This is an optimization exercise on Yosys and OpenROAD, whose aim is small area, not a production implementation. Where RTL was checked, it was by simulation tests only, not by an equivalence proof against the original. Not every run is shown, and edits may drop behaviour that the tests do not exercise. No functional check of the RTL was part of runs 2 to 5.

==> flow/design.v <==
module FIR_Filter_Optimized(
  input clk,
  input CLK_Filter,
  input rst_n,
  input wire[7:0] ADC_Value,
  output reg[19:0] Out_Filtered);
wire signed[8:0] coeffs[21:0];
reg [15:0] previous_Value[21:0];
reg [19:0] product[21:0];
assign coeffs[0]=2;
assign coeffs[1]=10;
assign coeffs[2]=16;
assign coeffs[3]=28;
assign coeffs[4]=43;
assign coeffs[5]=60;
assign coeffs[6]=78;
assign coeffs[7]=95;
assign coeffs[8]=111;
assign coeffs[9]=122;
assign coeffs[10]= 128;
always @(posedge clk)
begin
    if(rst_n)
        begin
	product[0] <= 0;
	product[1] <= 0;
	product[2] <= 0;
	product[3] <= 0;
	product[4] <= 0;
	product[5] <= 0;
	product[6] <= 0;
	product[7] <= 0;
	product[8] <= 0;
	product[9] <= 0;
	product[10] <= 0;
	product[11] <= 0;
	product[12] <= 0;
	product[13] <= 0;
	product[14] <= 0;
	product[15] <= 0;
	product[16] <= 0;
	product[17] <= 0;
	product[18] <= 0;
	product[19] <= 0;
	product[20] <= 0;
	product[21] <= 0;
	previous_Value[21]     <= 0;
        previous_Value[20]     <= 0;
	previous_Value[19]     <= 0;
        previous_Value[18]     <= 0;
	previous_Value[17]     <= 0;
        previous_Value[16]     <= 0;
	previous_Value[15]     <= 0;
        previous_Value[14]     <= 0;
       	previous_Value[13]     <= 0;
        previous_Value[12]     <= 0;
	previous_Value[11]     <= 0;
        previous_Value[10]     <= 0;
       	previous_Value[9]     <= 0;
        previous_Value[8]     <= 0;
	previous_Value[7]     <= 0;
        previous_Value[6]     <= 0;
       	previous_Value[5]     <= 0;
        previous_Value[4]     <= 0;
	previous_Value[3]     <= 0;
        previous_Value[2]     <= 0;
       	previous_Value[1]     <= 0;
        previous_Value[0]     <= 0;
        Out_Filtered    <= 0;
        end
    else if (CLK_Filter)
        begin     
	previous_Value[21]     <= previous_Value[20];
       	previous_Value[20]     <= previous_Value[19];
	previous_Value[19]     <= previous_Value[18];
        previous_Value[18]     <= previous_Value[17];
        previous_Value[17]     <= previous_Value[16];
        previous_Value[16]     <= previous_Value[15];
	previous_Value[15]     <= previous_Value[14];
        previous_Value[14]     <= previous_Value[13];
        previous_Value[13]     <= previous_Value[12];
        previous_Value[12]     <= previous_Value[11];
	previous_Value[11]     <= previous_Value[10];
        previous_Value[10]     <= previous_Value[9];
        previous_Value[9]     <= previous_Value[8];
        previous_Value[8]     <= previous_Value[7];
	previous_Value[7]     <= previous_Value[6];
        previous_Value[6]     <= previous_Value[5];
        previous_Value[5]     <= previous_Value[4];
        previous_Value[4]     <= previous_Value[3];
        previous_Value[3]     <= previous_Value[2];
        previous_Value[2]     <= previous_Value[1];
        previous_Value[1]     <= previous_Value[0];
        previous_Value[0]     <= ADC_Value;
	product[0] <= coeffs[0] * previous_Value[0];
		product[1] <= coeffs[1] * previous_Value[1];
		product[2] <= coeffs[2] * previous_Value[2];
		product[3] <= coeffs[3] * previous_Value[3];
		product[4] <= coeffs[4] * previous_Value[4];
		product[5] <= coeffs[5] * previous_Value[5];
		product[6] <= coeffs[6] * previous_Value[6];
		product[7] <= coeffs[7] * previous_Value[7];
		product[8] <= coeffs[8] * previous_Value[8];
		product[9] <= coeffs[9] * previous_Value[9];
		product[10] <= coeffs[10] * previous_Value[10];
		product[11] <= coeffs[10] * previous_Value[11];
		product[12] <= coeffs[9] * previous_Value[12];
		product[13] <= coeffs[8] * previous_Value[13];
		product[14] <= coeffs[7] * previous_Value[14];
		product[15] <= coeffs[6] * previous_Value[15];
		product[16] <= coeffs[5] * previous_Value[16];
		product[17] <= coeffs[4] * previous_Value[17];
		product[18] <= coeffs[3] * previous_Value[18];
		product[19] <= coeffs[2] * previous_Value[19];
		product[20] <= coeffs[1] * previous_Value[20];
		product[21] <= coeffs[0] * previous_Value[21];	
	 Out_Filtered <= (product[0] + product[1] + 
                              product[2] + product[3] + product[4] + product[5] + 
                              product[6] + product[7] + product[8] + product[9] + 
                              product[10] + product[11] + product[12] + product[13] + 
                              product[14] + product[15] + product[16] + product[17] + 
                              product[18] + product[19] + product[20] + product[21]);
	end
end
endmodule
module Controller_StateMachine(ADC,clk,Find_Setting, rst_n, LED_Drive,DC_Comp,LED_IR,LED_RED,PGA_Gain, RED_ADC_Value, IR_ADC_Value, CLK_Filter);
	output reg [3:0] LED_Drive;
	output reg [6:0] DC_Comp;
	output reg LED_IR;
	output reg LED_RED;
	output reg [3:0] PGA_Gain;
	output reg [7:0] RED_ADC_Value;
	output reg [7:0] IR_ADC_Value;
	output reg CLK_Filter;
	input wire [7:0] ADC;
	input wire clk;
	input wire rst_n;
	input wire Find_Setting;
	reg [6:0] RED_OP;
	reg [3:0] RED_Gain;
	reg [6:0] IR_OP;
	reg [3:0] IR_Gain;
	reg [7:0] V_offset;
	reg [3:0] acceptable_offset;
	reg [7:0] V_min_1s;
	reg [7:0] V_max_1s;
	reg [15:0] Gain_wait_time;
	reg [15:0] Alternating_Wait_Time;
	reg [15:0] Counter_CLK_Filter;
	reg [15:0] Min_Max_Wait_Counter;
	reg Min_Max_Found;
	reg [7:0] Min_Max_Difference;
	reg [7:0] DC_Middle;
	reg idle_state;
	reg [3:0] currentState;
	reg [3:0] previousState;
	reg [3:0] nextState;
	parameter Reset_State = 0;
	parameter Find_New_Settings_State=1;
	parameter RED_LED_OP_Search_State =2;
	parameter RED_LED_Gain_Search_State =3 ;
	parameter INRED_OP_Search_State =4;
	parameter INRED_Gain_Search_State =5 ;
	parameter Alternating_RED_LED_State = 6;
	parameter Alternating_IR_LED_State = 7;
	parameter Alternating_LED_State = 8;
	parameter FIR_Filter_State = 9;
	parameter Idle_State = 10;
	reg CLK_Filter_v;
	reg [7:0] RED_ADC_Value_v;
	reg [7:0] IR_ADC_Value_v;
	always@(posedge clk) begin
		if(rst_n ==1)
			begin
			Counter_CLK_Filter=0;
			CLK_Filter_v = 0;
			end
		if(Counter_CLK_Filter==1)
			begin
			Counter_CLK_Filter = 0;
			if (CLK_Filter_v == 1)
				CLK_Filter_v=0;
			else
				CLK_Filter_v =1;
			end
		Counter_CLK_Filter = Counter_CLK_Filter+1;
		CLK_Filter <= CLK_Filter_v;
	end
	always@(posedge clk) begin    		 
		if (Find_Setting==1)
			begin
			currentState = Find_New_Settings_State;
			end
		if (rst_n == 1)
			begin
			currentState  = Reset_State;
			nextState     = Reset_State;
			previousState = Reset_State;
			end
	case(currentState)
			Reset_State:
				begin					
					LED_Drive = 10;
					DC_Comp = 0;  
					LED_IR = 0;	 
					LED_RED = 1 ;  
					PGA_Gain = 0;  
					V_offset = 0;
					acceptable_offset = 10;
					Gain_wait_time = 545;
					Min_Max_Wait_Counter=0;
					V_min_1s = 255;
					V_max_1s = 0;
					DC_Middle = 0;
					Min_Max_Found=0;
					Min_Max_Difference=0;
					Alternating_Wait_Time = 10;
					IR_ADC_Value_v = 0;
					RED_ADC_Value_v = 0;
					currentState = nextState;  
				end
			Find_New_Settings_State:
				begin
					currentState = 	RED_LED_OP_Search_State;		
				end
			RED_LED_OP_Search_State:
				begin
					if (Min_Max_Wait_Counter<20)
						begin
						if(ADC < V_min_1s)
							V_min_1s = ADC;
						if(ADC > V_max_1s)
							V_max_1s = ADC;
						end
					else
						begin
						Min_Max_Difference = V_max_1s-V_min_1s;
						DC_Middle =  (Min_Max_Difference >>2) + V_min_1s;
						if(DC_Middle < 127)
							V_offset = 127-DC_Middle;
						else
							V_offset = DC_Middle-127;
						V_max_1s = 0;
						V_min_1s = 255;
						Min_Max_Wait_Counter = 0;
						Min_Max_Found = 1;
						end
					if(V_offset<= acceptable_offset & Min_Max_Found == 1)
						begin
						RED_OP = DC_Comp;
						Min_Max_Found=0;
						currentState = RED_LED_Gain_Search_State;
					 	end
					if(Min_Max_Found == 1 & V_min_1s > 127)
						begin
						DC_Comp = DC_Comp +10;
						Min_Max_Found = 0;
						end
					else if (Min_Max_Found == 1 & V_max_1s < 127)
						begin
						DC_Comp = DC_Comp-10;
						Min_Max_Found = 0;
						end
					else if ( Min_Max_Found == 1 & DC_Middle < 127)
						begin
						DC_Comp = DC_Comp-5;
						Min_Max_Found = 0;
						end
					else if (Min_Max_Found == 1 & DC_Middle > 127)
						begin
						DC_Comp = DC_Comp+5;
						Min_Max_Found = 0;
						end
					Min_Max_Wait_Counter = Min_Max_Wait_Counter+1;
				end
			RED_LED_Gain_Search_State:
				begin
					if(ADC < 240 & ADC > 5 & Gain_wait_time >= 545)  
					begin
					PGA_Gain = PGA_Gain + 1;
					Gain_wait_time = 0;
					end
				if (ADC > 240 | ADC < 5)
					begin
					RED_Gain = PGA_Gain;
					Gain_wait_time = 0;
					currentState = Reset_State;  
					nextState = INRED_OP_Search_State;
					end	
				Gain_wait_time = Gain_wait_time + 1;
				end
			INRED_OP_Search_State:
				begin
					LED_IR = 1;	 
					LED_RED = 0;
					if (Min_Max_Wait_Counter<20)
						begin
						if(ADC < V_min_1s)
							V_min_1s = ADC;
						if(ADC > V_max_1s)
							V_max_1s = ADC;
						end
					else
						begin
						Min_Max_Difference = V_max_1s-V_min_1s;
						DC_Middle =  (Min_Max_Difference >>2) + V_min_1s;
						if(DC_Middle < 127)
							V_offset = 127-DC_Middle;
						else
							V_offset = DC_Middle-127;
						V_max_1s = 0;
						V_min_1s = 255;
						Min_Max_Wait_Counter = 0;
						Min_Max_Found = 1;
						end
					if(V_offset<= acceptable_offset & Min_Max_Found == 1)
						begin
						IR_OP = DC_Comp;
						Min_Max_Found=0;
						currentState = INRED_Gain_Search_State;
					 	end
					if(Min_Max_Found == 1 & V_min_1s > 127)
						begin
						DC_Comp = DC_Comp +10;
						Min_Max_Found = 0;
						end
					else if (Min_Max_Found == 1 & V_max_1s < 127)
						begin
						DC_Comp = DC_Comp- 10;
						Min_Max_Found = 0;
						end
					else if ( Min_Max_Found == 1 & DC_Middle < 127)
						begin
						DC_Comp = DC_Comp-5;
						Min_Max_Found = 0;
						end
					else if (Min_Max_Found == 1 & DC_Middle > 127)
						begin
						DC_Comp = DC_Comp+5;
						Min_Max_Found = 0;
						end
					Min_Max_Wait_Counter = Min_Max_Wait_Counter+1;
				end
			INRED_Gain_Search_State:
				begin
					if(ADC < 240 & ADC > 5 & Gain_wait_time >= 545) 
					begin
					PGA_Gain = PGA_Gain +1;
					Gain_wait_time = 0;
					end
				if (ADC > 240 | ADC < 5)
					begin
					IR_Gain = PGA_Gain;
					Gain_wait_time = 0;
					currentState = Alternating_LED_State;
					end	
				Gain_wait_time = Gain_wait_time + 1;
				end
			Alternating_LED_State:
				begin
				if(Alternating_Wait_Time >= 10)  
					begin
					Alternating_Wait_Time = 0;
					if(previousState == Alternating_IR_LED_State)
						currentState= Alternating_RED_LED_State;
					else if(previousState == Alternating_RED_LED_State)
						currentState= Alternating_IR_LED_State;
					else 	
						currentState= Alternating_RED_LED_State;
					end
				if(previousState == Alternating_IR_LED_State)
					begin
					IR_ADC_Value_v = ADC;	 
					end
				if(previousState == Alternating_RED_LED_State)
					begin
					RED_ADC_Value_v = ADC;	 
					end
				Alternating_Wait_Time = Alternating_Wait_Time+1;
				end
			Alternating_RED_LED_State:
				begin
				LED_IR = 0;	 
				LED_RED = 1;
				DC_Comp = RED_OP;
				PGA_Gain = RED_Gain;
				currentState = Alternating_LED_State;
				previousState = Alternating_RED_LED_State;
				end
			Alternating_IR_LED_State:
				begin
				LED_IR = 1;	 
				LED_RED = 0;
				DC_Comp = IR_OP;
				PGA_Gain = IR_Gain;
				currentState = Alternating_LED_State;
				previousState = Alternating_IR_LED_State;
				end
			FIR_Filter_State:
				begin
				idle_state =1 ;
				end 
		endcase
		RED_ADC_Value <= RED_ADC_Value_v;
		IR_ADC_Value <= IR_ADC_Value_v;
end	
endmodule
module Top_Module_Controller_and_FIR(ADC,clk,Find_Setting, rst_n, LED_Drive,DC_Comp,LED_IR,LED_RED,PGA_Gain,Out_IR_Filtered,Out_RED_Filtered);
	output wire [3:0] LED_Drive;
	output wire [6:0] DC_Comp;
	output wire LED_IR;
	output wire LED_RED;
	output wire [3:0] PGA_Gain;
	wire [7:0] RED_ADC_Value;
	wire [7:0] IR_ADC_Value;
	wire CLK_Filter;
	input wire [7:0] ADC;
	input wire clk;
	input wire rst_n;
	input wire Find_Setting;
	output wire[19:0] Out_IR_Filtered;
	output wire[19:0] Out_RED_Filtered;	
	Controller_StateMachine Controller(
	.LED_Drive(LED_Drive), 
	.DC_Comp(DC_Comp), 
	.LED_IR(LED_IR), 
	.LED_RED(LED_RED), 
	.PGA_Gain(PGA_Gain),
	.RED_ADC_Value(RED_ADC_Value),
	.IR_ADC_Value(IR_ADC_Value),
	.CLK_Filter(CLK_Filter),
	.ADC(ADC), 
	.clk(clk),
	.rst_n(rst_n),
	.Find_Setting(Find_Setting));
	FIR_Filter_Optimized FIR_Filter_RED(
	.clk(clk),
	.CLK_Filter(CLK_Filter),
	.rst_n(rst_n),
	.ADC_Value(RED_ADC_Value),
	.Out_Filtered(Out_RED_Filtered)
	);
	FIR_Filter_Optimized FIR_Filter_IR(
	.clk(clk),
	.CLK_Filter(CLK_Filter),
	.rst_n(rst_n),
	.ADC_Value(IR_ADC_Value),
	.Out_Filtered(Out_IR_Filtered)
	);
endmodule
==> flow/run.sh <==
#!/bin/bash
# synth_recipe.tcl (not shown) runs the flow's synth.tcl, then flattens the netlist and writes it again
# the make line also repeats each setting of config.mk as NAME=value (left out here)
make -C /OpenROAD-flow-scripts/flow DESIGN_CONFIG=/design/flow/config.mk WORK_HOME=/design/flow/orfs CLKGATE_MAP_FILE= SYNTH_SCRIPT=/design/flow/synth_recipe.tcl finish
==> flow/config.mk <==
export PLATFORM = sky130hd
export DESIGN_NAME = Top_Module_Controller_and_FIR
export DESIGN_NICKNAME = Top_Module_Controller_and_FIR
export VERILOG_FILES = /design/flow/design.v
export SDC_FILE = /design/flow/constraint.sdc
export NUM_CORES = 4
export LEC_CHECK = 0
export CAP_MARGIN = 20
export CORE_MARGIN = 2
export CORE_UTILIZATION = 40
export SLEW_MARGIN = 20
==> flow/constraint.sdc <==
create_clock -name core_clock -period 10.0 [get_ports {clk}]
set_input_delay 2.0000 -clock core_clock [delete_from_list [all_inputs] [get_ports {clk}]]
set_output_delay 2.0000 -clock core_clock [all_outputs]
set_load 0.01 [all_outputs]
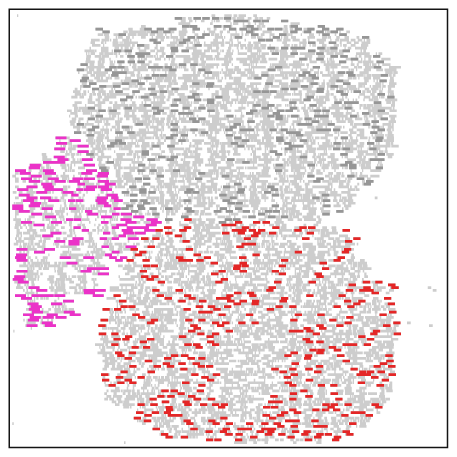
run_1/by_instance.png
Scale: 1 px per um.
| scope | colour | flops |
|---|---|---|
| Controller | magenta | 161 |
| FIR_Filter_IR | red | 396 |
not coloured: 396
Layout Utilization: 44.2%
die footprint: 191000 um^2
non-filler cells, final: 9981

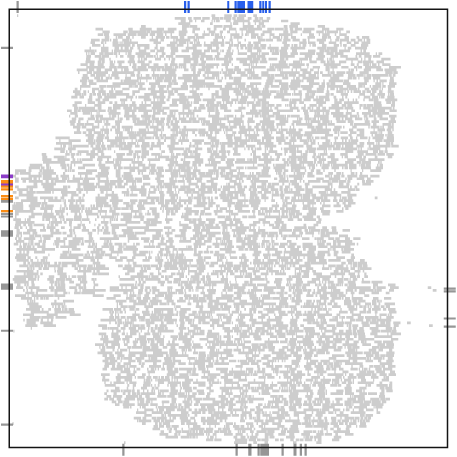
run_1/io_placement.png
Scale: 1 px per um. Pins as bars across the die edge, other pins in grey.
| port | colour | pins | direction | edge |
|---|---|---|---|---|
| DC_Comp | orange | 7 | output | left |
| Out_RED_Filtered | blue | 20 | output | top |
| PGA_Gain | purple | 4 | output | left |
all pins by edge: 26 left, 21 top, 17 bottom, 4 right
Chip Height: 437 um
port buffer count: 63

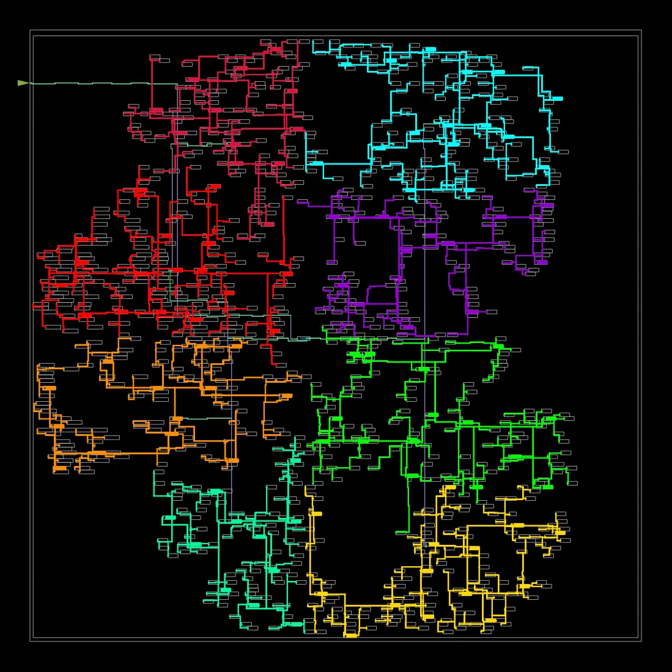
run_1/clock_tree.png
final sequential cell count: 953
clock buffer count from CTS: 111
CTS H-tree lvls: 3
Root Buffer: clkbuf_16
CTS sink count: 953

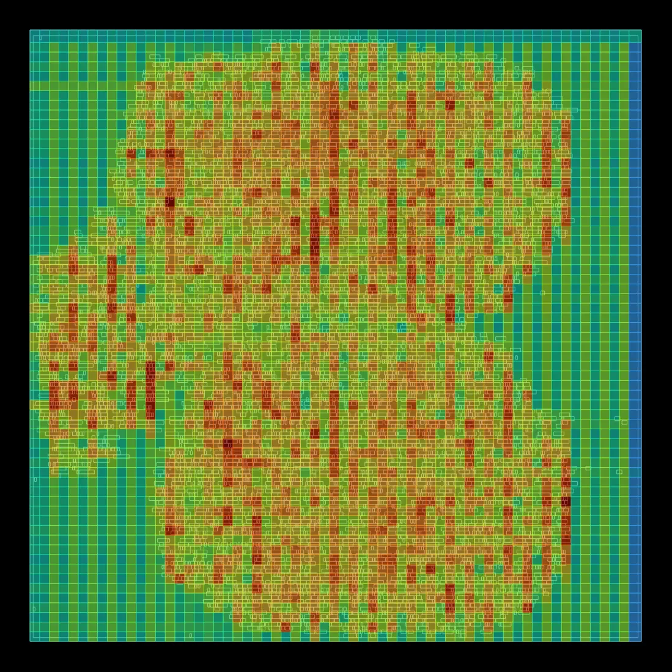
run_1/congestion.png
met3 usage: 2.05%
Routed wire per std cell: 17.2 um
Global Route met2 Usage: 30.4%
total global-route track usage: 18.5%
met1 usage: 26.0%

==> summary.txt, run 1 <==
clk buf depth=3; Clock Buffer Count=150; status=no timing/DRC/antenna violations; DR top layer=met5; Levels on crit path=32; Placement Cell Area=roughly 78000 um^2; Post-Synth XOR/XNOR Area=3.59%; met3 WL=just under 6000 um; setup_tns=0 ps; synth cell count leaders=1181 x inv_1, 1022 x nor2_1, 910 x ha_1, 868 x fa_1, 821 x dfxtp_1; hold_buf cts=0; Top FF cell, synth=dfxtp_1; Core ar.=~190000 um^2; RePlAce Congestion=0.867; initial antenna violation count=1; post-synth top area cell=fa_1; yosys warns=4; critical path's top delay family=compound AO/OA/AOI/OAI gates; final hold vios=0; fin crit period=7060 ps; CTS tree=done; Critical Path Sink Type=register; cells after synthesis=around 7400; DRC=0; Inst Count DP=9773; path depth of the worst reg2reg path=32; Max Cap Violations=0
--- run 2 (changed files replaced; the others as in run 1) ---
removed: flow/run.sh
==> flow/design.v <==
module FIR_Filter_Optimized(
  input clk,
  input CLK_Filter,
  input rst_n,
  input wire [7:0] RED_ADC_Value,
  input wire [7:0] IR_ADC_Next,
  output wire [19:0] Out_RED_Filtered,
  output wire [19:0] Out_IR_Filtered);
reg [8*46-1:0] sr;    
reg [23:1] v;         
reg [18:0] ir_hold;
reg [18:0] out_red, out_ir;
assign Out_RED_Filtered = {1'b0, out_red};
assign Out_IR_Filtered = {1'b0, out_ir};
wire [7:0] mn0 = ~(sr[31:24] & {8{v[2]}});
wire [7:0] mn1 = ~(sr[47:40] & {8{v[3]}});
wire [7:0] mn2 = ~(sr[63:56] & {8{v[4]}});
wire [7:0] mn3 = ~(sr[79:72] & {8{v[5]}});
wire [7:0] mn4 = ~(sr[95:88] & {8{v[6]}});
wire [7:0] mn5 = ~(sr[111:104] & {8{v[7]}});
wire [7:0] mn6 = ~(sr[127:120] & {8{v[8]}});
wire [7:0] mn7 = ~(sr[143:136] & {8{v[9]}});
wire [7:0] mn8 = ~(sr[159:152] & {8{v[10]}});
wire [7:0] mn9 = ~(sr[175:168] & {8{v[11]}});
wire [7:0] mn10 = ~(sr[191:184] & {8{v[12]}});
wire [7:0] mn11 = ~(sr[207:200] & {8{v[13]}});
wire [7:0] mn12 = ~(sr[223:216] & {8{v[14]}});
wire [7:0] mn13 = ~(sr[239:232] & {8{v[15]}});
wire [7:0] mn14 = ~(sr[255:248] & {8{v[16]}});
wire [7:0] mn15 = ~(sr[271:264] & {8{v[17]}});
wire [7:0] mn16 = ~(sr[287:280] & {8{v[18]}});
wire [7:0] mn17 = ~(sr[303:296] & {8{v[19]}});
wire [7:0] mn18 = ~(sr[319:312] & {8{v[20]}});
wire [7:0] mn19 = ~(sr[335:328] & {8{v[21]}});
wire [7:0] mn20 = ~(sr[351:344] & {8{v[22]}});
wire [7:0] mn21 = ~(sr[367:360] & {8{v[23]}});
wire hs1, hc2, fs3, fc4, fs5, fc6, fs7, fc8, fs9, fc10, fs11, fc12, fs13, fc14, fs15, fc16, hs17, hc18, fs19, fc20, fs21, fc22, fs23, fc24, fs25, fc26, fs27, fc28, fs29, fc30, fs31, fc32, hs33, hc34, fs35, fc36, fs37, fc38, fs39, fc40, fs41, fc42, fs43, fc44, fs45, fc46, fs47, fc48, hs49, hc50, fs51, fc52, fs53, fc54, fs55, fc56, fs57, fc58, fs59, fc60, fs61, fc62, fs63, fc64, hs65, hc66, fs67, fc68, fs69, fc70, fs71, fc72, fs73, fc74, fs75, fc76, fs77, fc78, fs79, fc80, hs81, hc82, fs83, fc84, fs85, fc86, fs87, fc88, fs89, fc90, fs91, fc92, fs93, fc94, fs95, fc96, hs97, hc98, fs99, fc100, fs101, fc102, fs103, fc104, fs105, fc106, fs107, fc108, fs109, fc110, fs111, fc112, hs113, hc114, fs115, fc116, fs117, fc118, fs119, fc120, fs121, fc122, fs123, fc124, fs125, fc126, fs127, fc128, nv129, nv130, fs131, fc132, nv133, fs134, fc135, fs136, fc137, nv138, nv139, fs140, fc141, fs142, fc143, fs144, fc145, nv146, nv147, fs148, fc149, fs150, fc151, fs152, fc153, fs154, fc155, nv156, nv157, fs158, fc159, fs160, fc161, fs162, fc163, fs164, fc165, fs166, fc167, nv168, nv169, fs170, fc171, fs172, fc173, fs174, fc175, fs176, fc177, fs178, fc179, fs180, fc181, nv182, fs183, fc184, fs185, fc186, fs187, fc188, fs189, fc190, fs191, fc192, fs193, fc194, nv195, nv196, fs197, fc198, fs199, fc200, fs201, fc202, fs203, fc204, fs205, fc206, fs207, fc208, nv209, nv210, fs211, fc212, fs213, fc214, fs215, fc216, fs217, fc218, fs219, fc220, nv221, nv222, fs223, fc224, fs225, fc226, fs227, fc228, fs229, fc230, nv231, nv232, fs233, fc234, fs235, fc236, fs237, fc238, nv239, fs240, fc241, fs242, fc243, nv244, fs245, fc246, nv247, nv248, fs249, fc250, hs251, hc252, fs253, fc254, fs255, fc256, fs257, fc258, fs259, fc260, fs261, fc262, fs263, fc264, fs265, fc266, fs267, fc268, fs269, fc270, fs271, fc272, fs273, fc274, fs275, fc276, fs277, fc278, fs279, fc280, fs281, fc282, fs283, fc284, fs285, fc286, fs287, fc288, fs289, fc290, fs291, fc292, fs293, fc294, fs295, fc296, fs297, fc298, fs299, fc300, fs301, fc302, fs303, fc304, fs305, fc306, fs307, fc308, fs309, fc310, fs311, fc312, fs313, fc314, fs315, fc316, fs317, fc318, fs319, fc320, fs321, fc322, fs323, fc324, fs325, fc326, fs327, fc328, fs329, fc330, fs331, fc332, hs333, hc334, fs335, fc336, fs337, fc338, fs339, fc340, fs341, fc342, fs343, fc344, fs345, fc346, fs347, fc348, fs349, fc350, fs351, fc352, fs353, fc354, fs355, fc356, fs357, fc358, fs359, fc360, fs361, fc362, fs363, fc364, fs365, fc366, fs367, fc368, fs369, fc370, fs371, fc372, fs373, fc374, fs375, fc376, fs377, fc378, fs379, fc380, fs381, fc382, fs383, fc384, fs385, fc386, fs387, fc388, fs389, fc390, fs391, fc392, fs393, fc394, fs395, fc396, fs397, fc398, fs399, fc400, fs401, fc402, fs403, fc404, fs405, fc406, fs407, fc408, fs409, fc410, fs411, fc412, fs413, fc414, fs415, fc416, fs417, fc418, fs419, fc420, fs421, fc422, fs423, fc424, fs425, fc426, fs427, fc428, fs429, fc430, fs431, fc432, fs433, fc434, fs435, fc436, fs437, fc438, fs439, fc440, fs441, fc442, fs443, fc444, fs445, fc446, fs447, fc448, fs449, fc450, fs451, fc452, fs453, fc454, fs455, fc456, fs457, fc458, fs459, fc460, fs461, fc462, fs463, fc464, fs465, fc466, fs467, fc468, fs469, fc470, fs471, fc472, fs473, fc474, fs475, fc476, hs477, hc478, fs479, fc480, fs481, fc482, fs483, fc484, fs485, fc486, fs487, fc488, fs489, fc490, fs491, fc492, fs493, fc494, fs495, fc496, fs497, fc498, fs499, fc500, fs501, fc502, fs503, fc504, fs505, fc506, fs507, fc508, fs509, fc510, fs511, fc512, hs513, hc514, fs515, fc516, fs517, fc518, fs519, fc520, fs521, fc522, fs523, fc524, fs525, fc526, fs527, fc528, fs529, fc530, fs531, fc532, fs533, fc534, fs535, fc536, fs537, fc538, fs539, fc540, fs541, fc542, fs543, fc544, fs545, fc546, fs547, fc548, fs549, fc550, fs551, fc552, fs553, fc554, fs555, fc556, fs557, fc558, fs559, fc560, fs561, fc562, fs563, fc564, fs565, fc566, fs567, fc568, fs569, fc570, fs571, fc572, hs573, hc574, fs575, fc576, fs577, fc578, fs579, fc580, fs581, fc582, fs583, fc584, fs585, fc586, fs587, fc588, fs589, fc590, fs591, fc592, fs593, fc594, fs595, fc596, hs597, hc598, fs599, fc600, fs601, fc602, fs603, fc604, fs605, fc606, fs607, fc608, fs609, fc610, fs611, fc612, fs613, fc614, fs615, fc616, hs617, hc618, fs619, fc620, fs621, fc622, fs623, fc624, fs625, fc626, fs627, fc628, fs629, fc630, fs631, fc632, fs633, fc634, hs635, hc636, fs637, fc638, hs639, hc640, hs641, hc642;
HA uhs1(.a(mn1[0]), .b(mn20[0]), .s(hs1), .co(hc2));
FA ufs3(.a(mn1[1]), .b(mn20[1]), .c(hc2), .s(fs3), .co(fc4));
FA ufs5(.a(mn1[2]), .b(mn20[2]), .c(fc4), .s(fs5), .co(fc6));
FA ufs7(.a(mn1[3]), .b(mn20[3]), .c(fc6), .s(fs7), .co(fc8));
FA ufs9(.a(mn1[4]), .b(mn20[4]), .c(fc8), .s(fs9), .co(fc10));
FA ufs11(.a(mn1[5]), .b(mn20[5]), .c(fc10), .s(fs11), .co(fc12));
FA ufs13(.a(mn1[6]), .b(mn20[6]), .c(fc12), .s(fs13), .co(fc14));
FA ufs15(.a(mn1[7]), .b(mn20[7]), .c(fc14), .s(fs15), .co(fc16));
HA uhs17(.a(mn3[0]), .b(mn18[0]), .s(hs17), .co(hc18));
FA ufs19(.a(mn3[1]), .b(mn18[1]), .c(hc18), .s(fs19), .co(fc20));
FA ufs21(.a(mn3[2]), .b(mn18[2]), .c(fc20), .s(fs21), .co(fc22));
FA ufs23(.a(mn3[3]), .b(mn18[3]), .c(fc22), .s(fs23), .co(fc24));
FA ufs25(.a(mn3[4]), .b(mn18[4]), .c(fc24), .s(fs25), .co(fc26));
FA ufs27(.a(mn3[5]), .b(mn18[5]), .c(fc26), .s(fs27), .co(fc28));
FA ufs29(.a(mn3[6]), .b(mn18[6]), .c(fc28), .s(fs29), .co(fc30));
FA ufs31(.a(mn3[7]), .b(mn18[7]), .c(fc30), .s(fs31), .co(fc32));
HA uhs33(.a(mn4[0]), .b(mn17[0]), .s(hs33), .co(hc34));
FA ufs35(.a(mn4[1]), .b(mn17[1]), .c(hc34), .s(fs35), .co(fc36));
FA ufs37(.a(mn4[2]), .b(mn17[2]), .c(fc36), .s(fs37), .co(fc38));
FA ufs39(.a(mn4[3]), .b(mn17[3]), .c(fc38), .s(fs39), .co(fc40));
FA ufs41(.a(mn4[4]), .b(mn17[4]), .c(fc40), .s(fs41), .co(fc42));
FA ufs43(.a(mn4[5]), .b(mn17[5]), .c(fc42), .s(fs43), .co(fc44));
FA ufs45(.a(mn4[6]), .b(mn17[6]), .c(fc44), .s(fs45), .co(fc46));
FA ufs47(.a(mn4[7]), .b(mn17[7]), .c(fc46), .s(fs47), .co(fc48));
HA uhs49(.a(mn5[0]), .b(mn16[0]), .s(hs49), .co(hc50));
FA ufs51(.a(mn5[1]), .b(mn16[1]), .c(hc50), .s(fs51), .co(fc52));
FA ufs53(.a(mn5[2]), .b(mn16[2]), .c(fc52), .s(fs53), .co(fc54));
FA ufs55(.a(mn5[3]), .b(mn16[3]), .c(fc54), .s(fs55), .co(fc56));
FA ufs57(.a(mn5[4]), .b(mn16[4]), .c(fc56), .s(fs57), .co(fc58));
FA ufs59(.a(mn5[5]), .b(mn16[5]), .c(fc58), .s(fs59), .co(fc60));
FA ufs61(.a(mn5[6]), .b(mn16[6]), .c(fc60), .s(fs61), .co(fc62));
FA ufs63(.a(mn5[7]), .b(mn16[7]), .c(fc62), .s(fs63), .co(fc64));
HA uhs65(.a(mn6[0]), .b(mn15[0]), .s(hs65), .co(hc66));
FA ufs67(.a(mn6[1]), .b(mn15[1]), .c(hc66), .s(fs67), .co(fc68));
FA ufs69(.a(mn6[2]), .b(mn15[2]), .c(fc68), .s(fs69), .co(fc70));
FA ufs71(.a(mn6[3]), .b(mn15[3]), .c(fc70), .s(fs71), .co(fc72));
FA ufs73(.a(mn6[4]), .b(mn15[4]), .c(fc72), .s(fs73), .co(fc74));
FA ufs75(.a(mn6[5]), .b(mn15[5]), .c(fc74), .s(fs75), .co(fc76));
FA ufs77(.a(mn6[6]), .b(mn15[6]), .c(fc76), .s(fs77), .co(fc78));
FA ufs79(.a(mn6[7]), .b(mn15[7]), .c(fc78), .s(fs79), .co(fc80));
HA uhs81(.a(mn7[0]), .b(mn14[0]), .s(hs81), .co(hc82));
FA ufs83(.a(mn7[1]), .b(mn14[1]), .c(hc82), .s(fs83), .co(fc84));
FA ufs85(.a(mn7[2]), .b(mn14[2]), .c(fc84), .s(fs85), .co(fc86));
FA ufs87(.a(mn7[3]), .b(mn14[3]), .c(fc86), .s(fs87), .co(fc88));
FA ufs89(.a(mn7[4]), .b(mn14[4]), .c(fc88), .s(fs89), .co(fc90));
FA ufs91(.a(mn7[5]), .b(mn14[5]), .c(fc90), .s(fs91), .co(fc92));
FA ufs93(.a(mn7[6]), .b(mn14[6]), .c(fc92), .s(fs93), .co(fc94));
FA ufs95(.a(mn7[7]), .b(mn14[7]), .c(fc94), .s(fs95), .co(fc96));
HA uhs97(.a(mn8[0]), .b(mn13[0]), .s(hs97), .co(hc98));
FA ufs99(.a(mn8[1]), .b(mn13[1]), .c(hc98), .s(fs99), .co(fc100));
FA ufs101(.a(mn8[2]), .b(mn13[2]), .c(fc100), .s(fs101), .co(fc102));
FA ufs103(.a(mn8[3]), .b(mn13[3]), .c(fc102), .s(fs103), .co(fc104));
FA ufs105(.a(mn8[4]), .b(mn13[4]), .c(fc104), .s(fs105), .co(fc106));
FA ufs107(.a(mn8[5]), .b(mn13[5]), .c(fc106), .s(fs107), .co(fc108));
FA ufs109(.a(mn8[6]), .b(mn13[6]), .c(fc108), .s(fs109), .co(fc110));
FA ufs111(.a(mn8[7]), .b(mn13[7]), .c(fc110), .s(fs111), .co(fc112));
HA uhs113(.a(mn9[0]), .b(mn12[0]), .s(hs113), .co(hc114));
FA ufs115(.a(mn9[1]), .b(mn12[1]), .c(hc114), .s(fs115), .co(fc116));
FA ufs117(.a(mn9[2]), .b(mn12[2]), .c(fc116), .s(fs117), .co(fc118));
FA ufs119(.a(mn9[3]), .b(mn12[3]), .c(fc118), .s(fs119), .co(fc120));
FA ufs121(.a(mn9[4]), .b(mn12[4]), .c(fc120), .s(fs121), .co(fc122));
FA ufs123(.a(mn9[5]), .b(mn12[5]), .c(fc122), .s(fs123), .co(fc124));
FA ufs125(.a(mn9[6]), .b(mn12[6]), .c(fc124), .s(fs125), .co(fc126));
FA ufs127(.a(mn9[7]), .b(mn12[7]), .c(fc126), .s(fs127), .co(fc128));
assign nv129 = ~hs81;
assign nv130 = ~hs97;
FA ufs131(.a(hs65), .b(fs83), .c(fs99), .s(fs131), .co(fc132));
assign nv133 = ~fs131;
FA ufs134(.a(hs17), .b(hs49), .c(fs67), .s(fs134), .co(fc135));
FA ufs136(.a(fs85), .b(fs101), .c(fc132), .s(fs136), .co(fc137));
assign nv138 = ~fs134;
assign nv139 = ~fs136;
FA ufs140(.a(hs113), .b(fs19), .c(fs51), .s(fs140), .co(fc141));
FA ufs142(.a(fs69), .b(fc135), .c(fs140), .s(fs142), .co(fc143));
FA ufs144(.a(fc137), .b(fs87), .c(fs103), .s(fs144), .co(fc145));
assign nv146 = ~fs142;
assign nv147 = ~fs144;
FA ufs148(.a(hs97), .b(fs115), .c(fs21), .s(fs148), .co(fc149));
FA ufs150(.a(fs53), .b(fc141), .c(fs71), .s(fs150), .co(fc151));
FA ufs152(.a(fs148), .b(fc143), .c(fs89), .s(fs152), .co(fc153));
FA ufs154(.a(fs105), .b(fc145), .c(fs150), .s(fs154), .co(fc155));
assign nv156 = ~fs152;
assign nv157 = ~fs154;
FA ufs158(.a(hs81), .b(fs99), .c(fs117), .s(fs158), .co(fc159));
FA ufs160(.a(fc149), .b(fs23), .c(fs55), .s(fs160), .co(fc161));
FA ufs162(.a(fs158), .b(fs73), .c(fc151), .s(fs162), .co(fc163));
FA ufs164(.a(fs160), .b(fs91), .c(fs107), .s(fs164), .co(fc165));
FA ufs166(.a(fc153), .b(fc155), .c(fs162), .s(fs166), .co(fc167));
assign nv168 = ~fs164;
assign nv169 = ~fs166;
FA ufs170(.a(fs83), .b(fs101), .c(fc159), .s(fs170), .co(fc171));
FA ufs172(.a(fs119), .b(fs25), .c(fs57), .s(fs172), .co(fc173));
FA ufs174(.a(fc161), .b(fs170), .c(fs75), .s(fs174), .co(fc175));
FA ufs176(.a(fc163), .b(fs172), .c(fs93), .s(fs176), .co(fc177));
FA ufs178(.a(fs109), .b(fc165), .c(fc167), .s(fs178), .co(fc179));
FA ufs180(.a(fs174), .b(fs176), .c(fs178), .s(fs180), .co(fc181));
assign nv182 = ~fs180;
FA ufs183(.a(fs85), .b(fs103), .c(fc171), .s(fs183), .co(fc184));
FA ufs185(.a(fs121), .b(fs27), .c(fs59), .s(fs185), .co(fc186));
FA ufs187(.a(fc173), .b(fs183), .c(fs77), .s(fs187), .co(fc188));
FA ufs189(.a(fc175), .b(fs185), .c(fs95), .s(fs189), .co(fc190));
FA ufs191(.a(fs111), .b(fc177), .c(fc179), .s(fs191), .co(fc192));
FA ufs193(.a(fs187), .b(fs189), .c(fs191), .s(fs193), .co(fc194));
assign nv195 = ~fc181;
assign nv196 = ~fs193;
FA ufs197(.a(fs87), .b(fs105), .c(fc184), .s(fs197), .co(fc198));
FA ufs199(.a(fs123), .b(fs29), .c(fs61), .s(fs199), .co(fc200));
FA ufs201(.a(fc186), .b(fs197), .c(fc96), .s(fs201), .co(fc202));
FA ufs203(.a(fc112), .b(fs79), .c(fc188), .s(fs203), .co(fc204));
FA ufs205(.a(fs199), .b(fc190), .c(fs201), .s(fs205), .co(fc206));
FA ufs207(.a(fc192), .b(fs203), .c(fs205), .s(fs207), .co(fc208));
assign nv209 = ~fc194;
assign nv210 = ~fs207;
FA ufs211(.a(fs89), .b(fs107), .c(fc198), .s(fs211), .co(fc212));
FA ufs213(.a(fs125), .b(fc80), .c(fs31), .s(fs213), .co(fc214));
FA ufs215(.a(fs63), .b(fc200), .c(fs211), .s(fs215), .co(fc216));
FA ufs217(.a(fc202), .b(fc204), .c(fs213), .s(fs217), .co(fc218));
FA ufs219(.a(fs215), .b(fc206), .c(fs217), .s(fs219), .co(fc220));
assign nv221 = ~fc208;
assign nv222 = ~fs219;
FA ufs223(.a(fs91), .b(fs109), .c(fc32), .s(fs223), .co(fc224));
FA ufs225(.a(fc64), .b(fc212), .c(fs127), .s(fs225), .co(fc226));
FA ufs227(.a(fc214), .b(fs223), .c(fc216), .s(fs227), .co(fc228));
FA ufs229(.a(fs225), .b(fc218), .c(fs227), .s(fs229), .co(fc230));
assign nv231 = ~fc220;
assign nv232 = ~fs229;
FA ufs233(.a(fs93), .b(fc128), .c(fs111), .s(fs233), .co(fc234));
FA ufs235(.a(fc224), .b(fc226), .c(fs233), .s(fs235), .co(fc236));
FA ufs237(.a(fc228), .b(fs235), .c(fc230), .s(fs237), .co(fc238));
assign nv239 = ~fs237;
FA ufs240(.a(fc112), .b(fs95), .c(fc234), .s(fs240), .co(fc241));
FA ufs242(.a(fs240), .b(fc236), .c(fc238), .s(fs242), .co(fc243));
assign nv244 = ~fs242;
FA ufs245(.a(fc96), .b(fc241), .c(fc243), .s(fs245), .co(fc246));
assign nv247 = ~fs245;
assign nv248 = ~fc246;
FA ufs249(.a(1'b1), .b(hs33), .c(nv129), .s(fs249), .co(fc250));
HA uhs251(.a(nv130), .b(fs249), .s(hs251), .co(hc252));
FA ufs253(.a(mn0[0]), .b(mn21[0]), .c(hs1), .s(fs253), .co(fc254));
FA ufs255(.a(hs33), .b(hs113), .c(fs35), .s(fs255), .co(fc256));
FA ufs257(.a(fc250), .b(fs253), .c(hc252), .s(fs257), .co(fc258));
FA ufs259(.a(fs255), .b(nv133), .c(fs257), .s(fs259), .co(fc260));
FA ufs261(.a(1'b1), .b(mn0[1]), .c(mn21[1]), .s(fs261), .co(fc262));
FA ufs263(.a(fs261), .b(fs3), .c(fs35), .s(fs263), .co(fc264));
FA ufs265(.a(fs115), .b(fc254), .c(fs37), .s(fs265), .co(fc266));
FA ufs267(.a(fc256), .b(fs263), .c(nv138), .s(fs267), .co(fc268));
FA ufs269(.a(fc258), .b(fs265), .c(nv139), .s(fs269), .co(fc270));
FA ufs271(.a(fs267), .b(fc260), .c(fs269), .s(fs271), .co(fc272));
FA ufs273(.a(1'b1), .b(mn0[2]), .c(mn21[2]), .s(fs273), .co(fc274));
FA ufs275(.a(hs1), .b(hs33), .c(fc262), .s(fs275), .co(fc276));
FA ufs277(.a(fs273), .b(fs275), .c(fs5), .s(fs277), .co(fc278));
FA ufs279(.a(fs37), .b(fs117), .c(fc264), .s(fs279), .co(fc280));
FA ufs281(.a(fc266), .b(fs39), .c(fs277), .s(fs281), .co(fc282));
FA ufs283(.a(fs279), .b(fc268), .c(nv146), .s(fs283), .co(fc284));
FA ufs285(.a(nv147), .b(fc270), .c(fs281), .s(fs285), .co(fc286));
FA ufs287(.a(fs283), .b(fc272), .c(fs285), .s(fs287), .co(fc288));
FA ufs289(.a(mn0[3]), .b(mn21[3]), .c(mn2[0]), .s(fs289), .co(fc290));
FA ufs291(.a(mn19[0]), .b(hs65), .c(fc274), .s(fs291), .co(fc292));
FA ufs293(.a(fs289), .b(fs3), .c(fs35), .s(fs293), .co(fc294));
FA ufs295(.a(fc276), .b(fs291), .c(fs293), .s(fs295), .co(fc296));
FA ufs297(.a(fc278), .b(fc280), .c(fs7), .s(fs297), .co(fc298));
FA ufs299(.a(fs39), .b(fs119), .c(fs295), .s(fs299), .co(fc300));
FA ufs301(.a(fs41), .b(fc282), .c(fs297), .s(fs301), .co(fc302));
FA ufs303(.a(fc284), .b(fs299), .c(fc286), .s(fs303), .co(fc304));
FA ufs305(.a(nv156), .b(fs301), .c(nv157), .s(fs305), .co(fc306));
FA ufs307(.a(fc288), .b(fs303), .c(fs305), .s(fs307), .co(fc308));
FA ufs309(.a(1'b1), .b(mn0[4]), .c(mn21[4]), .s(fs309), .co(fc310));
FA ufs311(.a(mn2[1]), .b(mn19[1]), .c(hs17), .s(fs311), .co(fc312));
FA ufs313(.a(hs33), .b(fc290), .c(fs309), .s(fs313), .co(fc314));
FA ufs315(.a(fs67), .b(fs311), .c(fc292), .s(fs315), .co(fc316));
FA ufs317(.a(fs313), .b(fs5), .c(fs37), .s(fs317), .co(fc318));
FA ufs319(.a(fc294), .b(fs315), .c(fs317), .s(fs319), .co(fc320));
FA ufs321(.a(fc296), .b(fs9), .c(fs41), .s(fs321), .co(fc322));
FA ufs323(.a(fs121), .b(fc298), .c(fc300), .s(fs323), .co(fc324));
FA ufs325(.a(fs319), .b(fs43), .c(fc302), .s(fs325), .co(fc326));
FA ufs327(.a(fs321), .b(fs323), .c(fc304), .s(fs327), .co(fc328));
FA ufs329(.a(nv168), .b(fs325), .c(fc306), .s(fs329), .co(fc330));
FA ufs331(.a(nv169), .b(fs327), .c(fc308), .s(fs331), .co(fc332));
HA uhs333(.a(fs329), .b(fs331), .s(hs333), .co(hc334));
FA ufs335(.a(mn0[5]), .b(mn21[5]), .c(mn2[2]), .s(fs335), .co(fc336));
FA ufs337(.a(mn19[2]), .b(hs49), .c(hs65), .s(fs337), .co(fc338));
FA ufs339(.a(fc310), .b(fs335), .c(fs19), .s(fs339), .co(fc340));
FA ufs341(.a(fs35), .b(fc312), .c(fs337), .s(fs341), .co(fc342));
FA ufs343(.a(fc314), .b(fs69), .c(fs339), .s(fs343), .co(fc344));
FA ufs345(.a(fs341), .b(fc316), .c(fc318), .s(fs345), .co(fc346));
FA ufs347(.a(fs7), .b(fs39), .c(fs343), .s(fs347), .co(fc348));
FA ufs349(.a(fc320), .b(fs345), .c(fs347), .s(fs349), .co(fc350));
FA ufs351(.a(fs11), .b(fs43), .c(fs123), .s(fs351), .co(fc352));
FA ufs353(.a(fc322), .b(fc324), .c(fs349), .s(fs353), .co(fc354));
FA ufs355(.a(fs45), .b(fc326), .c(fs351), .s(fs355), .co(fc356));
FA ufs357(.a(fs353), .b(fc328), .c(fs355), .s(fs357), .co(fc358));
FA ufs359(.a(fc330), .b(fs357), .c(nv182), .s(fs359), .co(fc360));
FA ufs361(.a(fc332), .b(hc334), .c(fs359), .s(fs361), .co(fc362));
FA ufs363(.a(1'b1), .b(mn0[6]), .c(mn21[6]), .s(fs363), .co(fc364));
FA ufs365(.a(mn2[3]), .b(mn19[3]), .c(mn10[0]), .s(fs365), .co(fc366));
FA ufs367(.a(mn11[0]), .b(hs81), .c(hs97), .s(fs367), .co(fc368));
FA ufs369(.a(hs113), .b(fc336), .c(fs363), .s(fs369), .co(fc370));
FA ufs371(.a(fs365), .b(fs51), .c(fs67), .s(fs371), .co(fc372));
FA ufs373(.a(fc338), .b(fs367), .c(fs369), .s(fs373), .co(fc374));
FA ufs375(.a(fs21), .b(fs37), .c(fc340), .s(fs375), .co(fc376));
FA ufs377(.a(fc342), .b(fs371), .c(fs373), .s(fs377), .co(fc378));
FA ufs379(.a(fs71), .b(fs375), .c(fc344), .s(fs379), .co(fc380));
FA ufs381(.a(fs377), .b(fc346), .c(fs9), .s(fs381), .co(fc382));
FA ufs383(.a(fs41), .b(fc348), .c(fs379), .s(fs383), .co(fc384));
FA ufs385(.a(fs381), .b(fc350), .c(fs383), .s(fs385), .co(fc386));
FA ufs387(.a(fs13), .b(fs45), .c(fs125), .s(fs387), .co(fc388));
FA ufs389(.a(fc352), .b(fc354), .c(fs385), .s(fs389), .co(fc390));
FA ufs391(.a(fs47), .b(fc356), .c(fs387), .s(fs391), .co(fc392));
FA ufs393(.a(fs389), .b(fs391), .c(fc358), .s(fs393), .co(fc394));
FA ufs395(.a(nv195), .b(fs393), .c(nv196), .s(fs395), .co(fc396));
FA ufs397(.a(fc360), .b(fs395), .c(fc362), .s(fs397), .co(fc398));
FA ufs399(.a(1'b1), .b(mn0[7]), .c(mn21[7]), .s(fs399), .co(fc400));
FA ufs401(.a(mn2[4]), .b(mn19[4]), .c(mn10[1]), .s(fs401), .co(fc402));
FA ufs403(.a(mn11[1]), .b(fc364), .c(fc366), .s(fs403), .co(fc404));
FA ufs405(.a(fs399), .b(fs401), .c(fs83), .s(fs405), .co(fc406));
FA ufs407(.a(fs99), .b(fs115), .c(fc368), .s(fs407), .co(fc408));
FA ufs409(.a(fc370), .b(fs403), .c(fs53), .s(fs409), .co(fc410));
FA ufs411(.a(fs69), .b(fc372), .c(fs405), .s(fs411), .co(fc412));
FA ufs413(.a(fs407), .b(fc374), .c(fc376), .s(fs413), .co(fc414));
FA ufs415(.a(fs23), .b(fs39), .c(fs409), .s(fs415), .co(fc416));
FA ufs417(.a(fs411), .b(fc378), .c(fs73), .s(fs417), .co(fc418));
FA ufs419(.a(fc380), .b(fs413), .c(fs415), .s(fs419), .co(fc420));
FA ufs421(.a(fs11), .b(fs43), .c(fc382), .s(fs421), .co(fc422));
FA ufs423(.a(fs417), .b(fc384), .c(fs419), .s(fs423), .co(fc424));
FA ufs425(.a(fs421), .b(fc386), .c(fs423), .s(fs425), .co(fc426));
FA ufs427(.a(fc48), .b(fs15), .c(fs47), .s(fs427), .co(fc428));
FA ufs429(.a(fs127), .b(fc388), .c(fc390), .s(fs429), .co(fc430));
FA ufs431(.a(fs425), .b(fc392), .c(fs427), .s(fs431), .co(fc432));
FA ufs433(.a(fs429), .b(fs431), .c(fc394), .s(fs433), .co(fc434));
FA ufs435(.a(nv209), .b(nv210), .c(fs433), .s(fs435), .co(fc436));
FA ufs437(.a(fc396), .b(fs435), .c(fc398), .s(fs437), .co(fc438));
FA ufs439(.a(1'b1), .b(mn2[5]), .c(mn19[5]), .s(fs439), .co(fc440));
FA ufs441(.a(mn10[2]), .b(mn11[2]), .c(fc400), .s(fs441), .co(fc442));
FA ufs443(.a(fc402), .b(fs439), .c(fc404), .s(fs443), .co(fc444));
FA ufs445(.a(fs441), .b(fs85), .c(fs101), .s(fs445), .co(fc446));
FA ufs447(.a(fs117), .b(fc406), .c(fc408), .s(fs447), .co(fc448));
FA ufs449(.a(fs443), .b(fc410), .c(fs55), .s(fs449), .co(fc450));
FA ufs451(.a(fs71), .b(fs445), .c(fs447), .s(fs451), .co(fc452));
FA ufs453(.a(fc412), .b(fc414), .c(fs25), .s(fs453), .co(fc454));
FA ufs455(.a(fs41), .b(fc416), .c(fs449), .s(fs455), .co(fc456));
FA ufs457(.a(fs451), .b(fs75), .c(fc418), .s(fs457), .co(fc458));
FA ufs459(.a(fs453), .b(fc420), .c(fs455), .s(fs459), .co(fc460));
FA ufs461(.a(fs13), .b(fs45), .c(fc422), .s(fs461), .co(fc462));
FA ufs463(.a(fs457), .b(fc424), .c(fs459), .s(fs463), .co(fc464));
FA ufs465(.a(fc16), .b(fc48), .c(fc128), .s(fs465), .co(fc466));
FA ufs467(.a(fs461), .b(fc426), .c(fs463), .s(fs467), .co(fc468));
FA ufs469(.a(fc428), .b(fs465), .c(fc430), .s(fs469), .co(fc470));
FA ufs471(.a(fs467), .b(fc432), .c(fs469), .s(fs471), .co(fc472));
FA ufs473(.a(nv221), .b(fc434), .c(nv222), .s(fs473), .co(fc474));
FA ufs475(.a(fs471), .b(fc436), .c(fs473), .s(fs475), .co(fc476));
HA uhs477(.a(fc438), .b(fs475), .s(hs477), .co(hc478));
FA ufs479(.a(mn2[6]), .b(mn19[6]), .c(mn10[3]), .s(fs479), .co(fc480));
FA ufs481(.a(mn11[3]), .b(fc440), .c(fs479), .s(fs481), .co(fc482));
FA ufs483(.a(fc442), .b(fs481), .c(fc444), .s(fs483), .co(fc484));
FA ufs485(.a(fc446), .b(fc448), .c(fs87), .s(fs485), .co(fc486));
FA ufs487(.a(fs103), .b(fs119), .c(fs483), .s(fs487), .co(fc488));
FA ufs489(.a(fs57), .b(fs73), .c(fc450), .s(fs489), .co(fc490));
FA ufs491(.a(fc452), .b(fs485), .c(fs487), .s(fs491), .co(fc492));
FA ufs493(.a(fs27), .b(fs43), .c(fc454), .s(fs493), .co(fc494));
FA ufs495(.a(fc456), .b(fs489), .c(fs491), .s(fs495), .co(fc496));
FA ufs497(.a(fs77), .b(fc458), .c(fs493), .s(fs497), .co(fc498));
FA ufs499(.a(fc460), .b(fs495), .c(fs15), .s(fs499), .co(fc500));
FA ufs501(.a(fs47), .b(fc462), .c(fs497), .s(fs501), .co(fc502));
FA ufs503(.a(fc464), .b(fc466), .c(fs499), .s(fs503), .co(fc504));
FA ufs505(.a(fs501), .b(fc468), .c(fs503), .s(fs505), .co(fc506));
FA ufs507(.a(fc470), .b(nv231), .c(fs505), .s(fs507), .co(fc508));
FA ufs509(.a(nv232), .b(fc472), .c(fc474), .s(fs509), .co(fc510));
FA ufs511(.a(fs507), .b(fc476), .c(fs509), .s(fs511), .co(fc512));
HA uhs513(.a(hc478), .b(fs511), .s(hs513), .co(hc514));
FA ufs515(.a(mn2[7]), .b(mn19[7]), .c(mn10[4]), .s(fs515), .co(fc516));
FA ufs517(.a(mn11[4]), .b(fc480), .c(fs515), .s(fs517), .co(fc518));
FA ufs519(.a(fc482), .b(fs517), .c(fc484), .s(fs519), .co(fc520));
FA ufs521(.a(fs89), .b(fs105), .c(fs121), .s(fs521), .co(fc522));
FA ufs523(.a(fc486), .b(fc488), .c(fs519), .s(fs523), .co(fc524));
FA ufs525(.a(fs59), .b(fs75), .c(fc490), .s(fs525), .co(fc526));
FA ufs527(.a(fs521), .b(fc492), .c(fs523), .s(fs527), .co(fc528));
FA ufs529(.a(fs29), .b(fs45), .c(fc494), .s(fs529), .co(fc530));
FA ufs531(.a(fs525), .b(fc496), .c(fs527), .s(fs531), .co(fc532));
FA ufs533(.a(fc16), .b(fc48), .c(fs79), .s(fs533), .co(fc534));
FA ufs535(.a(fc498), .b(fs529), .c(fs531), .s(fs535), .co(fc536));
FA ufs537(.a(fc500), .b(fs533), .c(fc502), .s(fs537), .co(fc538));
FA ufs539(.a(fs535), .b(fc504), .c(fs537), .s(fs539), .co(fc540));
FA ufs541(.a(fc506), .b(fs539), .c(fc508), .s(fs541), .co(fc542));
FA ufs543(.a(nv239), .b(fc510), .c(fs541), .s(fs543), .co(fc544));
FA ufs545(.a(fc512), .b(fs543), .c(hc514), .s(fs545), .co(fc546));
FA ufs547(.a(1'b1), .b(mn10[5]), .c(mn11[5]), .s(fs547), .co(fc548));
FA ufs549(.a(fc516), .b(fs547), .c(fc518), .s(fs549), .co(fc550));
FA ufs551(.a(fs549), .b(fc520), .c(fs91), .s(fs551), .co(fc552));
FA ufs553(.a(fs107), .b(fs123), .c(fc522), .s(fs553), .co(fc554));
FA ufs555(.a(fc524), .b(fs61), .c(fs77), .s(fs555), .co(fc556));
FA ufs557(.a(fc526), .b(fs551), .c(fs553), .s(fs557), .co(fc558));
FA ufs559(.a(fc528), .b(fc80), .c(fs31), .s(fs559), .co(fc560));
FA ufs561(.a(fs47), .b(fc530), .c(fs555), .s(fs561), .co(fc562));
FA ufs563(.a(fs557), .b(fc532), .c(fc534), .s(fs563), .co(fc564));
FA ufs565(.a(fs559), .b(fs561), .c(fc536), .s(fs565), .co(fc566));
FA ufs567(.a(fs563), .b(fc538), .c(fs565), .s(fs567), .co(fc568));
FA ufs569(.a(fc540), .b(fs567), .c(fc542), .s(fs569), .co(fc570));
FA ufs571(.a(nv244), .b(fc544), .c(fs569), .s(fs571), .co(fc572));
HA uhs573(.a(fc546), .b(fs571), .s(hs573), .co(hc574));
FA ufs575(.a(mn10[6]), .b(mn11[6]), .c(fc548), .s(fs575), .co(fc576));
FA ufs577(.a(fs575), .b(fc550), .c(fs93), .s(fs577), .co(fc578));
FA ufs579(.a(fs109), .b(fs125), .c(fc552), .s(fs579), .co(fc580));
FA ufs581(.a(fc554), .b(fc32), .c(fc48), .s(fs581), .co(fc582));
FA ufs583(.a(fs63), .b(fs79), .c(fc556), .s(fs583), .co(fc584));
FA ufs585(.a(fc558), .b(fs577), .c(fs579), .s(fs585), .co(fc586));
FA ufs587(.a(fc560), .b(fs581), .c(fc562), .s(fs587), .co(fc588));
FA ufs589(.a(fs583), .b(fs585), .c(fc564), .s(fs589), .co(fc590));
FA ufs591(.a(fs587), .b(fc566), .c(fs589), .s(fs591), .co(fc592));
FA ufs593(.a(fc568), .b(fs591), .c(fc570), .s(fs593), .co(fc594));
FA ufs595(.a(nv247), .b(fc572), .c(fs593), .s(fs595), .co(fc596));
HA uhs597(.a(hc574), .b(fs595), .s(hs597), .co(hc598));
FA ufs599(.a(mn10[7]), .b(mn11[7]), .c(fc576), .s(fs599), .co(fc600));
FA ufs601(.a(fs599), .b(fc64), .c(fc80), .s(fs601), .co(fc602));
FA ufs603(.a(fs95), .b(fs111), .c(fs127), .s(fs603), .co(fc604));
FA ufs605(.a(fc578), .b(fc580), .c(fc582), .s(fs605), .co(fc606));
FA ufs607(.a(fc584), .b(fs601), .c(fc586), .s(fs607), .co(fc608));
FA ufs609(.a(fs603), .b(fs605), .c(fc588), .s(fs609), .co(fc610));
FA ufs611(.a(fs607), .b(fc590), .c(fs609), .s(fs611), .co(fc612));
FA ufs613(.a(fc592), .b(fs611), .c(nv248), .s(fs613), .co(fc614));
FA ufs615(.a(fc594), .b(fs613), .c(fc596), .s(fs615), .co(fc616));
HA uhs617(.a(hc598), .b(fs615), .s(hs617), .co(hc618));
FA ufs619(.a(fc600), .b(fc96), .c(fc112), .s(fs619), .co(fc620));
FA ufs621(.a(fc128), .b(fc602), .c(fc604), .s(fs621), .co(fc622));
FA ufs623(.a(fs619), .b(fc606), .c(fs621), .s(fs623), .co(fc624));
FA ufs625(.a(fc608), .b(fc610), .c(fs623), .s(fs625), .co(fc626));
FA ufs627(.a(fc612), .b(fs625), .c(fc614), .s(fs627), .co(fc628));
FA ufs629(.a(fs627), .b(fc616), .c(hc618), .s(fs629), .co(fc630));
FA ufs631(.a(fc620), .b(fc622), .c(fc624), .s(fs631), .co(fc632));
FA ufs633(.a(fc626), .b(fs631), .c(fc628), .s(fs633), .co(fc634));
HA uhs635(.a(fc630), .b(fs633), .s(hs635), .co(hc636));
FA ufs637(.a(1'b1), .b(fc632), .c(fc634), .s(fs637), .co(fc638));
HA uhs639(.a(hc636), .b(fs637), .s(hs639), .co(hc640));
HA uhs641(.a(fc638), .b(hc640), .s(hs641), .co(hc642));
wire [18:0] sum_n = {hs641, hs639, hs635, fs629, hs617, hs597, hs573, fs545, hs513, hs477, fs437, fs397, fs361, hs333, fs307, fs287, fs271, fs259, hs251};
always @(posedge clk) begin
  sr <= {sr[8*45-1:0], CLK_Filter ? RED_ADC_Value : IR_ADC_Next};
  ir_hold <= ~sum_n;
  if (rst_n) begin
    v <= 23'd0;
    out_red <= 19'd0;
    out_ir <= 19'd0;
  end else if (CLK_Filter) begin
    v <= {v[22:1], 1'b1} | v;
    out_red <= ~sum_n;
    out_ir <= ir_hold;
  end
end
endmodule
module FA(input a, input b, input c, output s, output co);
assign s = a ^ b ^ c;
assign co = (a & b) | (c & (a ^ b));
endmodule
module HA(input a, input b, output s, output co);
assign s = a ^ b;
assign co = a & b;
endmodule
module Controller_StateMachine(ADC, clk, Find_Setting, rst_n, LED_Drive, DC_Comp, LED_IR, LED_RED, PGA_Gain,
                               RED_ADC_Value, IR_ADC_Next, CLK_Filter);
	input  wire [7:0] ADC;
	input  wire clk;
	input  wire rst_n;           
	input  wire Find_Setting;
	output wire [3:0] LED_Drive;
	output reg  [6:0] DC_Comp;
	output wire LED_IR;
	output wire LED_RED;
	output reg  [3:0] PGA_Gain;
	output reg  [7:0] RED_ADC_Value;  
	output wire [7:0] IR_ADC_Next;    
	output reg  CLK_Filter;
	localparam [3:0] S_IDLE  = 4'd0,   
	                 S_RST4  = 4'd1,   
	                 S_ROP   = 4'd2,
	                 S_RGAIN = 4'd3,
	                 S_IOP   = 4'd4,
	                 S_IGAIN = 4'd5,
	                 S_AR    = 4'd6,
	                 S_AI    = 4'd7,
	                 S_ALT   = 4'd8;
	reg [3:0]  st;
	reg [1:0]  prev;         
	reg [15:0] gw;           
	reg [4:0]  cnt;
	reg [7:0]  vmin, vmax;
	reg [6:0]  oth_op;
	reg [3:0]  oth_g;
	reg        led_ir;
	reg [7:0]  IR_ADC_Value;
	assign LED_Drive = 4'd10;
	assign LED_IR  = led_ir;
	assign LED_RED = ~led_ir;
	wire in_reset = (st == S_IDLE) | (st == S_RST4);
	wire win_done = cnt[4] & cnt[2];
	wire aw_ok    = cnt[3] & cnt[1];
	wire in_alt   = (st == S_ALT) | (st == S_AR) | (st == S_AI);
	wire in_rng = (ADC < 8'd240) & (ADC > 8'd5);
	wire clip   = (ADC > 8'd240) | (ADC < 8'd5);
	wire gw_ok  = (|gw[15:10]) | (gw[9] & ((|gw[8:6]) | (gw[5] & (|gw[4:0]))));
	wire [8:0] cmin, cmax;
	assign cmin[0] = 1'b1;    
	assign cmax[0] = 1'b0;    
	genvar gi;
	generate for (gi = 0; gi < 8; gi = gi + 1) begin : cmp
		assign cmin[gi+1] = (ADC[gi] & ~vmin[gi]) | (cmin[gi] & (ADC[gi] | ~vmin[gi]));
		assign cmax[gi+1] = (ADC[gi] & ~vmax[gi]) | (cmax[gi] & (ADC[gi] | ~vmax[gi]));
	end endgenerate
	wire lt_min = ~cmin[8];
	wire gt_max = cmax[8];
	wire [7:0] dcy;           
	wire [7:2] q;             
	assign dcy[1] = vmax[0] | ~vmin[0];
	assign dcy[2] = (vmax[1] & ~vmin[1]) | (dcy[1] & (vmax[1] | ~vmin[1]));
	generate for (gi = 2; gi < 7; gi = gi + 1) begin : sub
		FA u(.a(vmax[gi]), .b(~vmin[gi]), .c(dcy[gi]), .s(q[gi]), .co(dcy[gi+1]));
	end endgenerate
	assign q[7] = vmax[7] ^ ~vmin[7] ^ dcy[7];
	wire [7:0] mid;
	wire [7:0] mcy;
	HA m0(.a(vmin[0]), .b(q[2]), .s(mid[0]), .co(mcy[1]));
	generate for (gi = 1; gi < 6; gi = gi + 1) begin : add
		FA u(.a(vmin[gi]), .b(q[gi+2]), .c(mcy[gi]), .s(mid[gi]), .co(mcy[gi+1]));
	end endgenerate
	HA m6(.a(vmin[6]), .b(mcy[6]), .s(mid[6]), .co(mcy[7]));
	assign mid[7] = vmin[7] ^ mcy[7];
	wire accept = (mid >= 8'd117) & (mid <= 8'd137);
	wire [15:0] gw_inc;
	wire [15:0] gcy;
	assign gw_inc[0] = ~gw[0];
	assign gcy[1] = gw[0];
	generate for (gi = 1; gi < 15; gi = gi + 1) begin : ginc
		HA u(.a(gw[gi]), .b(gcy[gi]), .s(gw_inc[gi]), .co(gcy[gi+1]));
	end endgenerate
	assign gw_inc[15] = gw[15] ^ gcy[15];
	assign IR_ADC_Next = rst_n ? 8'd0 :
	                     Find_Setting ? IR_ADC_Value :
	                     in_reset ? 8'd0 :
	                     ((st == S_ALT) & (prev == 2'd2)) ? ADC : IR_ADC_Value;
	always @(posedge clk) begin
		IR_ADC_Value <= IR_ADC_Next;
		if (rst_n) CLK_Filter <= 1'b0;
		else CLK_Filter <= ~CLK_Filter;
	end
	always @(posedge clk) begin
		if (rst_n) begin
			st <= S_IDLE;
			prev <= 2'd0;
			led_ir <= 1'b0;
			DC_Comp <= 7'd0;
			PGA_Gain <= 4'd0;
			gw <= 16'd545;
			cnt <= 5'd0;
			vmin <= 8'd255;
			vmax <= 8'd0;
			RED_ADC_Value <= 8'd0;
		end else if (Find_Setting) begin
			st <= S_ROP;
			if (in_alt) cnt <= 5'd1;
		end else begin
			case (st)
			S_IDLE, S_RST4: begin
				led_ir <= 1'b0;
				DC_Comp <= 7'd0;
				PGA_Gain <= 4'd0;
				gw <= 16'd545;
				cnt <= 5'd0;
				vmin <= 8'd255;
				vmax <= 8'd0;
				RED_ADC_Value <= 8'd0;
				st <= (st == S_RST4) ? S_IOP : S_IDLE;
			end
			S_ROP, S_IOP: begin
				if (st == S_IOP) led_ir <= 1'b1;
				if (!win_done) begin
					if (lt_min) vmin <= ADC;
					if (gt_max) vmax <= ADC;
					cnt <= cnt + 5'd1;
				end else begin
					vmin <= 8'd255;
					vmax <= 8'd0;
					cnt <= 5'd1;
					if (accept) begin
						if (st == S_ROP) begin oth_op <= DC_Comp; st <= S_RGAIN; end
						else st <= S_IGAIN;
					end else
						DC_Comp <= DC_Comp + 7'd10;
				end
			end
			S_RGAIN, S_IGAIN: begin
				if (in_rng & gw_ok) PGA_Gain <= PGA_Gain + 4'd1;
				if ((in_rng & gw_ok) | clip) gw <= 16'd1;
				else gw <= gw_inc;
				if (clip) begin
					if (st == S_RGAIN) begin oth_g <= PGA_Gain; st <= S_RST4; end
					else begin st <= S_ALT; cnt <= 5'd10; end
				end
			end
			S_ALT: begin
				if (aw_ok) begin
					cnt <= 5'd1;
					st <= (prev == 2'd1) ? S_AI : S_AR;
				end else
					cnt <= cnt + 5'd1;
				if (prev == 2'd1) RED_ADC_Value <= ADC;
			end
			S_AR, S_AI: begin
				if (led_ir != (st == S_AI)) begin
					DC_Comp <= oth_op;
					oth_op <= DC_Comp;
					PGA_Gain <= oth_g;
					oth_g <= PGA_Gain;
				end
				led_ir <= (st == S_AI);
				st <= S_ALT;
				prev <= (st == S_AI) ? 2'd2 : 2'd1;
			end
			default: ;
			endcase
		end
	end
endmodule
module Top_Module_Controller_and_FIR(ADC,clk,Find_Setting, rst_n, LED_Drive,DC_Comp,LED_IR,LED_RED,PGA_Gain,Out_IR_Filtered,Out_RED_Filtered);
	output wire [3:0] LED_Drive;
	output wire [6:0] DC_Comp;
	output wire LED_IR;
	output wire LED_RED;
	output wire [3:0] PGA_Gain;
	input wire [7:0] ADC;
	input wire clk;
	input wire rst_n;
	input wire Find_Setting;
	output wire [19:0] Out_IR_Filtered;
	output wire [19:0] Out_RED_Filtered;
	wire [7:0] RED_ADC_Value;
	wire [7:0] IR_ADC_Next;
	wire CLK_Filter;
	Controller_StateMachine Controller(
	.ADC(ADC), .clk(clk), .Find_Setting(Find_Setting), .rst_n(rst_n),
	.LED_Drive(LED_Drive), .DC_Comp(DC_Comp), .LED_IR(LED_IR), .LED_RED(LED_RED), .PGA_Gain(PGA_Gain),
	.RED_ADC_Value(RED_ADC_Value), .IR_ADC_Next(IR_ADC_Next), .CLK_Filter(CLK_Filter));
	FIR_Filter_Optimized Filters(
	.clk(clk), .CLK_Filter(CLK_Filter), .rst_n(rst_n),
	.RED_ADC_Value(RED_ADC_Value), .IR_ADC_Next(IR_ADC_Next),
	.Out_RED_Filtered(Out_RED_Filtered), .Out_IR_Filtered(Out_IR_Filtered));
endmodule
==> flow/flow/run.sh <==
#!/bin/bash
# Layout flow: the standard ORFS flow (standard.sh: the standard synthesis,
# floorplan, power grid, tap cells, placement, CTS, routing), with two settings
# passed to it through the environment:
#  - every port still gets its own buffer, but the smallest one (buf_1);
#  - the clock tree uses clkbuf_8 sink clusters and no dummy loads.
# The whole make output goes to flow_make.log in this folder; ORFS also writes
# each step's log under orfs/logs/.
set -euo pipefail
export BUFFER_PORTS_ARGS="-buffer_cell sky130_fd_sc_hd__buf_1"
export CTS_ARGS="-sink_clustering_enable -repair_clock_nets -dont_use_dummy_load -buf_list sky130_fd_sc_hd__clkbuf_8 -sink_clustering_size 18 -sink_clustering_max_diameter 60"
bash standard.sh finish > flow_make.log 2>&1
==> flow/standard.sh <==
#!/bin/bash
# synth_recipe.tcl (not shown) runs the flow's synth.tcl, then flattens the netlist and writes it again
# the make line also repeats each setting of config.mk as NAME=value (left out here)
make -C /OpenROAD-flow-scripts/flow DESIGN_CONFIG=/design/flow/config.mk WORK_HOME=/design/flow/orfs CLKGATE_MAP_FILE= SYNTH_SCRIPT=/design/flow/synth_recipe.tcl "${@:-finish}"
==> flow/config.mk <==
export PLATFORM = sky130hd
export DESIGN_NAME = Top_Module_Controller_and_FIR
export DESIGN_NICKNAME = Top_Module_Controller_and_FIR
export VERILOG_FILES = /design/flow/design.v
export SDC_FILE = /design/flow/constraint.sdc
export NUM_CORES = 4
export LEC_CHECK = 0
export CAP_MARGIN = 20
export CORE_MARGIN = 2
export CORE_UTILIZATION = 60
export SLEW_MARGIN = 20
export SYNTH_HIERARCHICAL = 1
==> run 2 against run 1 <==
  * Clock-buffer cell count is 111 lower
  * Register-to-register slack got worse by 2400 ps
  * Via count down 76%
  * Sequential share of layout area is 22 points higher
  * Final cell count is 78% lower
  * First-iteration DRC count fell by 73%
  * Clock skew increased by 21 ps
  * Worst hold slack worse by 160 ps
  * Routed wire length decreased by 73%
==> summary.txt, run 2 <==
status=no timing/DRC/antenna violations; Global Route met2 Usage=about two fifths; final hold vios=0; Inst Count DP=2147; Post-Synth XOR/XNOR Area=0.278%; hold_buf cts=0; Post-CTS Setup Inserts=0; Clk Latency, worst-skew pair=about 630 ps; DR top layer=met4; Max Cap Violations=0; final sequential cell count=531; Root Buffer=clkbuf_8; RePlAce Congestion=0.939; synth cell count leaders=520 x dfxtp_1, 301 x fa_1, 216 x nand2_1, 112 x nor2_1, 68 x a21oi_1; Chip Height=194 um; CTS tree=done; DRC=0; yosys warns=8; FF-to-FF setup slack=510 ps; cells after synthesis=1673; post-synth top area cell=dfxtp_1; critical path's top delay family=adder cells; clk buf depth=3; Core ar.=35500 um^2; met1 usage=37.3%; initial antenna violation count=4; Placement Cell Area=22200 um^2; fin crit period=9490 ps; layout cells sized above 1=6.09%; Critical Path Sink Type=register; CTS sink count=531
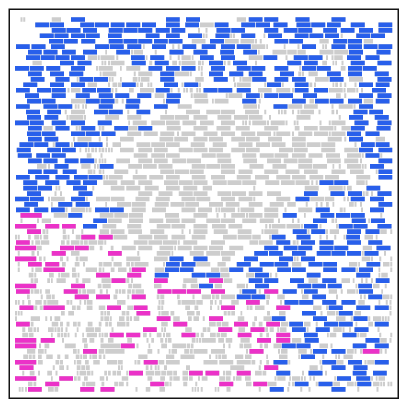
run_2/by_instance.png
Scale: 2 px per um.
| scope | colour | flops |
|---|---|---|
| Filters | blue | 448 |
| Controller | magenta | 83 |

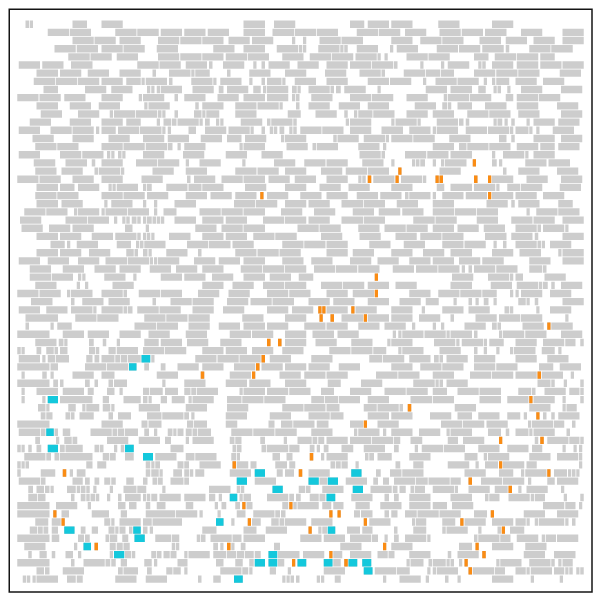
run_2/logic_types.png
Scale: 3 px per um.
| family | colour | cells |
|---|---|---|
| AND-OR and OR-AND gates | cyan | 32 |
| inverters | orange | 62 |
non-filler cells, final: 2186
commonest non-fill, non-tap cell in the layout: dfxtp_1
fraction of area in multi-input gates: 45.3%

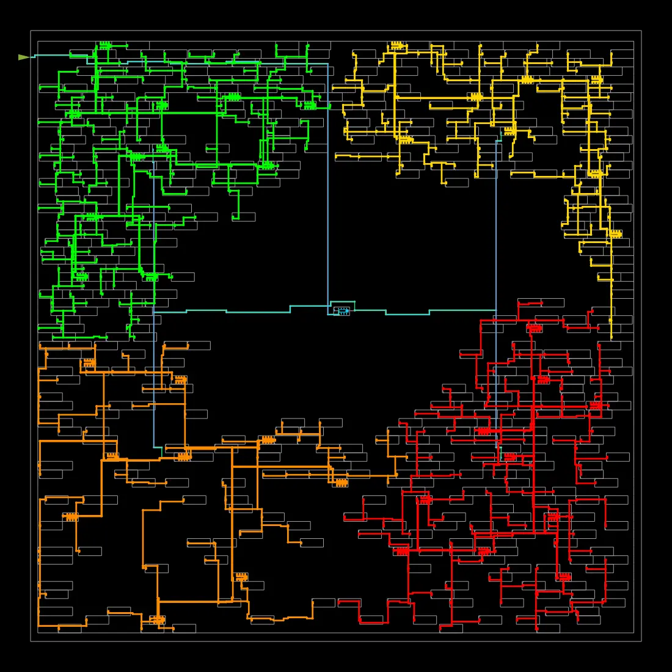
run_2/clock_tree.png
CTS H-tree lvls: 2
clock buffer count from CTS: 39

==> run 3, diff against run 2 <==
--- a/flow/design.v
+++ b/flow/design.v
@@ -7,33 +7,33 @@
   output wire [19:0] Out_RED_Filtered,
   output wire [19:0] Out_IR_Filtered);
 reg [8*46-1:0] sr;    
-reg [23:1] v;         
+reg [4:0] h;          
 reg [18:0] ir_hold;
 reg [18:0] out_red, out_ir;
 assign Out_RED_Filtered = {1'b0, out_red};
 assign Out_IR_Filtered = {1'b0, out_ir};
-wire [7:0] mn0 = ~(sr[31:24] & {8{v[2]}});
-wire [7:0] mn1 = ~(sr[47:40] & {8{v[3]}});
-wire [7:0] mn2 = ~(sr[63:56] & {8{v[4]}});
-wire [7:0] mn3 = ~(sr[79:72] & {8{v[5]}});
-wire [7:0] mn4 = ~(sr[95:88] & {8{v[6]}});
-wire [7:0] mn5 = ~(sr[111:104] & {8{v[7]}});
-wire [7:0] mn6 = ~(sr[127:120] & {8{v[8]}});
-wire [7:0] mn7 = ~(sr[143:136] & {8{v[9]}});
-wire [7:0] mn8 = ~(sr[159:152] & {8{v[10]}});
-wire [7:0] mn9 = ~(sr[175:168] & {8{v[11]}});
-wire [7:0] mn10 = ~(sr[191:184] & {8{v[12]}});
-wire [7:0] mn11 = ~(sr[207:200] & {8{v[13]}});
-wire [7:0] mn12 = ~(sr[223:216] & {8{v[14]}});
-wire [7:0] mn13 = ~(sr[239:232] & {8{v[15]}});
-wire [7:0] mn14 = ~(sr[255:248] & {8{v[16]}});
-wire [7:0] mn15 = ~(sr[271:264] & {8{v[17]}});
-wire [7:0] mn16 = ~(sr[287:280] & {8{v[18]}});
-wire [7:0] mn17 = ~(sr[303:296] & {8{v[19]}});
-wire [7:0] mn18 = ~(sr[319:312] & {8{v[20]}});
-wire [7:0] mn19 = ~(sr[335:328] & {8{v[21]}});
-wire [7:0] mn20 = ~(sr[351:344] & {8{v[22]}});
-wire [7:0] mn21 = ~(sr[367:360] & {8{v[23]}});
+wire [7:0] mn0 = ~(sr[31:24] & {8{h >= 5'd2}});
+wire [7:0] mn1 = ~(sr[47:40] & {8{h >= 5'd3}});
+wire [7:0] mn2 = ~(sr[63:56] & {8{h >= 5'd4}});
+wire [7:0] mn3 = ~(sr[79:72] & {8{h >= 5'd5}});
+wire [7:0] mn4 = ~(sr[95:88] & {8{h >= 5'd6}});
+wire [7:0] mn5 = ~(sr[111:104] & {8{h >= 5'd7}});
+wire [7:0] mn6 = ~(sr[127:120] & {8{h >= 5'd8}});
+wire [7:0] mn7 = ~(sr[143:136] & {8{h >= 5'd9}});
+wire [7:0] mn8 = ~(sr[159:152] & {8{h >= 5'd10}});
+wire [7:0] mn9 = ~(sr[175:168] & {8{h >= 5'd11}});
+wire [7:0] mn10 = ~(sr[191:184] & {8{h >= 5'd12}});
+wire [7:0] mn11 = ~(sr[207:200] & {8{h >= 5'd13}});
+wire [7:0] mn12 = ~(sr[223:216] & {8{h >= 5'd14}});
+wire [7:0] mn13 = ~(sr[239:232] & {8{h >= 5'd15}});
+wire [7:0] mn14 = ~(sr[255:248] & {8{h >= 5'd16}});
+wire [7:0] mn15 = ~(sr[271:264] & {8{h >= 5'd17}});
+wire [7:0] mn16 = ~(sr[287:280] & {8{h >= 5'd18}});
+wire [7:0] mn17 = ~(sr[303:296] & {8{h >= 5'd19}});
+wire [7:0] mn18 = ~(sr[319:312] & {8{h >= 5'd20}});
+wire [7:0] mn19 = ~(sr[335:328] & {8{h >= 5'd21}});
+wire [7:0] mn20 = ~(sr[351:344] & {8{h >= 5'd22}});
+wire [7:0] mn21 = ~(sr[367:360] & {8{h >= 5'd23}});
 wire hs1, hc2, fs3, fc4, fs5, fc6, fs7, fc8, fs9, fc10, fs11, fc12, fs13, fc14, fs15, fc16, hs17, hc18, fs19, fc20, fs21, fc22, fs23, fc24, fs25, fc26, fs27, fc28, fs29, fc30, fs31, fc32, hs33, hc34, fs35, fc36, fs37, fc38, fs39, fc40, fs41, fc42, fs43, fc44, fs45, fc46, fs47, fc48, hs49, hc50, fs51, fc52, fs53, fc54, fs55, fc56, fs57, fc58, fs59, fc60, fs61, fc62, fs63, fc64, hs65, hc66, fs67, fc68, fs69, fc70, fs71, fc72, fs73, fc74, fs75, fc76, fs77, fc78, fs79, fc80, hs81, hc82, fs83, fc84, fs85, fc86, fs87, fc88, fs89, fc90, fs91, fc92, fs93, fc94, fs95, fc96, hs97, hc98, fs99, fc100, fs101, fc102, fs103, fc104, fs105, fc106, fs107, fc108, fs109, fc110, fs111, fc112, hs113, hc114, fs115, fc116, fs117, fc118, fs119, fc120, fs121, fc122, fs123, fc124, fs125, fc126, fs127, fc128, nv129, nv130, fs131, fc132, nv133, fs134, fc135, fs136, fc137, nv138, nv139, fs140, fc141, fs142, fc143, fs144, fc145, nv146, nv147, fs148, fc149, fs150, fc151, fs152, fc153, fs154, fc155, nv156, nv157, fs158, fc159, fs160, fc161, fs162, fc163, fs164, fc165, fs166, fc167, nv168, nv169, fs170, fc171, fs172, fc173, fs174, fc175, fs176, fc177, fs178, fc179, fs180, fc181, nv182, fs183, fc184, fs185, fc186, fs187, fc188, fs189, fc190, fs191, fc192, fs193, fc194, nv195, nv196, fs197, fc198, fs199, fc200, fs201, fc202, fs203, fc204, fs205, fc206, fs207, fc208, nv209, nv210, fs211, fc212, fs213, fc214, fs215, fc216, fs217, fc218, fs219, fc220, nv221, nv222, fs223, fc224, fs225, fc226, fs227, fc228, fs229, fc230, nv231, nv232, fs233, fc234, fs235, fc236, fs237, fc238, nv239, fs240, fc241, fs242, fc243, nv244, fs245, fc246, nv247, nv248, fs249, fc250, hs251, hc252, fs253, fc254, fs255, fc256, fs257, fc258, fs259, fc260, fs261, fc262, fs263, fc264, fs265, fc266, fs267, fc268, fs269, fc270, fs271, fc272, fs273, fc274, fs275, fc276, fs277, fc278, fs279, fc280, fs281, fc282, fs283, fc284, fs285, fc286, fs287, fc288, fs289, fc290, fs291, fc292, fs293, fc294, fs295, fc296, fs297, fc298, fs299, fc300, fs301, fc302, fs303, fc304, fs305, fc306, fs307, fc308, fs309, fc310, fs311, fc312, fs313, fc314, fs315, fc316, fs317, fc318, fs319, fc320, fs321, fc322, fs323, fc324, fs325, fc326, fs327, fc328, fs329, fc330, fs331, fc332, hs333, hc334, fs335, fc336, fs337, fc338, fs339, fc340, fs341, fc342, fs343, fc344, fs345, fc346, fs347, fc348, fs349, fc350, fs351, fc352, fs353, fc354, fs355, fc356, fs357, fc358, fs359, fc360, fs361, fc362, fs363, fc364, fs365, fc366, fs367, fc368, fs369, fc370, fs371, fc372, fs373, fc374, fs375, fc376, fs377, fc378, fs379, fc380, fs381, fc382, fs383, fc384, fs385, fc386, fs387, fc388, fs389, fc390, fs391, fc392, fs393, fc394, fs395, fc396, fs397, fc398, fs399, fc400, fs401, fc402, fs403, fc404, fs405, fc406, fs407, fc408, fs409, fc410, fs411, fc412, fs413, fc414, fs415, fc416, fs417, fc418, fs419, fc420, fs421, fc422, fs423, fc424, fs425, fc426, fs427, fc428, fs429, fc430, fs431, fc432, fs433, fc434, fs435, fc436, fs437, fc438, fs439, fc440, fs441, fc442, fs443, fc444, fs445, fc446, fs447, fc448, fs449, fc450, fs451, fc452, fs453, fc454, fs455, fc456, fs457, fc458, fs459, fc460, fs461, fc462, fs463, fc464, fs465, fc466, fs467, fc468, fs469, fc470, fs471, fc472, fs473, fc474, fs475, fc476, hs477, hc478, fs479, fc480, fs481, fc482, fs483, fc484, fs485, fc486, fs487, fc488, fs489, fc490, fs491, fc492, fs493, fc494, fs495, fc496, fs497, fc498, fs499, fc500, fs501, fc502, fs503, fc504, fs505, fc506, fs507, fc508, fs509, fc510, fs511, fc512, hs513, hc514, fs515, fc516, fs517, fc518, fs519, fc520, fs521, fc522, fs523, fc524, fs525, fc526, fs527, fc528, fs529, fc530, fs531, fc532, fs533, fc534, fs535, fc536, fs537, fc538, fs539, fc540, fs541, fc542, fs543, fc544, fs545, fc546, fs547, fc548, fs549, fc550, fs551, fc552, fs553, fc554, fs555, fc556, fs557, fc558, fs559, fc560, fs561, fc562, fs563, fc564, fs565, fc566, fs567, fc568, fs569, fc570, fs571, fc572, hs573, hc574, fs575, fc576, fs577, fc578, fs579, fc580, fs581, fc582, fs583, fc584, fs585, fc586, fs587, fc588, fs589, fc590, fs591, fc592, fs593, fc594, fs595, fc596, hs597, hc598, fs599, fc600, fs601, fc602, fs603, fc604, fs605, fc606, fs607, fc608, fs609, fc610, fs611, fc612, fs613, fc614, fs615, fc616, hs617, hc618, fs619, fc620, fs621, fc622, fs623, fc624, fs625, fc626, fs627, fc628, fs629, fc630, fs631, fc632, fs633, fc634, hs635, hc636, fs637, fc638, hs639, hc640, hs641, hc642;
 HA uhs1(.a(mn1[0]), .b(mn20[0]), .s(hs1), .co(hc2));
 FA ufs3(.a(mn1[1]), .b(mn20[1]), .c(hc2), .s(fs3), .co(fc4));
@@ -373,11 +373,11 @@
   sr <= {sr[8*45-1:0], CLK_Filter ? RED_ADC_Value : IR_ADC_Next};
   ir_hold <= ~sum_n;
   if (rst_n) begin
-    v <= 23'd0;
+    h <= 5'd0;
     out_red <= 19'd0;
     out_ir <= 19'd0;
   end else if (CLK_Filter) begin
-    v <= {v[22:1], 1'b1} | v;
+    if (h != 5'd23) h <= h + 5'd1;
     out_red <= ~sum_n;
     out_ir <= ir_hold;
   end
==> run 3 against run 2 <==
  * Still clean
  * Non-clock buffer count is 46 higher
  * Routed wire length is 4.6% lower
  * Die area is 2.3% lower
  * Cell area is 0.43% higher
  * Flip-flop and latch count is 18 lower
  * Critical path depth is 4 higher
  * Utilization is 1.9 points higher
  * Clock-buffer cell count stayed put
  * Synthesized cell count is 3.0% lower
  * Sequential share of layout area is 1.7 points lower
==> summary.txt, run 3 <==
final sequential cell count=513; synth cell count leaders=502 x dfxtp_1, 301 x fa_1, 212 x nand2_1, 94 x nor2_1, 70 x inv_1; Critical Path Sink Type=register; layout cells sized above 1=10.8%; hold_buf cts=0; Root Buffer=clkbuf_8; CTS H-tree lvls=2; Routed wire per std cell=20.0 um; Core ar.=34600 um^2; met3 WL=1450 um; clock buffer count from CTS=39; Max Cap Violations=0; yosys warns=8; setup_tns=0 ps; DRC=0; CTS tree=done; status=no timing/DRC/antenna violations; RePlAce Congestion=roughly 0.88; fraction of area in multi-input gates=45.4%; Clock Buffer Count=39; total global-route track usage=roughly a quarter; post-synth top area cell=dfxtp_1; Inst Count DP=2149; fin crit period=9690 ps; cells after synthesis=1622; Post-CTS Setup Inserts=3; path depth of the worst reg2reg path=29; critical path's top delay family=adder cells; WHS Path Cells=0; Chip Height=192 um; Levels on crit path=29; clk buf depth=3; Clk Latency, worst-skew pair=630 ps; commonest non-fill, non-tap cell in the layout=dfxtp_1; Placement Cell Area=22100 um^2; FF-to-FF setup slack=roughly 300 ps; Top FF cell, synth=dfxtp_1
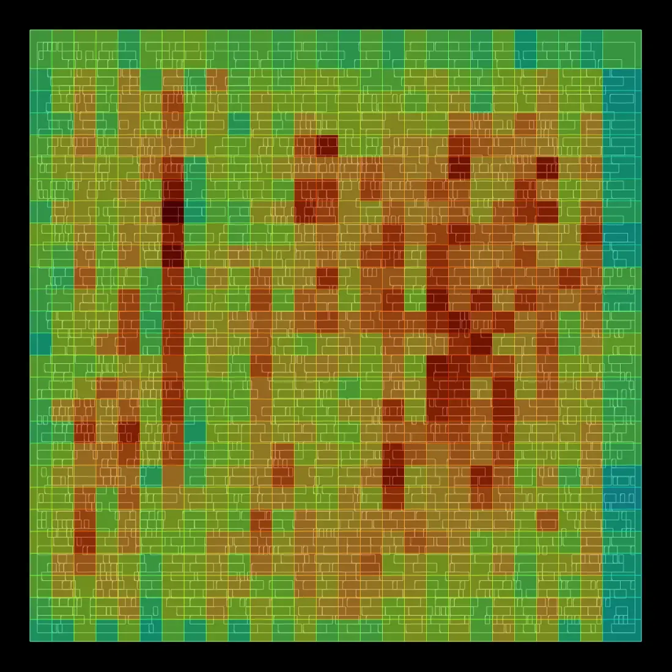
run_3/congestion.png
met1 usage: 32.9%
Layout Utilization: 66.0%
Global Route met2 Usage: 43.1%

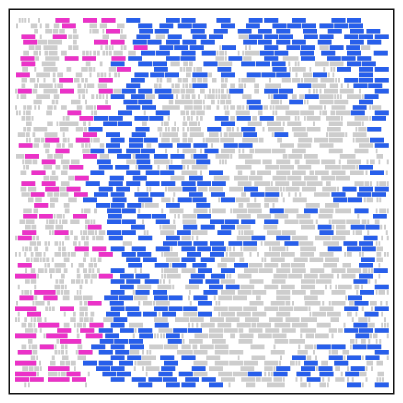
run_3/by_instance.png
Scale: 2 px per um.
non-filler cells, final: 2194
die footprint: 36700 um^2

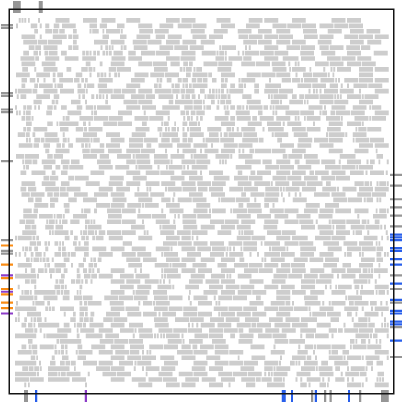
run_3/io_placement.png
Scale: 2 px per um. Pins as bars across the die edge, other pins in grey.
| port | colour | pins | direction | edge |
|---|---|---|---|---|
| PGA_Gain | purple | 4 | output | 3 left, 1 bottom |
| Out_RED_Filtered | blue | 20 | output | 14 right, 6 bottom |
| DC_Comp | orange | 7 | output | left |
all pins by edge: 25 right, 20 left, 17 bottom, 6 top

==> run 4, diff against run 3 <==
--- a/flow/config.mk
+++ b/flow/config.mk
@@ -7,6 +7,6 @@
 export LEC_CHECK = 0
 export CAP_MARGIN = 20
 export CORE_MARGIN = 2
-export CORE_UTILIZATION = 60
+export CORE_UTILIZATION = 68
 export SLEW_MARGIN = 20
 export SYNTH_HIERARCHICAL = 1
==> run 4 against run 3 <==
  * Utilization up 8.2 points
  * Synthesized cell count unchanged
  * Highest routed layer unchanged
  * Critical endpoint unchanged
  * Sequential share of layout area up 0.33 points
  * Routed wire length down 3.3%
  * Clock-buffer cell count unchanged
  * Still clean on timing, DRC and antenna
==> summary.txt, run 4 <==
Routed wire per std cell=a little under 20 um; Clk Latency, worst-skew pair=just under 600 ps; CTS tree=done; Core ar.=30600 um^2; status=no timing/DRC/antenna violations; RePlAce Congestion=0.935; post-synth top area cell=dfxtp_1; final sequential cell count=513; hold_buf cts=0; WHS Path Cells=0; CTS H-tree lvls=2; port buffer count=around 60; Chip Height=180 um; clock buffer count from CTS=39; layout cells sized above 1=9.98%; Post-CTS Setup Inserts=2; yosys warns=8; cells after synthesis=between 1500 and 2000; path depth of the worst reg2reg path=29; Post-Synth XOR/XNOR Area=0.332%; commonest non-fill, non-tap cell in the layout=dfxtp_1; DRC=0; DR top layer=met4
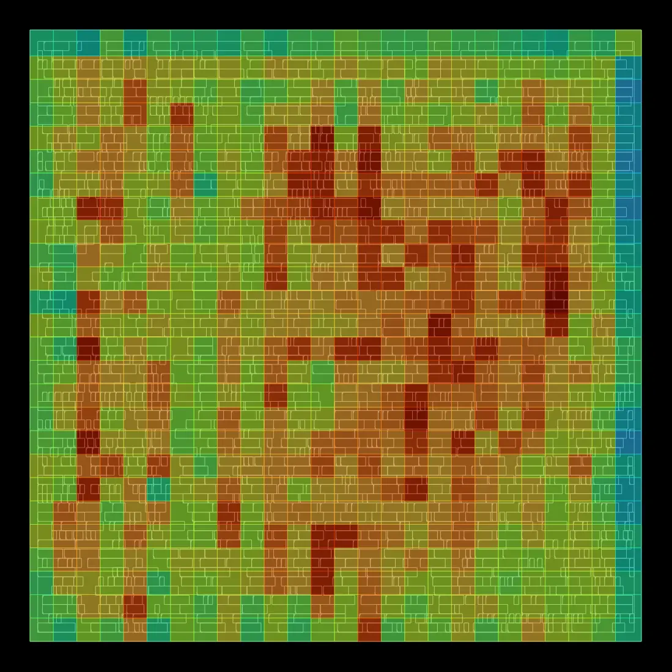
run_4/congestion.png
met1 usage: 35.3%
Layout Utilization: 74.2%
Global Route met2 Usage: 45.8%

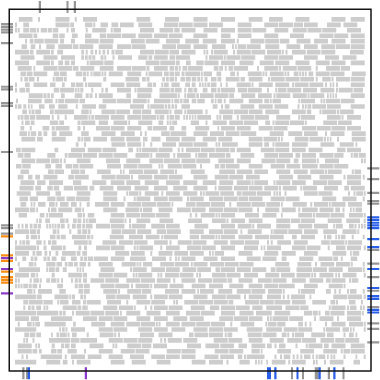
run_4/io_placement.png
Scale: 2 px per um. Pins as bars across the die edge, other pins in grey.
| port | colour | pins | direction | edge |
|---|---|---|---|---|
| DC_Comp | orange | 7 | output | left |
| Out_RED_Filtered | blue | 20 | output | 13 right, 7 bottom |
| PGA_Gain | purple | 4 | output | 3 left, 1 bottom |
all pins by edge: 26 right, 23 left, 16 bottom, 3 top

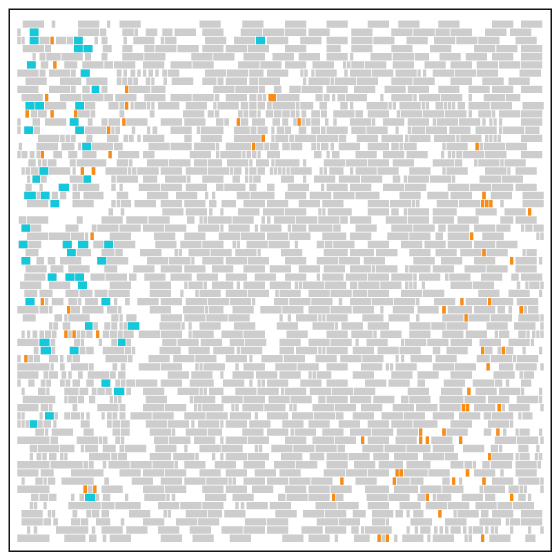
run_4/logic_types.png
Scale: 3 px per um.
| family | colour | cells |
|---|---|---|
| AND-OR and OR-AND gates | cyan | 48 |
| inverters | orange | 71 |
non-filler cells, final: 2131
fraction of area in multi-input gates: 45.5%

==> run 5, diff against run 4 <==
==> flow/flow/run.sh (replaced) <==
#!/bin/bash
# Layout flow: the standard ORFS flow (standard.sh: the standard synthesis,
# floorplan, power grid, tap cells, placement, CTS, routing), with two settings
# passed to it through the environment:
#  - every port still gets its own buffer, but the smallest one (buf_1);
#  - the clock tree uses clkbuf_8 sink clusters and no dummy loads;
#  - timing-driven placement does not keep the buffers of its trial repairs.
# The whole make output goes to flow_make.log in this folder; ORFS also writes
# each step's log under orfs/logs/.
set -euo pipefail
export BUFFER_PORTS_ARGS="-buffer_cell sky130_fd_sc_hd__buf_1"
export CTS_ARGS="-sink_clustering_enable -repair_clock_nets -dont_use_dummy_load -buf_list sky130_fd_sc_hd__clkbuf_8 -sink_clustering_size 18 -sink_clustering_max_diameter 60"
export GPL_KEEP_OVERFLOW=0
bash standard.sh finish > flow_make.log 2>&1
--- a/flow/config.mk
+++ b/flow/config.mk
@@ -7,6 +7,6 @@
 export LEC_CHECK = 0
 export CAP_MARGIN = 20
 export CORE_MARGIN = 2
-export CORE_UTILIZATION = 68
+export CORE_UTILIZATION = 60
 export SLEW_MARGIN = 20
 export SYNTH_HIERARCHICAL = 1
==> run 5 against run 4 <==
  * Clock skew rose by 6.4 ps
  * Worst hold slack better by 20 ps
  * Register-to-register slack got worse by 40 ps
  * Synthesized area unchanged
  * Synthesized cell count stayed put
  * Largest cell class is now multi-input combinational cells
  * Global-route usage is 1.3 points lower
  * Still clean on timing, DRC and antenna
==> summary.txt, run 5 <==
initial antenna violation count=0; max incr delay on CP=just under 700 ps; fin crit period=9770 ps; DR top layer=met4; hold_buf cts=0; Inst Count DP=2097; Core ar.=roughly 35000 um^2; total global-route track usage=about 26%; RePlAce Congestion=0.883; Seq/total area=between 40% and 50%; Clock Buffer Count=39; port buffer count=~60; WHS Path Cells=0; yosys warns=8; Post-CTS Setup Inserts=16; status=no timing/DRC/antenna violations; commonest non-fill, non-tap cell in the layout=dfxtp_1; fraction of area in multi-input gates=45.8%; met3 WL=1610 um; CTS tree=done; CTS H-tree lvls=2; clk buf depth=3; Worst Path Required=10530 ps; Chip Height=roughly 190 um; Max Cap Violations=0; met3 usage=between 3 and 4%; Critical Path Sink Type=register; met1 usage=32.7%; critical path's top delay family=adder cells; Placement Cell Area=21700 um^2; post-synth top area cell=dfxtp_1; Routed wire per std cell=about 20 um; slowest CP cell=fa_2; die footprint=between 30000 and 40000 um^2; largest family of logic cells by synthesized area=adder cells; layout cells sized above 1=roughly 11%; layer with the highest usage=met2; setup_tns=0 ps; Global Route met2 Usage=44.3%; DRC=0; synth cell count leaders=502 x dfxtp_1, 301 x fa_1, 212 x nand2_1, 94 x nor2_1, 70 x inv_1; clock buffer count from CTS=39; Post-Synth XOR/XNOR Area=0.332%; path depth of the worst reg2reg path=25; final hold vios=0; first-pass GRT wire length=69100 um; FF-to-FF setup slack=230 ps; Fin Hold WS=290 ps; Sequential Area=10400 um^2; Clk Latency, worst-skew pair=620 ps; Site Rows=68
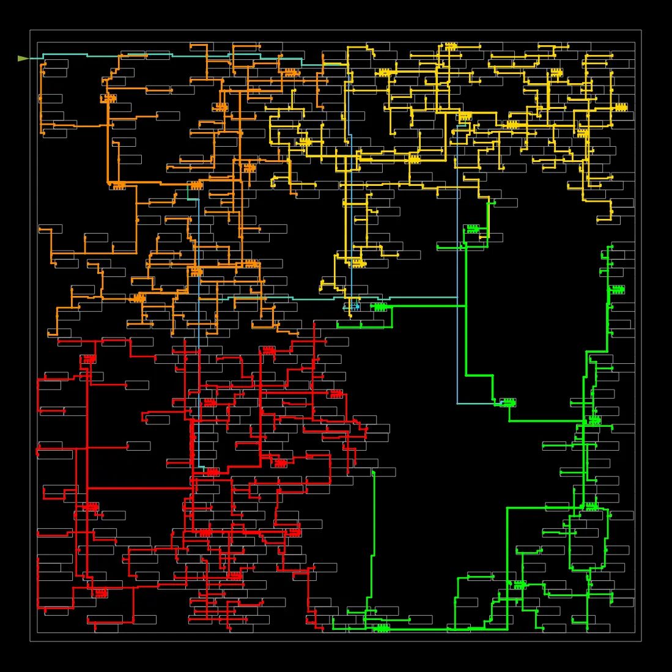
run_5/clock_tree.png
final sequential cell count: 513
Root Buffer: clkbuf_8
CTS sink count: 513

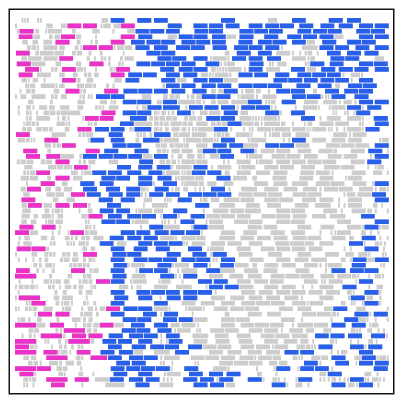
run_5/by_instance.png
Scale: 2 px per um.
| scope | colour | flops | where |
|---|---|---|---|
| Filters | blue | 430 | widely spread |
| Controller | magenta | 83 | a column on the left |
Layout Utilization: 66.4%
non-filler cells, final: 2184

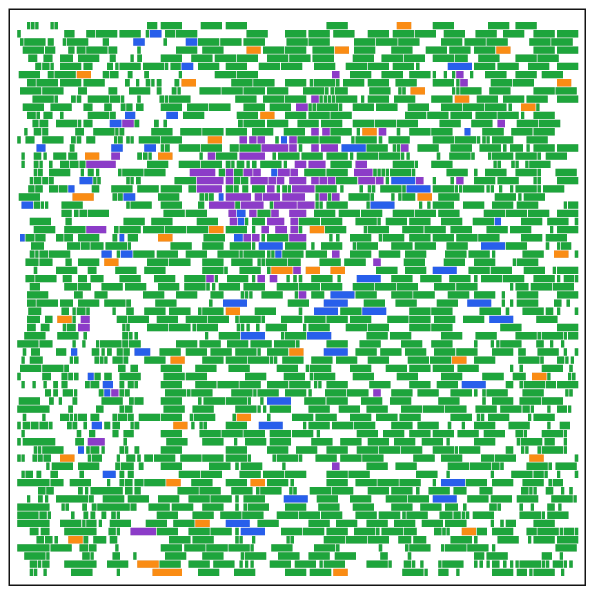
run_5/sizes.png
Scale: 3 px per um.
| size | colour | cells | share | most used |
|---|---|---|---|---|
| _2 cells | blue | 62 | 3.6% | fa_2 |
| _6 and larger | orange | 43 | 2.5% | clkbuf_8 |
| _0 and _1 cells | green | 1537 | 89% | dfxtp_1 |
| _3 and _4 cells | purple | 87 | 5.0% | buf_4 |

==> run 6: too many edits to list; what changed since run 5 <==
flow/design.v: 581 -> 583 lines; modules unchanged: 3
  FIR_Filter_Optimized: edited, 385 -> 413 lines
  Controller_StateMachine: edited, 164 -> 138 lines
==> module Controller_StateMachine as of run 6 <==
module Controller_StateMachine(ADC, clk, Find_Setting, rst_n, LED_Drive, DC_Comp, LED_IR, LED_RED, PGA_Gain,
                               RED_ADC_Value, IR_ADC_Next, CLK_Filter);
	input  wire [7:0] ADC;
	input  wire clk;
	input  wire rst_n;           
	input  wire Find_Setting;
	output wire [3:0] LED_Drive;
	output reg  [6:0] DC_Comp;
	output wire LED_IR;
	output wire LED_RED;
	output reg  [3:0] PGA_Gain;
	output reg  [7:0] RED_ADC_Value;  
	output wire [7:0] IR_ADC_Next;    
	output reg  CLK_Filter;
	localparam [3:0] S_IDLE  = 4'd0,   
	                 S_RST4  = 4'd1,   
	                 S_ROP   = 4'd2,
	                 S_RGAIN = 4'd3,
	                 S_IOP   = 4'd4,
	                 S_IGAIN = 4'd5,
	                 S_AR    = 4'd6,
	                 S_AI    = 4'd7,
	                 S_ALT   = 4'd8;
	reg [3:0]  st;
	reg [1:0]  prev;         
	reg [15:0] gw;           
	reg [3:0]  aw;           
	reg [4:0]  cnt;          
	reg [7:0]  vmin, vmax;
	reg [6:0]  rop, iop;
	reg [3:0]  rg, ig;
	reg        led_ir;
	reg [7:0]  IR_ADC_Value;
	assign LED_Drive = 4'd10;
	assign LED_IR  = led_ir;
	assign LED_RED = ~led_ir;
	wire in_reset = (st == S_IDLE) | (st == S_RST4);
	wire is_op    = (st == S_ROP) | (st == S_IOP);
	wire is_gain  = (st == S_RGAIN) | (st == S_IGAIN);
	wire win_done = (cnt >= 5'd20);
	wire [7:0] diff = vmax - vmin;
	wire [7:0] mid  = {2'b00, diff[7:2]} + vmin;
	wire accept = (mid >= 8'd117) & (mid <= 8'd137);
	wire in_rng = (ADC < 8'd240) & (ADC > 8'd5);
	wire clip   = (ADC > 8'd240) | (ADC < 8'd5);
	wire gw_ok  = (gw >= 16'd545);
	wire aw_ok  = (aw >= 4'd10);
	assign IR_ADC_Next = rst_n ? 8'd0 :
	                     Find_Setting ? IR_ADC_Value :
	                     in_reset ? 8'd0 :
	                     ((st == S_ALT) & (prev == 2'd2)) ? ADC : IR_ADC_Value;
	always @(posedge clk) begin
		IR_ADC_Value <= IR_ADC_Next;
		if (rst_n) CLK_Filter <= 1'b0;
		else CLK_Filter <= ~CLK_Filter;
	end
	always @(posedge clk) begin
		if (rst_n) begin
			st <= S_IDLE;
			prev <= 2'd0;
			led_ir <= 1'b0;
			DC_Comp <= 7'd0;
			PGA_Gain <= 4'd0;
			gw <= 16'd545;
			cnt <= 5'd0;
			vmin <= 8'd255;
			vmax <= 8'd0;
			aw <= 4'd10;
			RED_ADC_Value <= 8'd0;
		end else if (Find_Setting) begin
			st <= S_ROP;
		end else begin
			case (st)
			S_IDLE, S_RST4: begin
				led_ir <= 1'b0;
				DC_Comp <= 7'd0;
				PGA_Gain <= 4'd0;
				gw <= 16'd545;
				cnt <= 5'd0;
				vmin <= 8'd255;
				vmax <= 8'd0;
				aw <= 4'd10;
				RED_ADC_Value <= 8'd0;
				st <= (st == S_RST4) ? S_IOP : S_IDLE;
			end
			S_ROP, S_IOP: begin
				if (st == S_IOP) led_ir <= 1'b1;
				if (!win_done) begin
					if (ADC < vmin) vmin <= ADC;
					if (ADC > vmax) vmax <= ADC;
					cnt <= cnt + 5'd1;
				end else begin
					vmin <= 8'd255;
					vmax <= 8'd0;
					cnt <= 5'd1;
					if (accept) begin
						if (st == S_ROP) begin rop <= DC_Comp; st <= S_RGAIN; end
						else begin iop <= DC_Comp; st <= S_IGAIN; end
					end else
						DC_Comp <= DC_Comp + 7'd10;
				end
			end
			S_RGAIN, S_IGAIN: begin
				if (in_rng & gw_ok) PGA_Gain <= PGA_Gain + 4'd1;
				if ((in_rng & gw_ok) | clip) gw <= 16'd1;
				else gw <= gw + 16'd1;
				if (clip) begin
					if (st == S_RGAIN) begin rg <= PGA_Gain; st <= S_RST4; end
					else begin ig <= PGA_Gain; st <= S_ALT; end
				end
			end
			S_ALT: begin
				if (aw_ok) begin
					aw <= 4'd1;
					st <= (prev == 2'd1) ? S_AI : S_AR;
				end else
					aw <= aw + 4'd1;
				if (prev == 2'd1) RED_ADC_Value <= ADC;
			end
			S_AR: begin
				led_ir <= 1'b0;
				DC_Comp <= rop;
				PGA_Gain <= rg;
				st <= S_ALT;
				prev <= 2'd1;
			end
			S_AI: begin
				led_ir <= 1'b1;
				DC_Comp <= iop;
				PGA_Gain <= ig;
				st <= S_ALT;
				prev <= 2'd2;
			end
			default: ;
			endcase
		end
	end
endmodule
==> flow/run.sh (new file) <==
#!/bin/bash
# synth_recipe.tcl (not shown) runs the flow's synth.tcl, then flattens the netlist and writes it again
# the make line also repeats each setting of config.mk as NAME=value (left out here)
make -C /OpenROAD-flow-scripts/flow DESIGN_CONFIG=/design/flow/config.mk WORK_HOME=/design/flow/orfs CLKGATE_MAP_FILE= SYNTH_SCRIPT=/design/flow/synth_recipe.tcl finish
--- a/flow/config.mk
+++ b/flow/config.mk
@@ -9,4 +9,5 @@
 export CORE_MARGIN = 2
 export CORE_UTILIZATION = 60
+export CTS_BUF_LIST = sky130_fd_sc_hd__clkbuf_4
 export SLEW_MARGIN = 20
 export SYNTH_HIERARCHICAL = 1
removed: flow/flow/run.sh
removed: flow/standard.sh
==> run 6 against run 5 <==
  * Still clean on timing, DRC and antenna
  * Routed wire length increased by 8.5%
  * Cell area increased by 9.3%
  * Synthesized cell count increased by 8.9%
  * Register-to-register slack improved by 80 ps
  * Flip-flop and latch count increased by 18
  * Non-clock buffer count decreased by 12
  * Sequential share of layout area decreased by 2.0 points
  * Via count increased by 12%
  * Synthesized area increased by 4.8%
==> summary.txt, run 6 <==
Placement Cell Area=23400 um^2; Critical Path Sink Type=register; Post-CTS Setup Inserts=0; Fin Hold WS=between 200 and 300 ps; Sequential Area=10900 um^2; met3 WL=2100 um; fin crit period=a little under 10000 ps; DRC=0; Seq/total area=between 40% and 50%; setup_tns=0 ps; layout cells sized above 1=between 10% and 20%; Post-Synth XOR/XNOR Area=less than 1%; WHS Path Cells=0; Global Route met2 Usage=44.2%; commonest non-fill, non-tap cell in the layout=dfxtp_1; hold_buf cts=0; post-synth top area cell=dfxtp_1; first-pass GRT wire length=77200 um; Site Rows=70; slowest CP cell=or4_4; clk buf depth=3; layer with the highest usage=met2; status=no timing/DRC/antenna violations; RePlAce Congestion=0.919; Inst Count DP=roughly 2300; Core ar.=36400 um^2
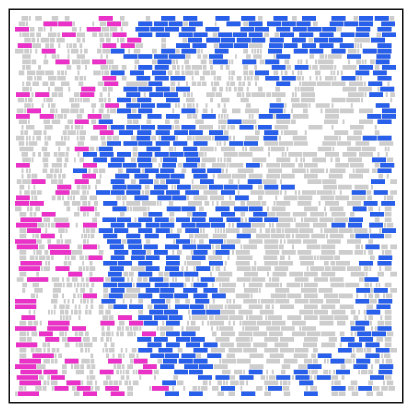
run_6/by_instance.png
Scale: 2 px per um.
| scope | colour | flops | where |
|---|---|---|---|
| Controller | magenta | 98 | a column on the left |
| Filters | blue | 433 | widely spread |
Layout Utilization: 69.0%
die footprint: 38400 um^2
non-filler cells, final: 2528

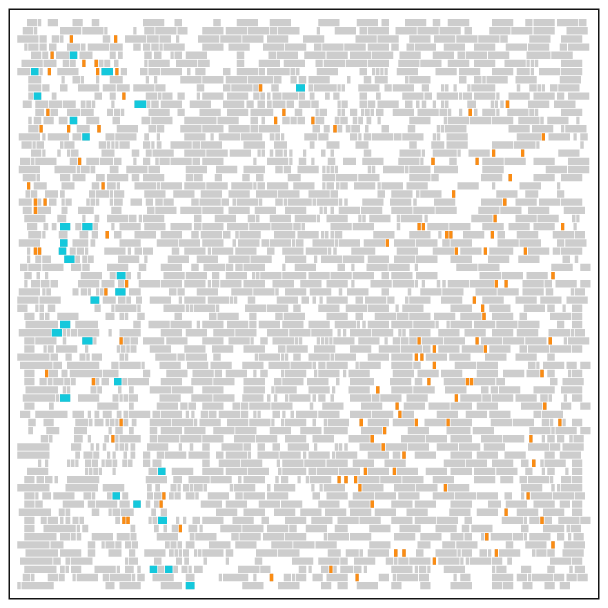
run_6/logic_types.png
Scale: 3 px per um.
fraction of area in multi-input gates: 42.5%

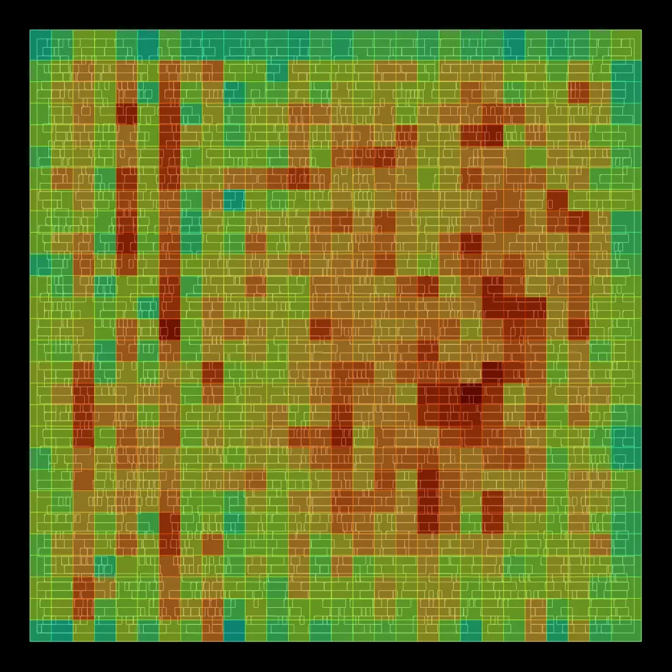
run_6/congestion.png
met3 usage: 5.59%
total global-route track usage: 26.8%

==> run 7, diff against run 6 <==
--- a/flow/config.mk
+++ b/flow/config.mk
@@ -7,7 +7,6 @@
 export LEC_CHECK = 0
 export CAP_MARGIN = 20
 export CORE_MARGIN = 2
-export CORE_UTILIZATION = 60
-export CTS_BUF_LIST = sky130_fd_sc_hd__clkbuf_4
+export CORE_UTILIZATION = 40
 export SLEW_MARGIN = 20
 export SYNTH_HIERARCHICAL = 1
==> run 7 against run 6 <==
  * Still clean on timing, DRC and antenna
  * Die area is 49% higher
  * Synthesized area stayed put
  * Cell area is 2.6% higher
  * Routed wire length is 0.79% higher
  * Register-to-register slack hardly changed
  * Via count is 3.0% lower
  * Fmax hardly changed
==> summary.txt, run 7 <==
Core ar.=54900 um^2; WHS Path Cells=0; Critical Path Sink Type=register; DR top layer=met4; status=no timing/DRC/antenna violations; port buffer count=63; largest family of logic cells by synthesized area=adder cells; DRC=0; setup_tns=0 ps; Placement Cell Area=between 20000 and 25000 um^2; Seq/total area=a little over two fifths; max incr delay on CP=approximately 570 ps; total global-route track usage=17.7%; Worst Path Required=10430 ps; non-filler cells, final=2637; met3 WL=around 1900 um; die footprint=between 50000 and 60000 um^2; first-pass GRT wire length=76800 um; Sequential Area=approximately 11000 um^2; clk buf depth=3; met3 usage=3.18%; critical path's top delay family=adder cells; CTS tree=done; RePlAce Congestion=about 0.9; CTS H-tree lvls=2; path depth of the worst reg2reg path=28; Post-CTS Setup Inserts=0; Global Route met2 Usage=29.6%; Max Cap Violations=0; Chip Height=239 um; clock buffer count from CTS=53; Clk Latency, worst-skew pair=600 ps; hold_buf cts=0; met1 usage=23.7%; Post-Synth XOR/XNOR Area=0.990%; Top FF cell, synth=dfxtp_1; Inst Count DP=2532
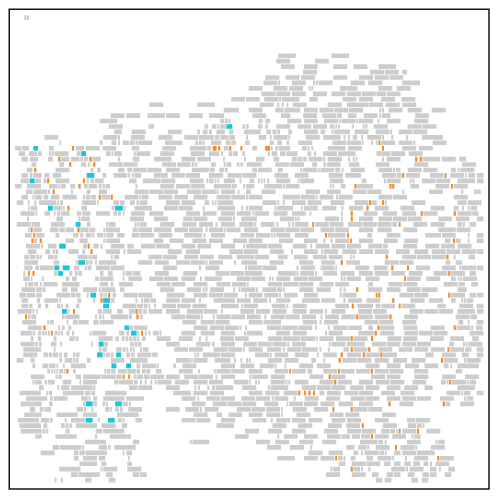
run_7/logic_types.png
Scale: 2 px per um.
| family | colour | cells |
|---|---|---|
| AND-OR and OR-AND gates | cyan | 28 |
| inverters | orange | 113 |

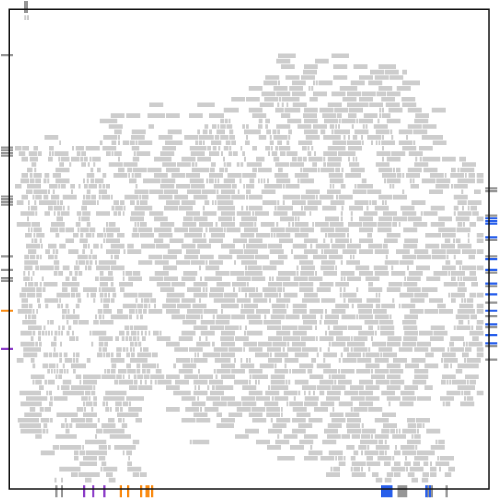
run_7/io_placement.png
Scale: 2 px per um. Pins as bars across the die edge, other pins in grey.
| port | colour | pins | direction | edge |
|---|---|---|---|---|
| Out_RED_Filtered | blue | 20 | output | 12 right, 8 bottom |
| PGA_Gain | purple | 4 | output | 3 bottom, 1 left |
| DC_Comp | orange | 7 | output | 6 bottom, 1 left |
all pins by edge: 27 bottom, 24 right, 15 left, 2 top

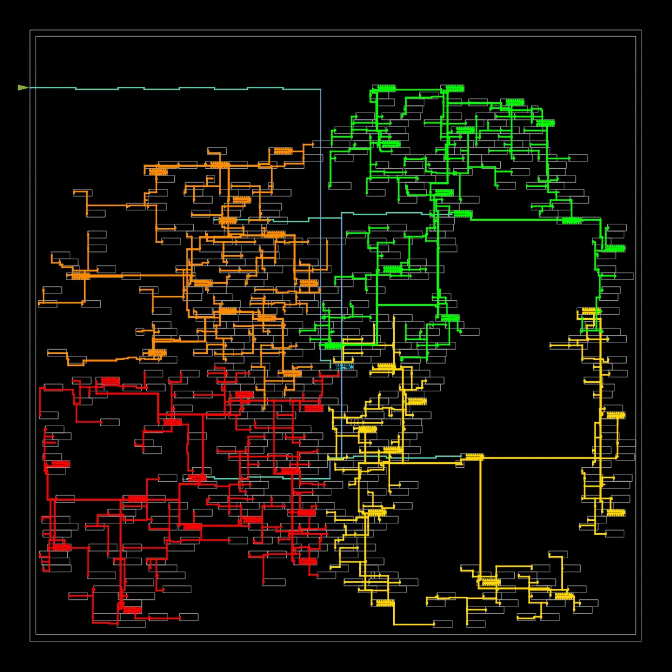
run_7/clock_tree.png
CTS sink count: 531
Root Buffer: clkbuf_16

==> run 8: too many edits to list; what changed since run 7 <==
flow/design.v: 583 -> 582 lines; modules unchanged: 3
  FIR_Filter_Optimized: edited, 413 -> 415 lines
  Controller_StateMachine: edited, 138 -> 135 lines
==> flow/flow/run.sh (new file) <==
#!/bin/bash
# Layout flow: the standard ORFS flow (standard.sh: the standard synthesis,
# floorplan, power grid, tap cells, placement, CTS, routing), with two settings
# passed to it through the environment:
#  - every port still gets its own buffer, but the smallest one (buf_1);
#  - the clock tree uses clkbuf_8 sink clusters and no dummy loads.
# The whole make output goes to flow_make.log in this folder; ORFS also writes
# each step's log under orfs/logs/.
set -euo pipefail
export BUFFER_PORTS_ARGS="-buffer_cell sky130_fd_sc_hd__buf_1"
export CTS_ARGS="-sink_clustering_enable -repair_clock_nets -dont_use_dummy_load -buf_list sky130_fd_sc_hd__clkbuf_8 -sink_clustering_size 18 -sink_clustering_max_diameter 60"
bash standard.sh finish > flow_make.log 2>&1
==> flow/standard.sh (new file) <==
#!/bin/bash
# synth_recipe.tcl (not shown) runs the flow's synth.tcl, then flattens the netlist and writes it again
# the make line also repeats each setting of config.mk as NAME=value (left out here)
make -C /OpenROAD-flow-scripts/flow DESIGN_CONFIG=/design/flow/config.mk WORK_HOME=/design/flow/orfs CLKGATE_MAP_FILE= SYNTH_SCRIPT=/design/flow/synth_recipe.tcl "${@:-finish}"
--- a/flow/config.mk
+++ b/flow/config.mk
@@ -8,5 +8,5 @@
 export CAP_MARGIN = 20
 export CORE_MARGIN = 2
-export CORE_UTILIZATION = 40
+export CORE_UTILIZATION = 60
 export SLEW_MARGIN = 20
 export SYNTH_HIERARCHICAL = 1
removed: flow/run.sh
==> run 8 against run 7 <==
  * Routed wire length is 4.8% lower
  * Cell area down 9.5%
  * Global-route usage is 7.9 points higher
  * Non-clock buffer count shrank 10
  * Still clean on timing, DRC and antenna
  * Register-to-register slack hardly changed
==> summary.txt, run 8 <==
status=no timing/DRC/antenna violations; synth cell count leaders=506 x dfxtp_1, 292 x fa_1, 223 x nand2_1, 114 x inv_1, 103 x nor2_1; slowest CP cell=fa_2; first-pass GRT wire length=73100 um; final sequential cell count=517; Core ar.=approximately 36000 um^2; cells after synthesis=1745; CTS H-tree lvls=2; FF-to-FF setup slack=between 200 and 300 ps; largest family of logic cells by synthesized area=adder cells; Clock Buffer Count=39; initial antenna violation count=2; Fin Hold WS=296 ps; Post-CTS Setup Inserts=0; setup_tns=0 ps; Max Cap Violations=0; Worst Path Required=10520 ps; Inst Count DP=roughly 2300; Levels on crit path=30; Critical Path Sink Type=register; Clk Latency, worst-skew pair=640 ps; met3 WL=1780 um; yosys warns=8; critical path's top delay family=adder cells; Sequential Area=10500 um^2; Routed wire per std cell=20.2 um; Post-Synth XOR/XNOR Area=approximately 1.2%; final hold vios=0
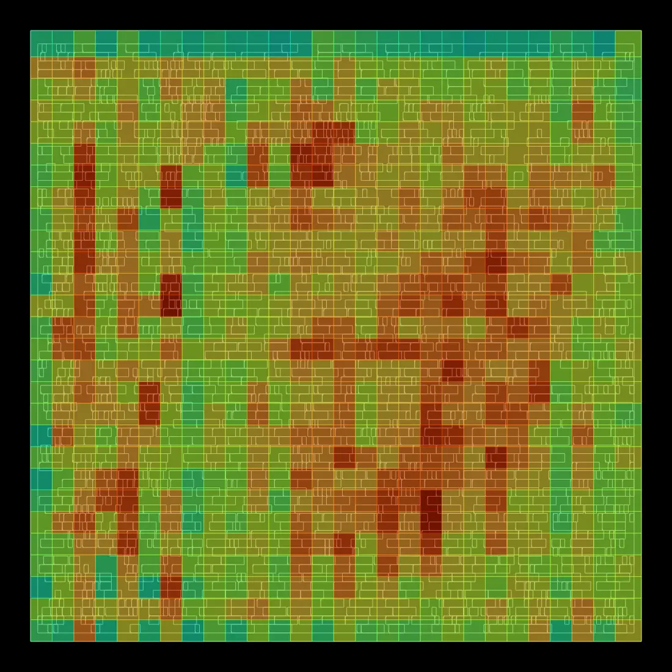
run_8/congestion.png
Global Route met2 Usage: 44.2%
layer with the highest usage: met2
met3 usage: 3.47%

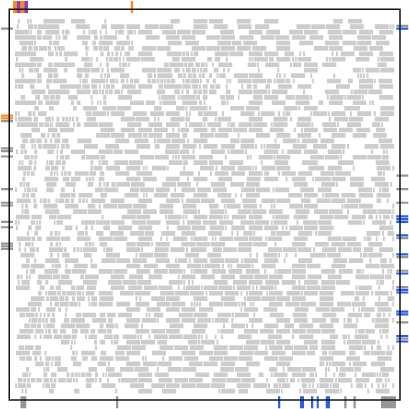
run_8/io_placement.png
Scale: 2 px per um. Pins as bars across the die edge, other pins in grey.
| port | colour | pins | direction | edge |
|---|---|---|---|---|
| PGA_Gain | purple | 4 | output | top |
| Out_RED_Filtered | blue | 20 | output | 13 right, 7 bottom |
| DC_Comp | orange | 7 | output | 5 top, 2 left |
all pins by edge: 23 right, 21 bottom, 15 left, 9 top

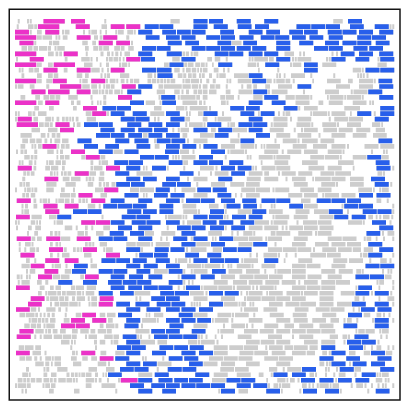
run_8/by_instance.png
Scale: 2 px per um.
non-filler cells, final: 2304
Layout Utilization: 65.4%


==> gallery <==
Routing congestion.
shot_01.png
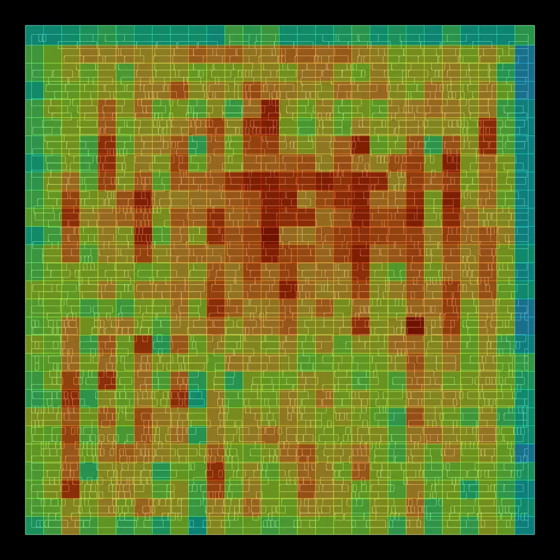
shot_02.png
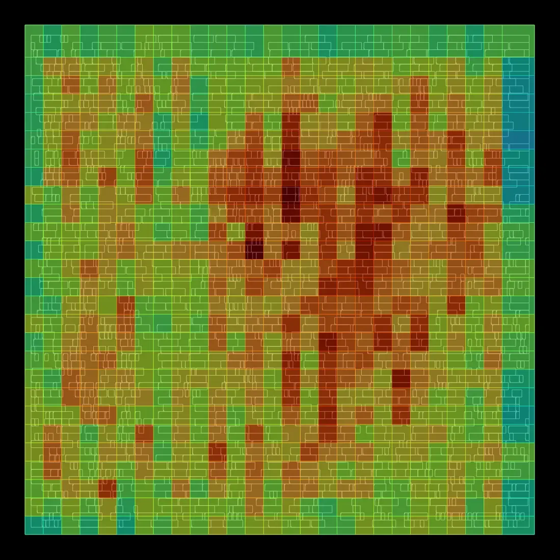
shot_03.png
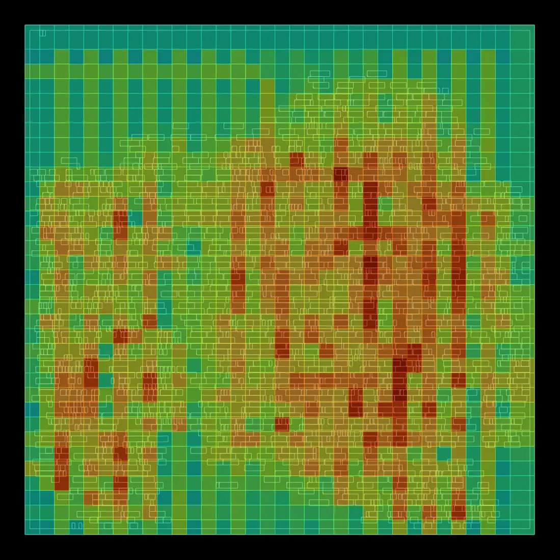
shot_02.png -> run 5
shot_03.png -> run 7
shot_01.png -> run 2
The one with the lowest utilization is shot_03.png.
The one with the lowest track usage is shot_03.png.


==> gallery <==
Pin map.
Scale: 2 px per um. Pins as bars across the die edge, other pins in grey.
(a)
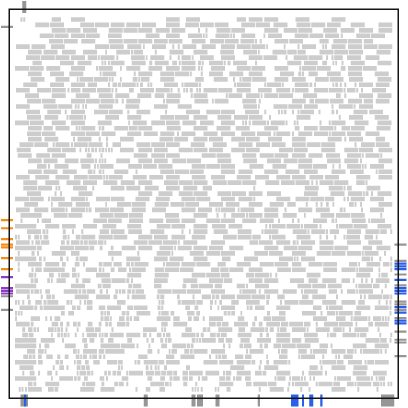
(b)
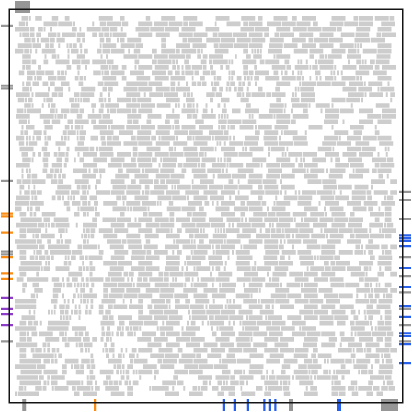
(c)
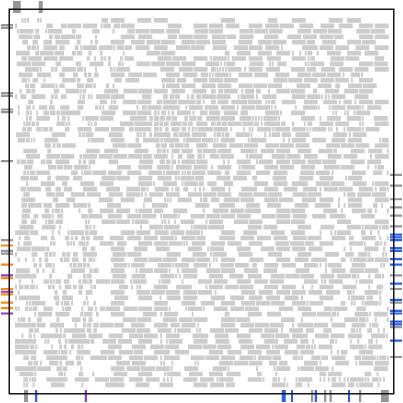
(c): run 5
(b): run 6
(a): run 2

Key to (a):
| port | colour | pins | direction | edge |
|---|---|---|---|---|
| PGA_Gain | purple | 4 | output | left |
| Out_RED_Filtered | blue | 20 | output | 11 right, 9 bottom |
| DC_Comp | orange | 7 | output | left |

## static timing again, ports no longer ideal
The results above use ideal ports. As a check the final layouts listed here were re-extracted and re-timed, cells and wires unchanged. Step 1, drivers: a clkbuf_16 drives clk and a buf_2 each remaining input, both assumed. Step 2, shift: input delay + t, output delay - t, t = (earliest + latest rising clock arrival at the registers) / 2. This alone moves slack from input paths to output paths. a / b / c = no drivers / after step 1 / after step 2; a / b = the first two.
run | shift t [ns] | setup slack, ns | worst setup path at the end
run 1 | 0.830 | 2.941 / 2.941 / 2.941 | register to register
run 2 | 0.653 | 0.505 / 0.505 / 0.505 | register to register
run 3 | 0.653 | 0.306 / 0.306 / 0.306 | register to register
run 4 | 0.595 | 0.275 / 0.275 / 0.275 | register to register
run 5 | 0.638 | 0.234 / 0.234 / 0.234 | register to register
run 6 | 0.867 | 0.311 / 0.311 / 0.311 | register to register
run 7 | 0.645 | 0.306 / 0.306 / 0.306 | register to register
run 8 | 0.653 | 0.295 / 0.295 / 0.295 | register to register
After both steps setup and hold are still met in every run listed.
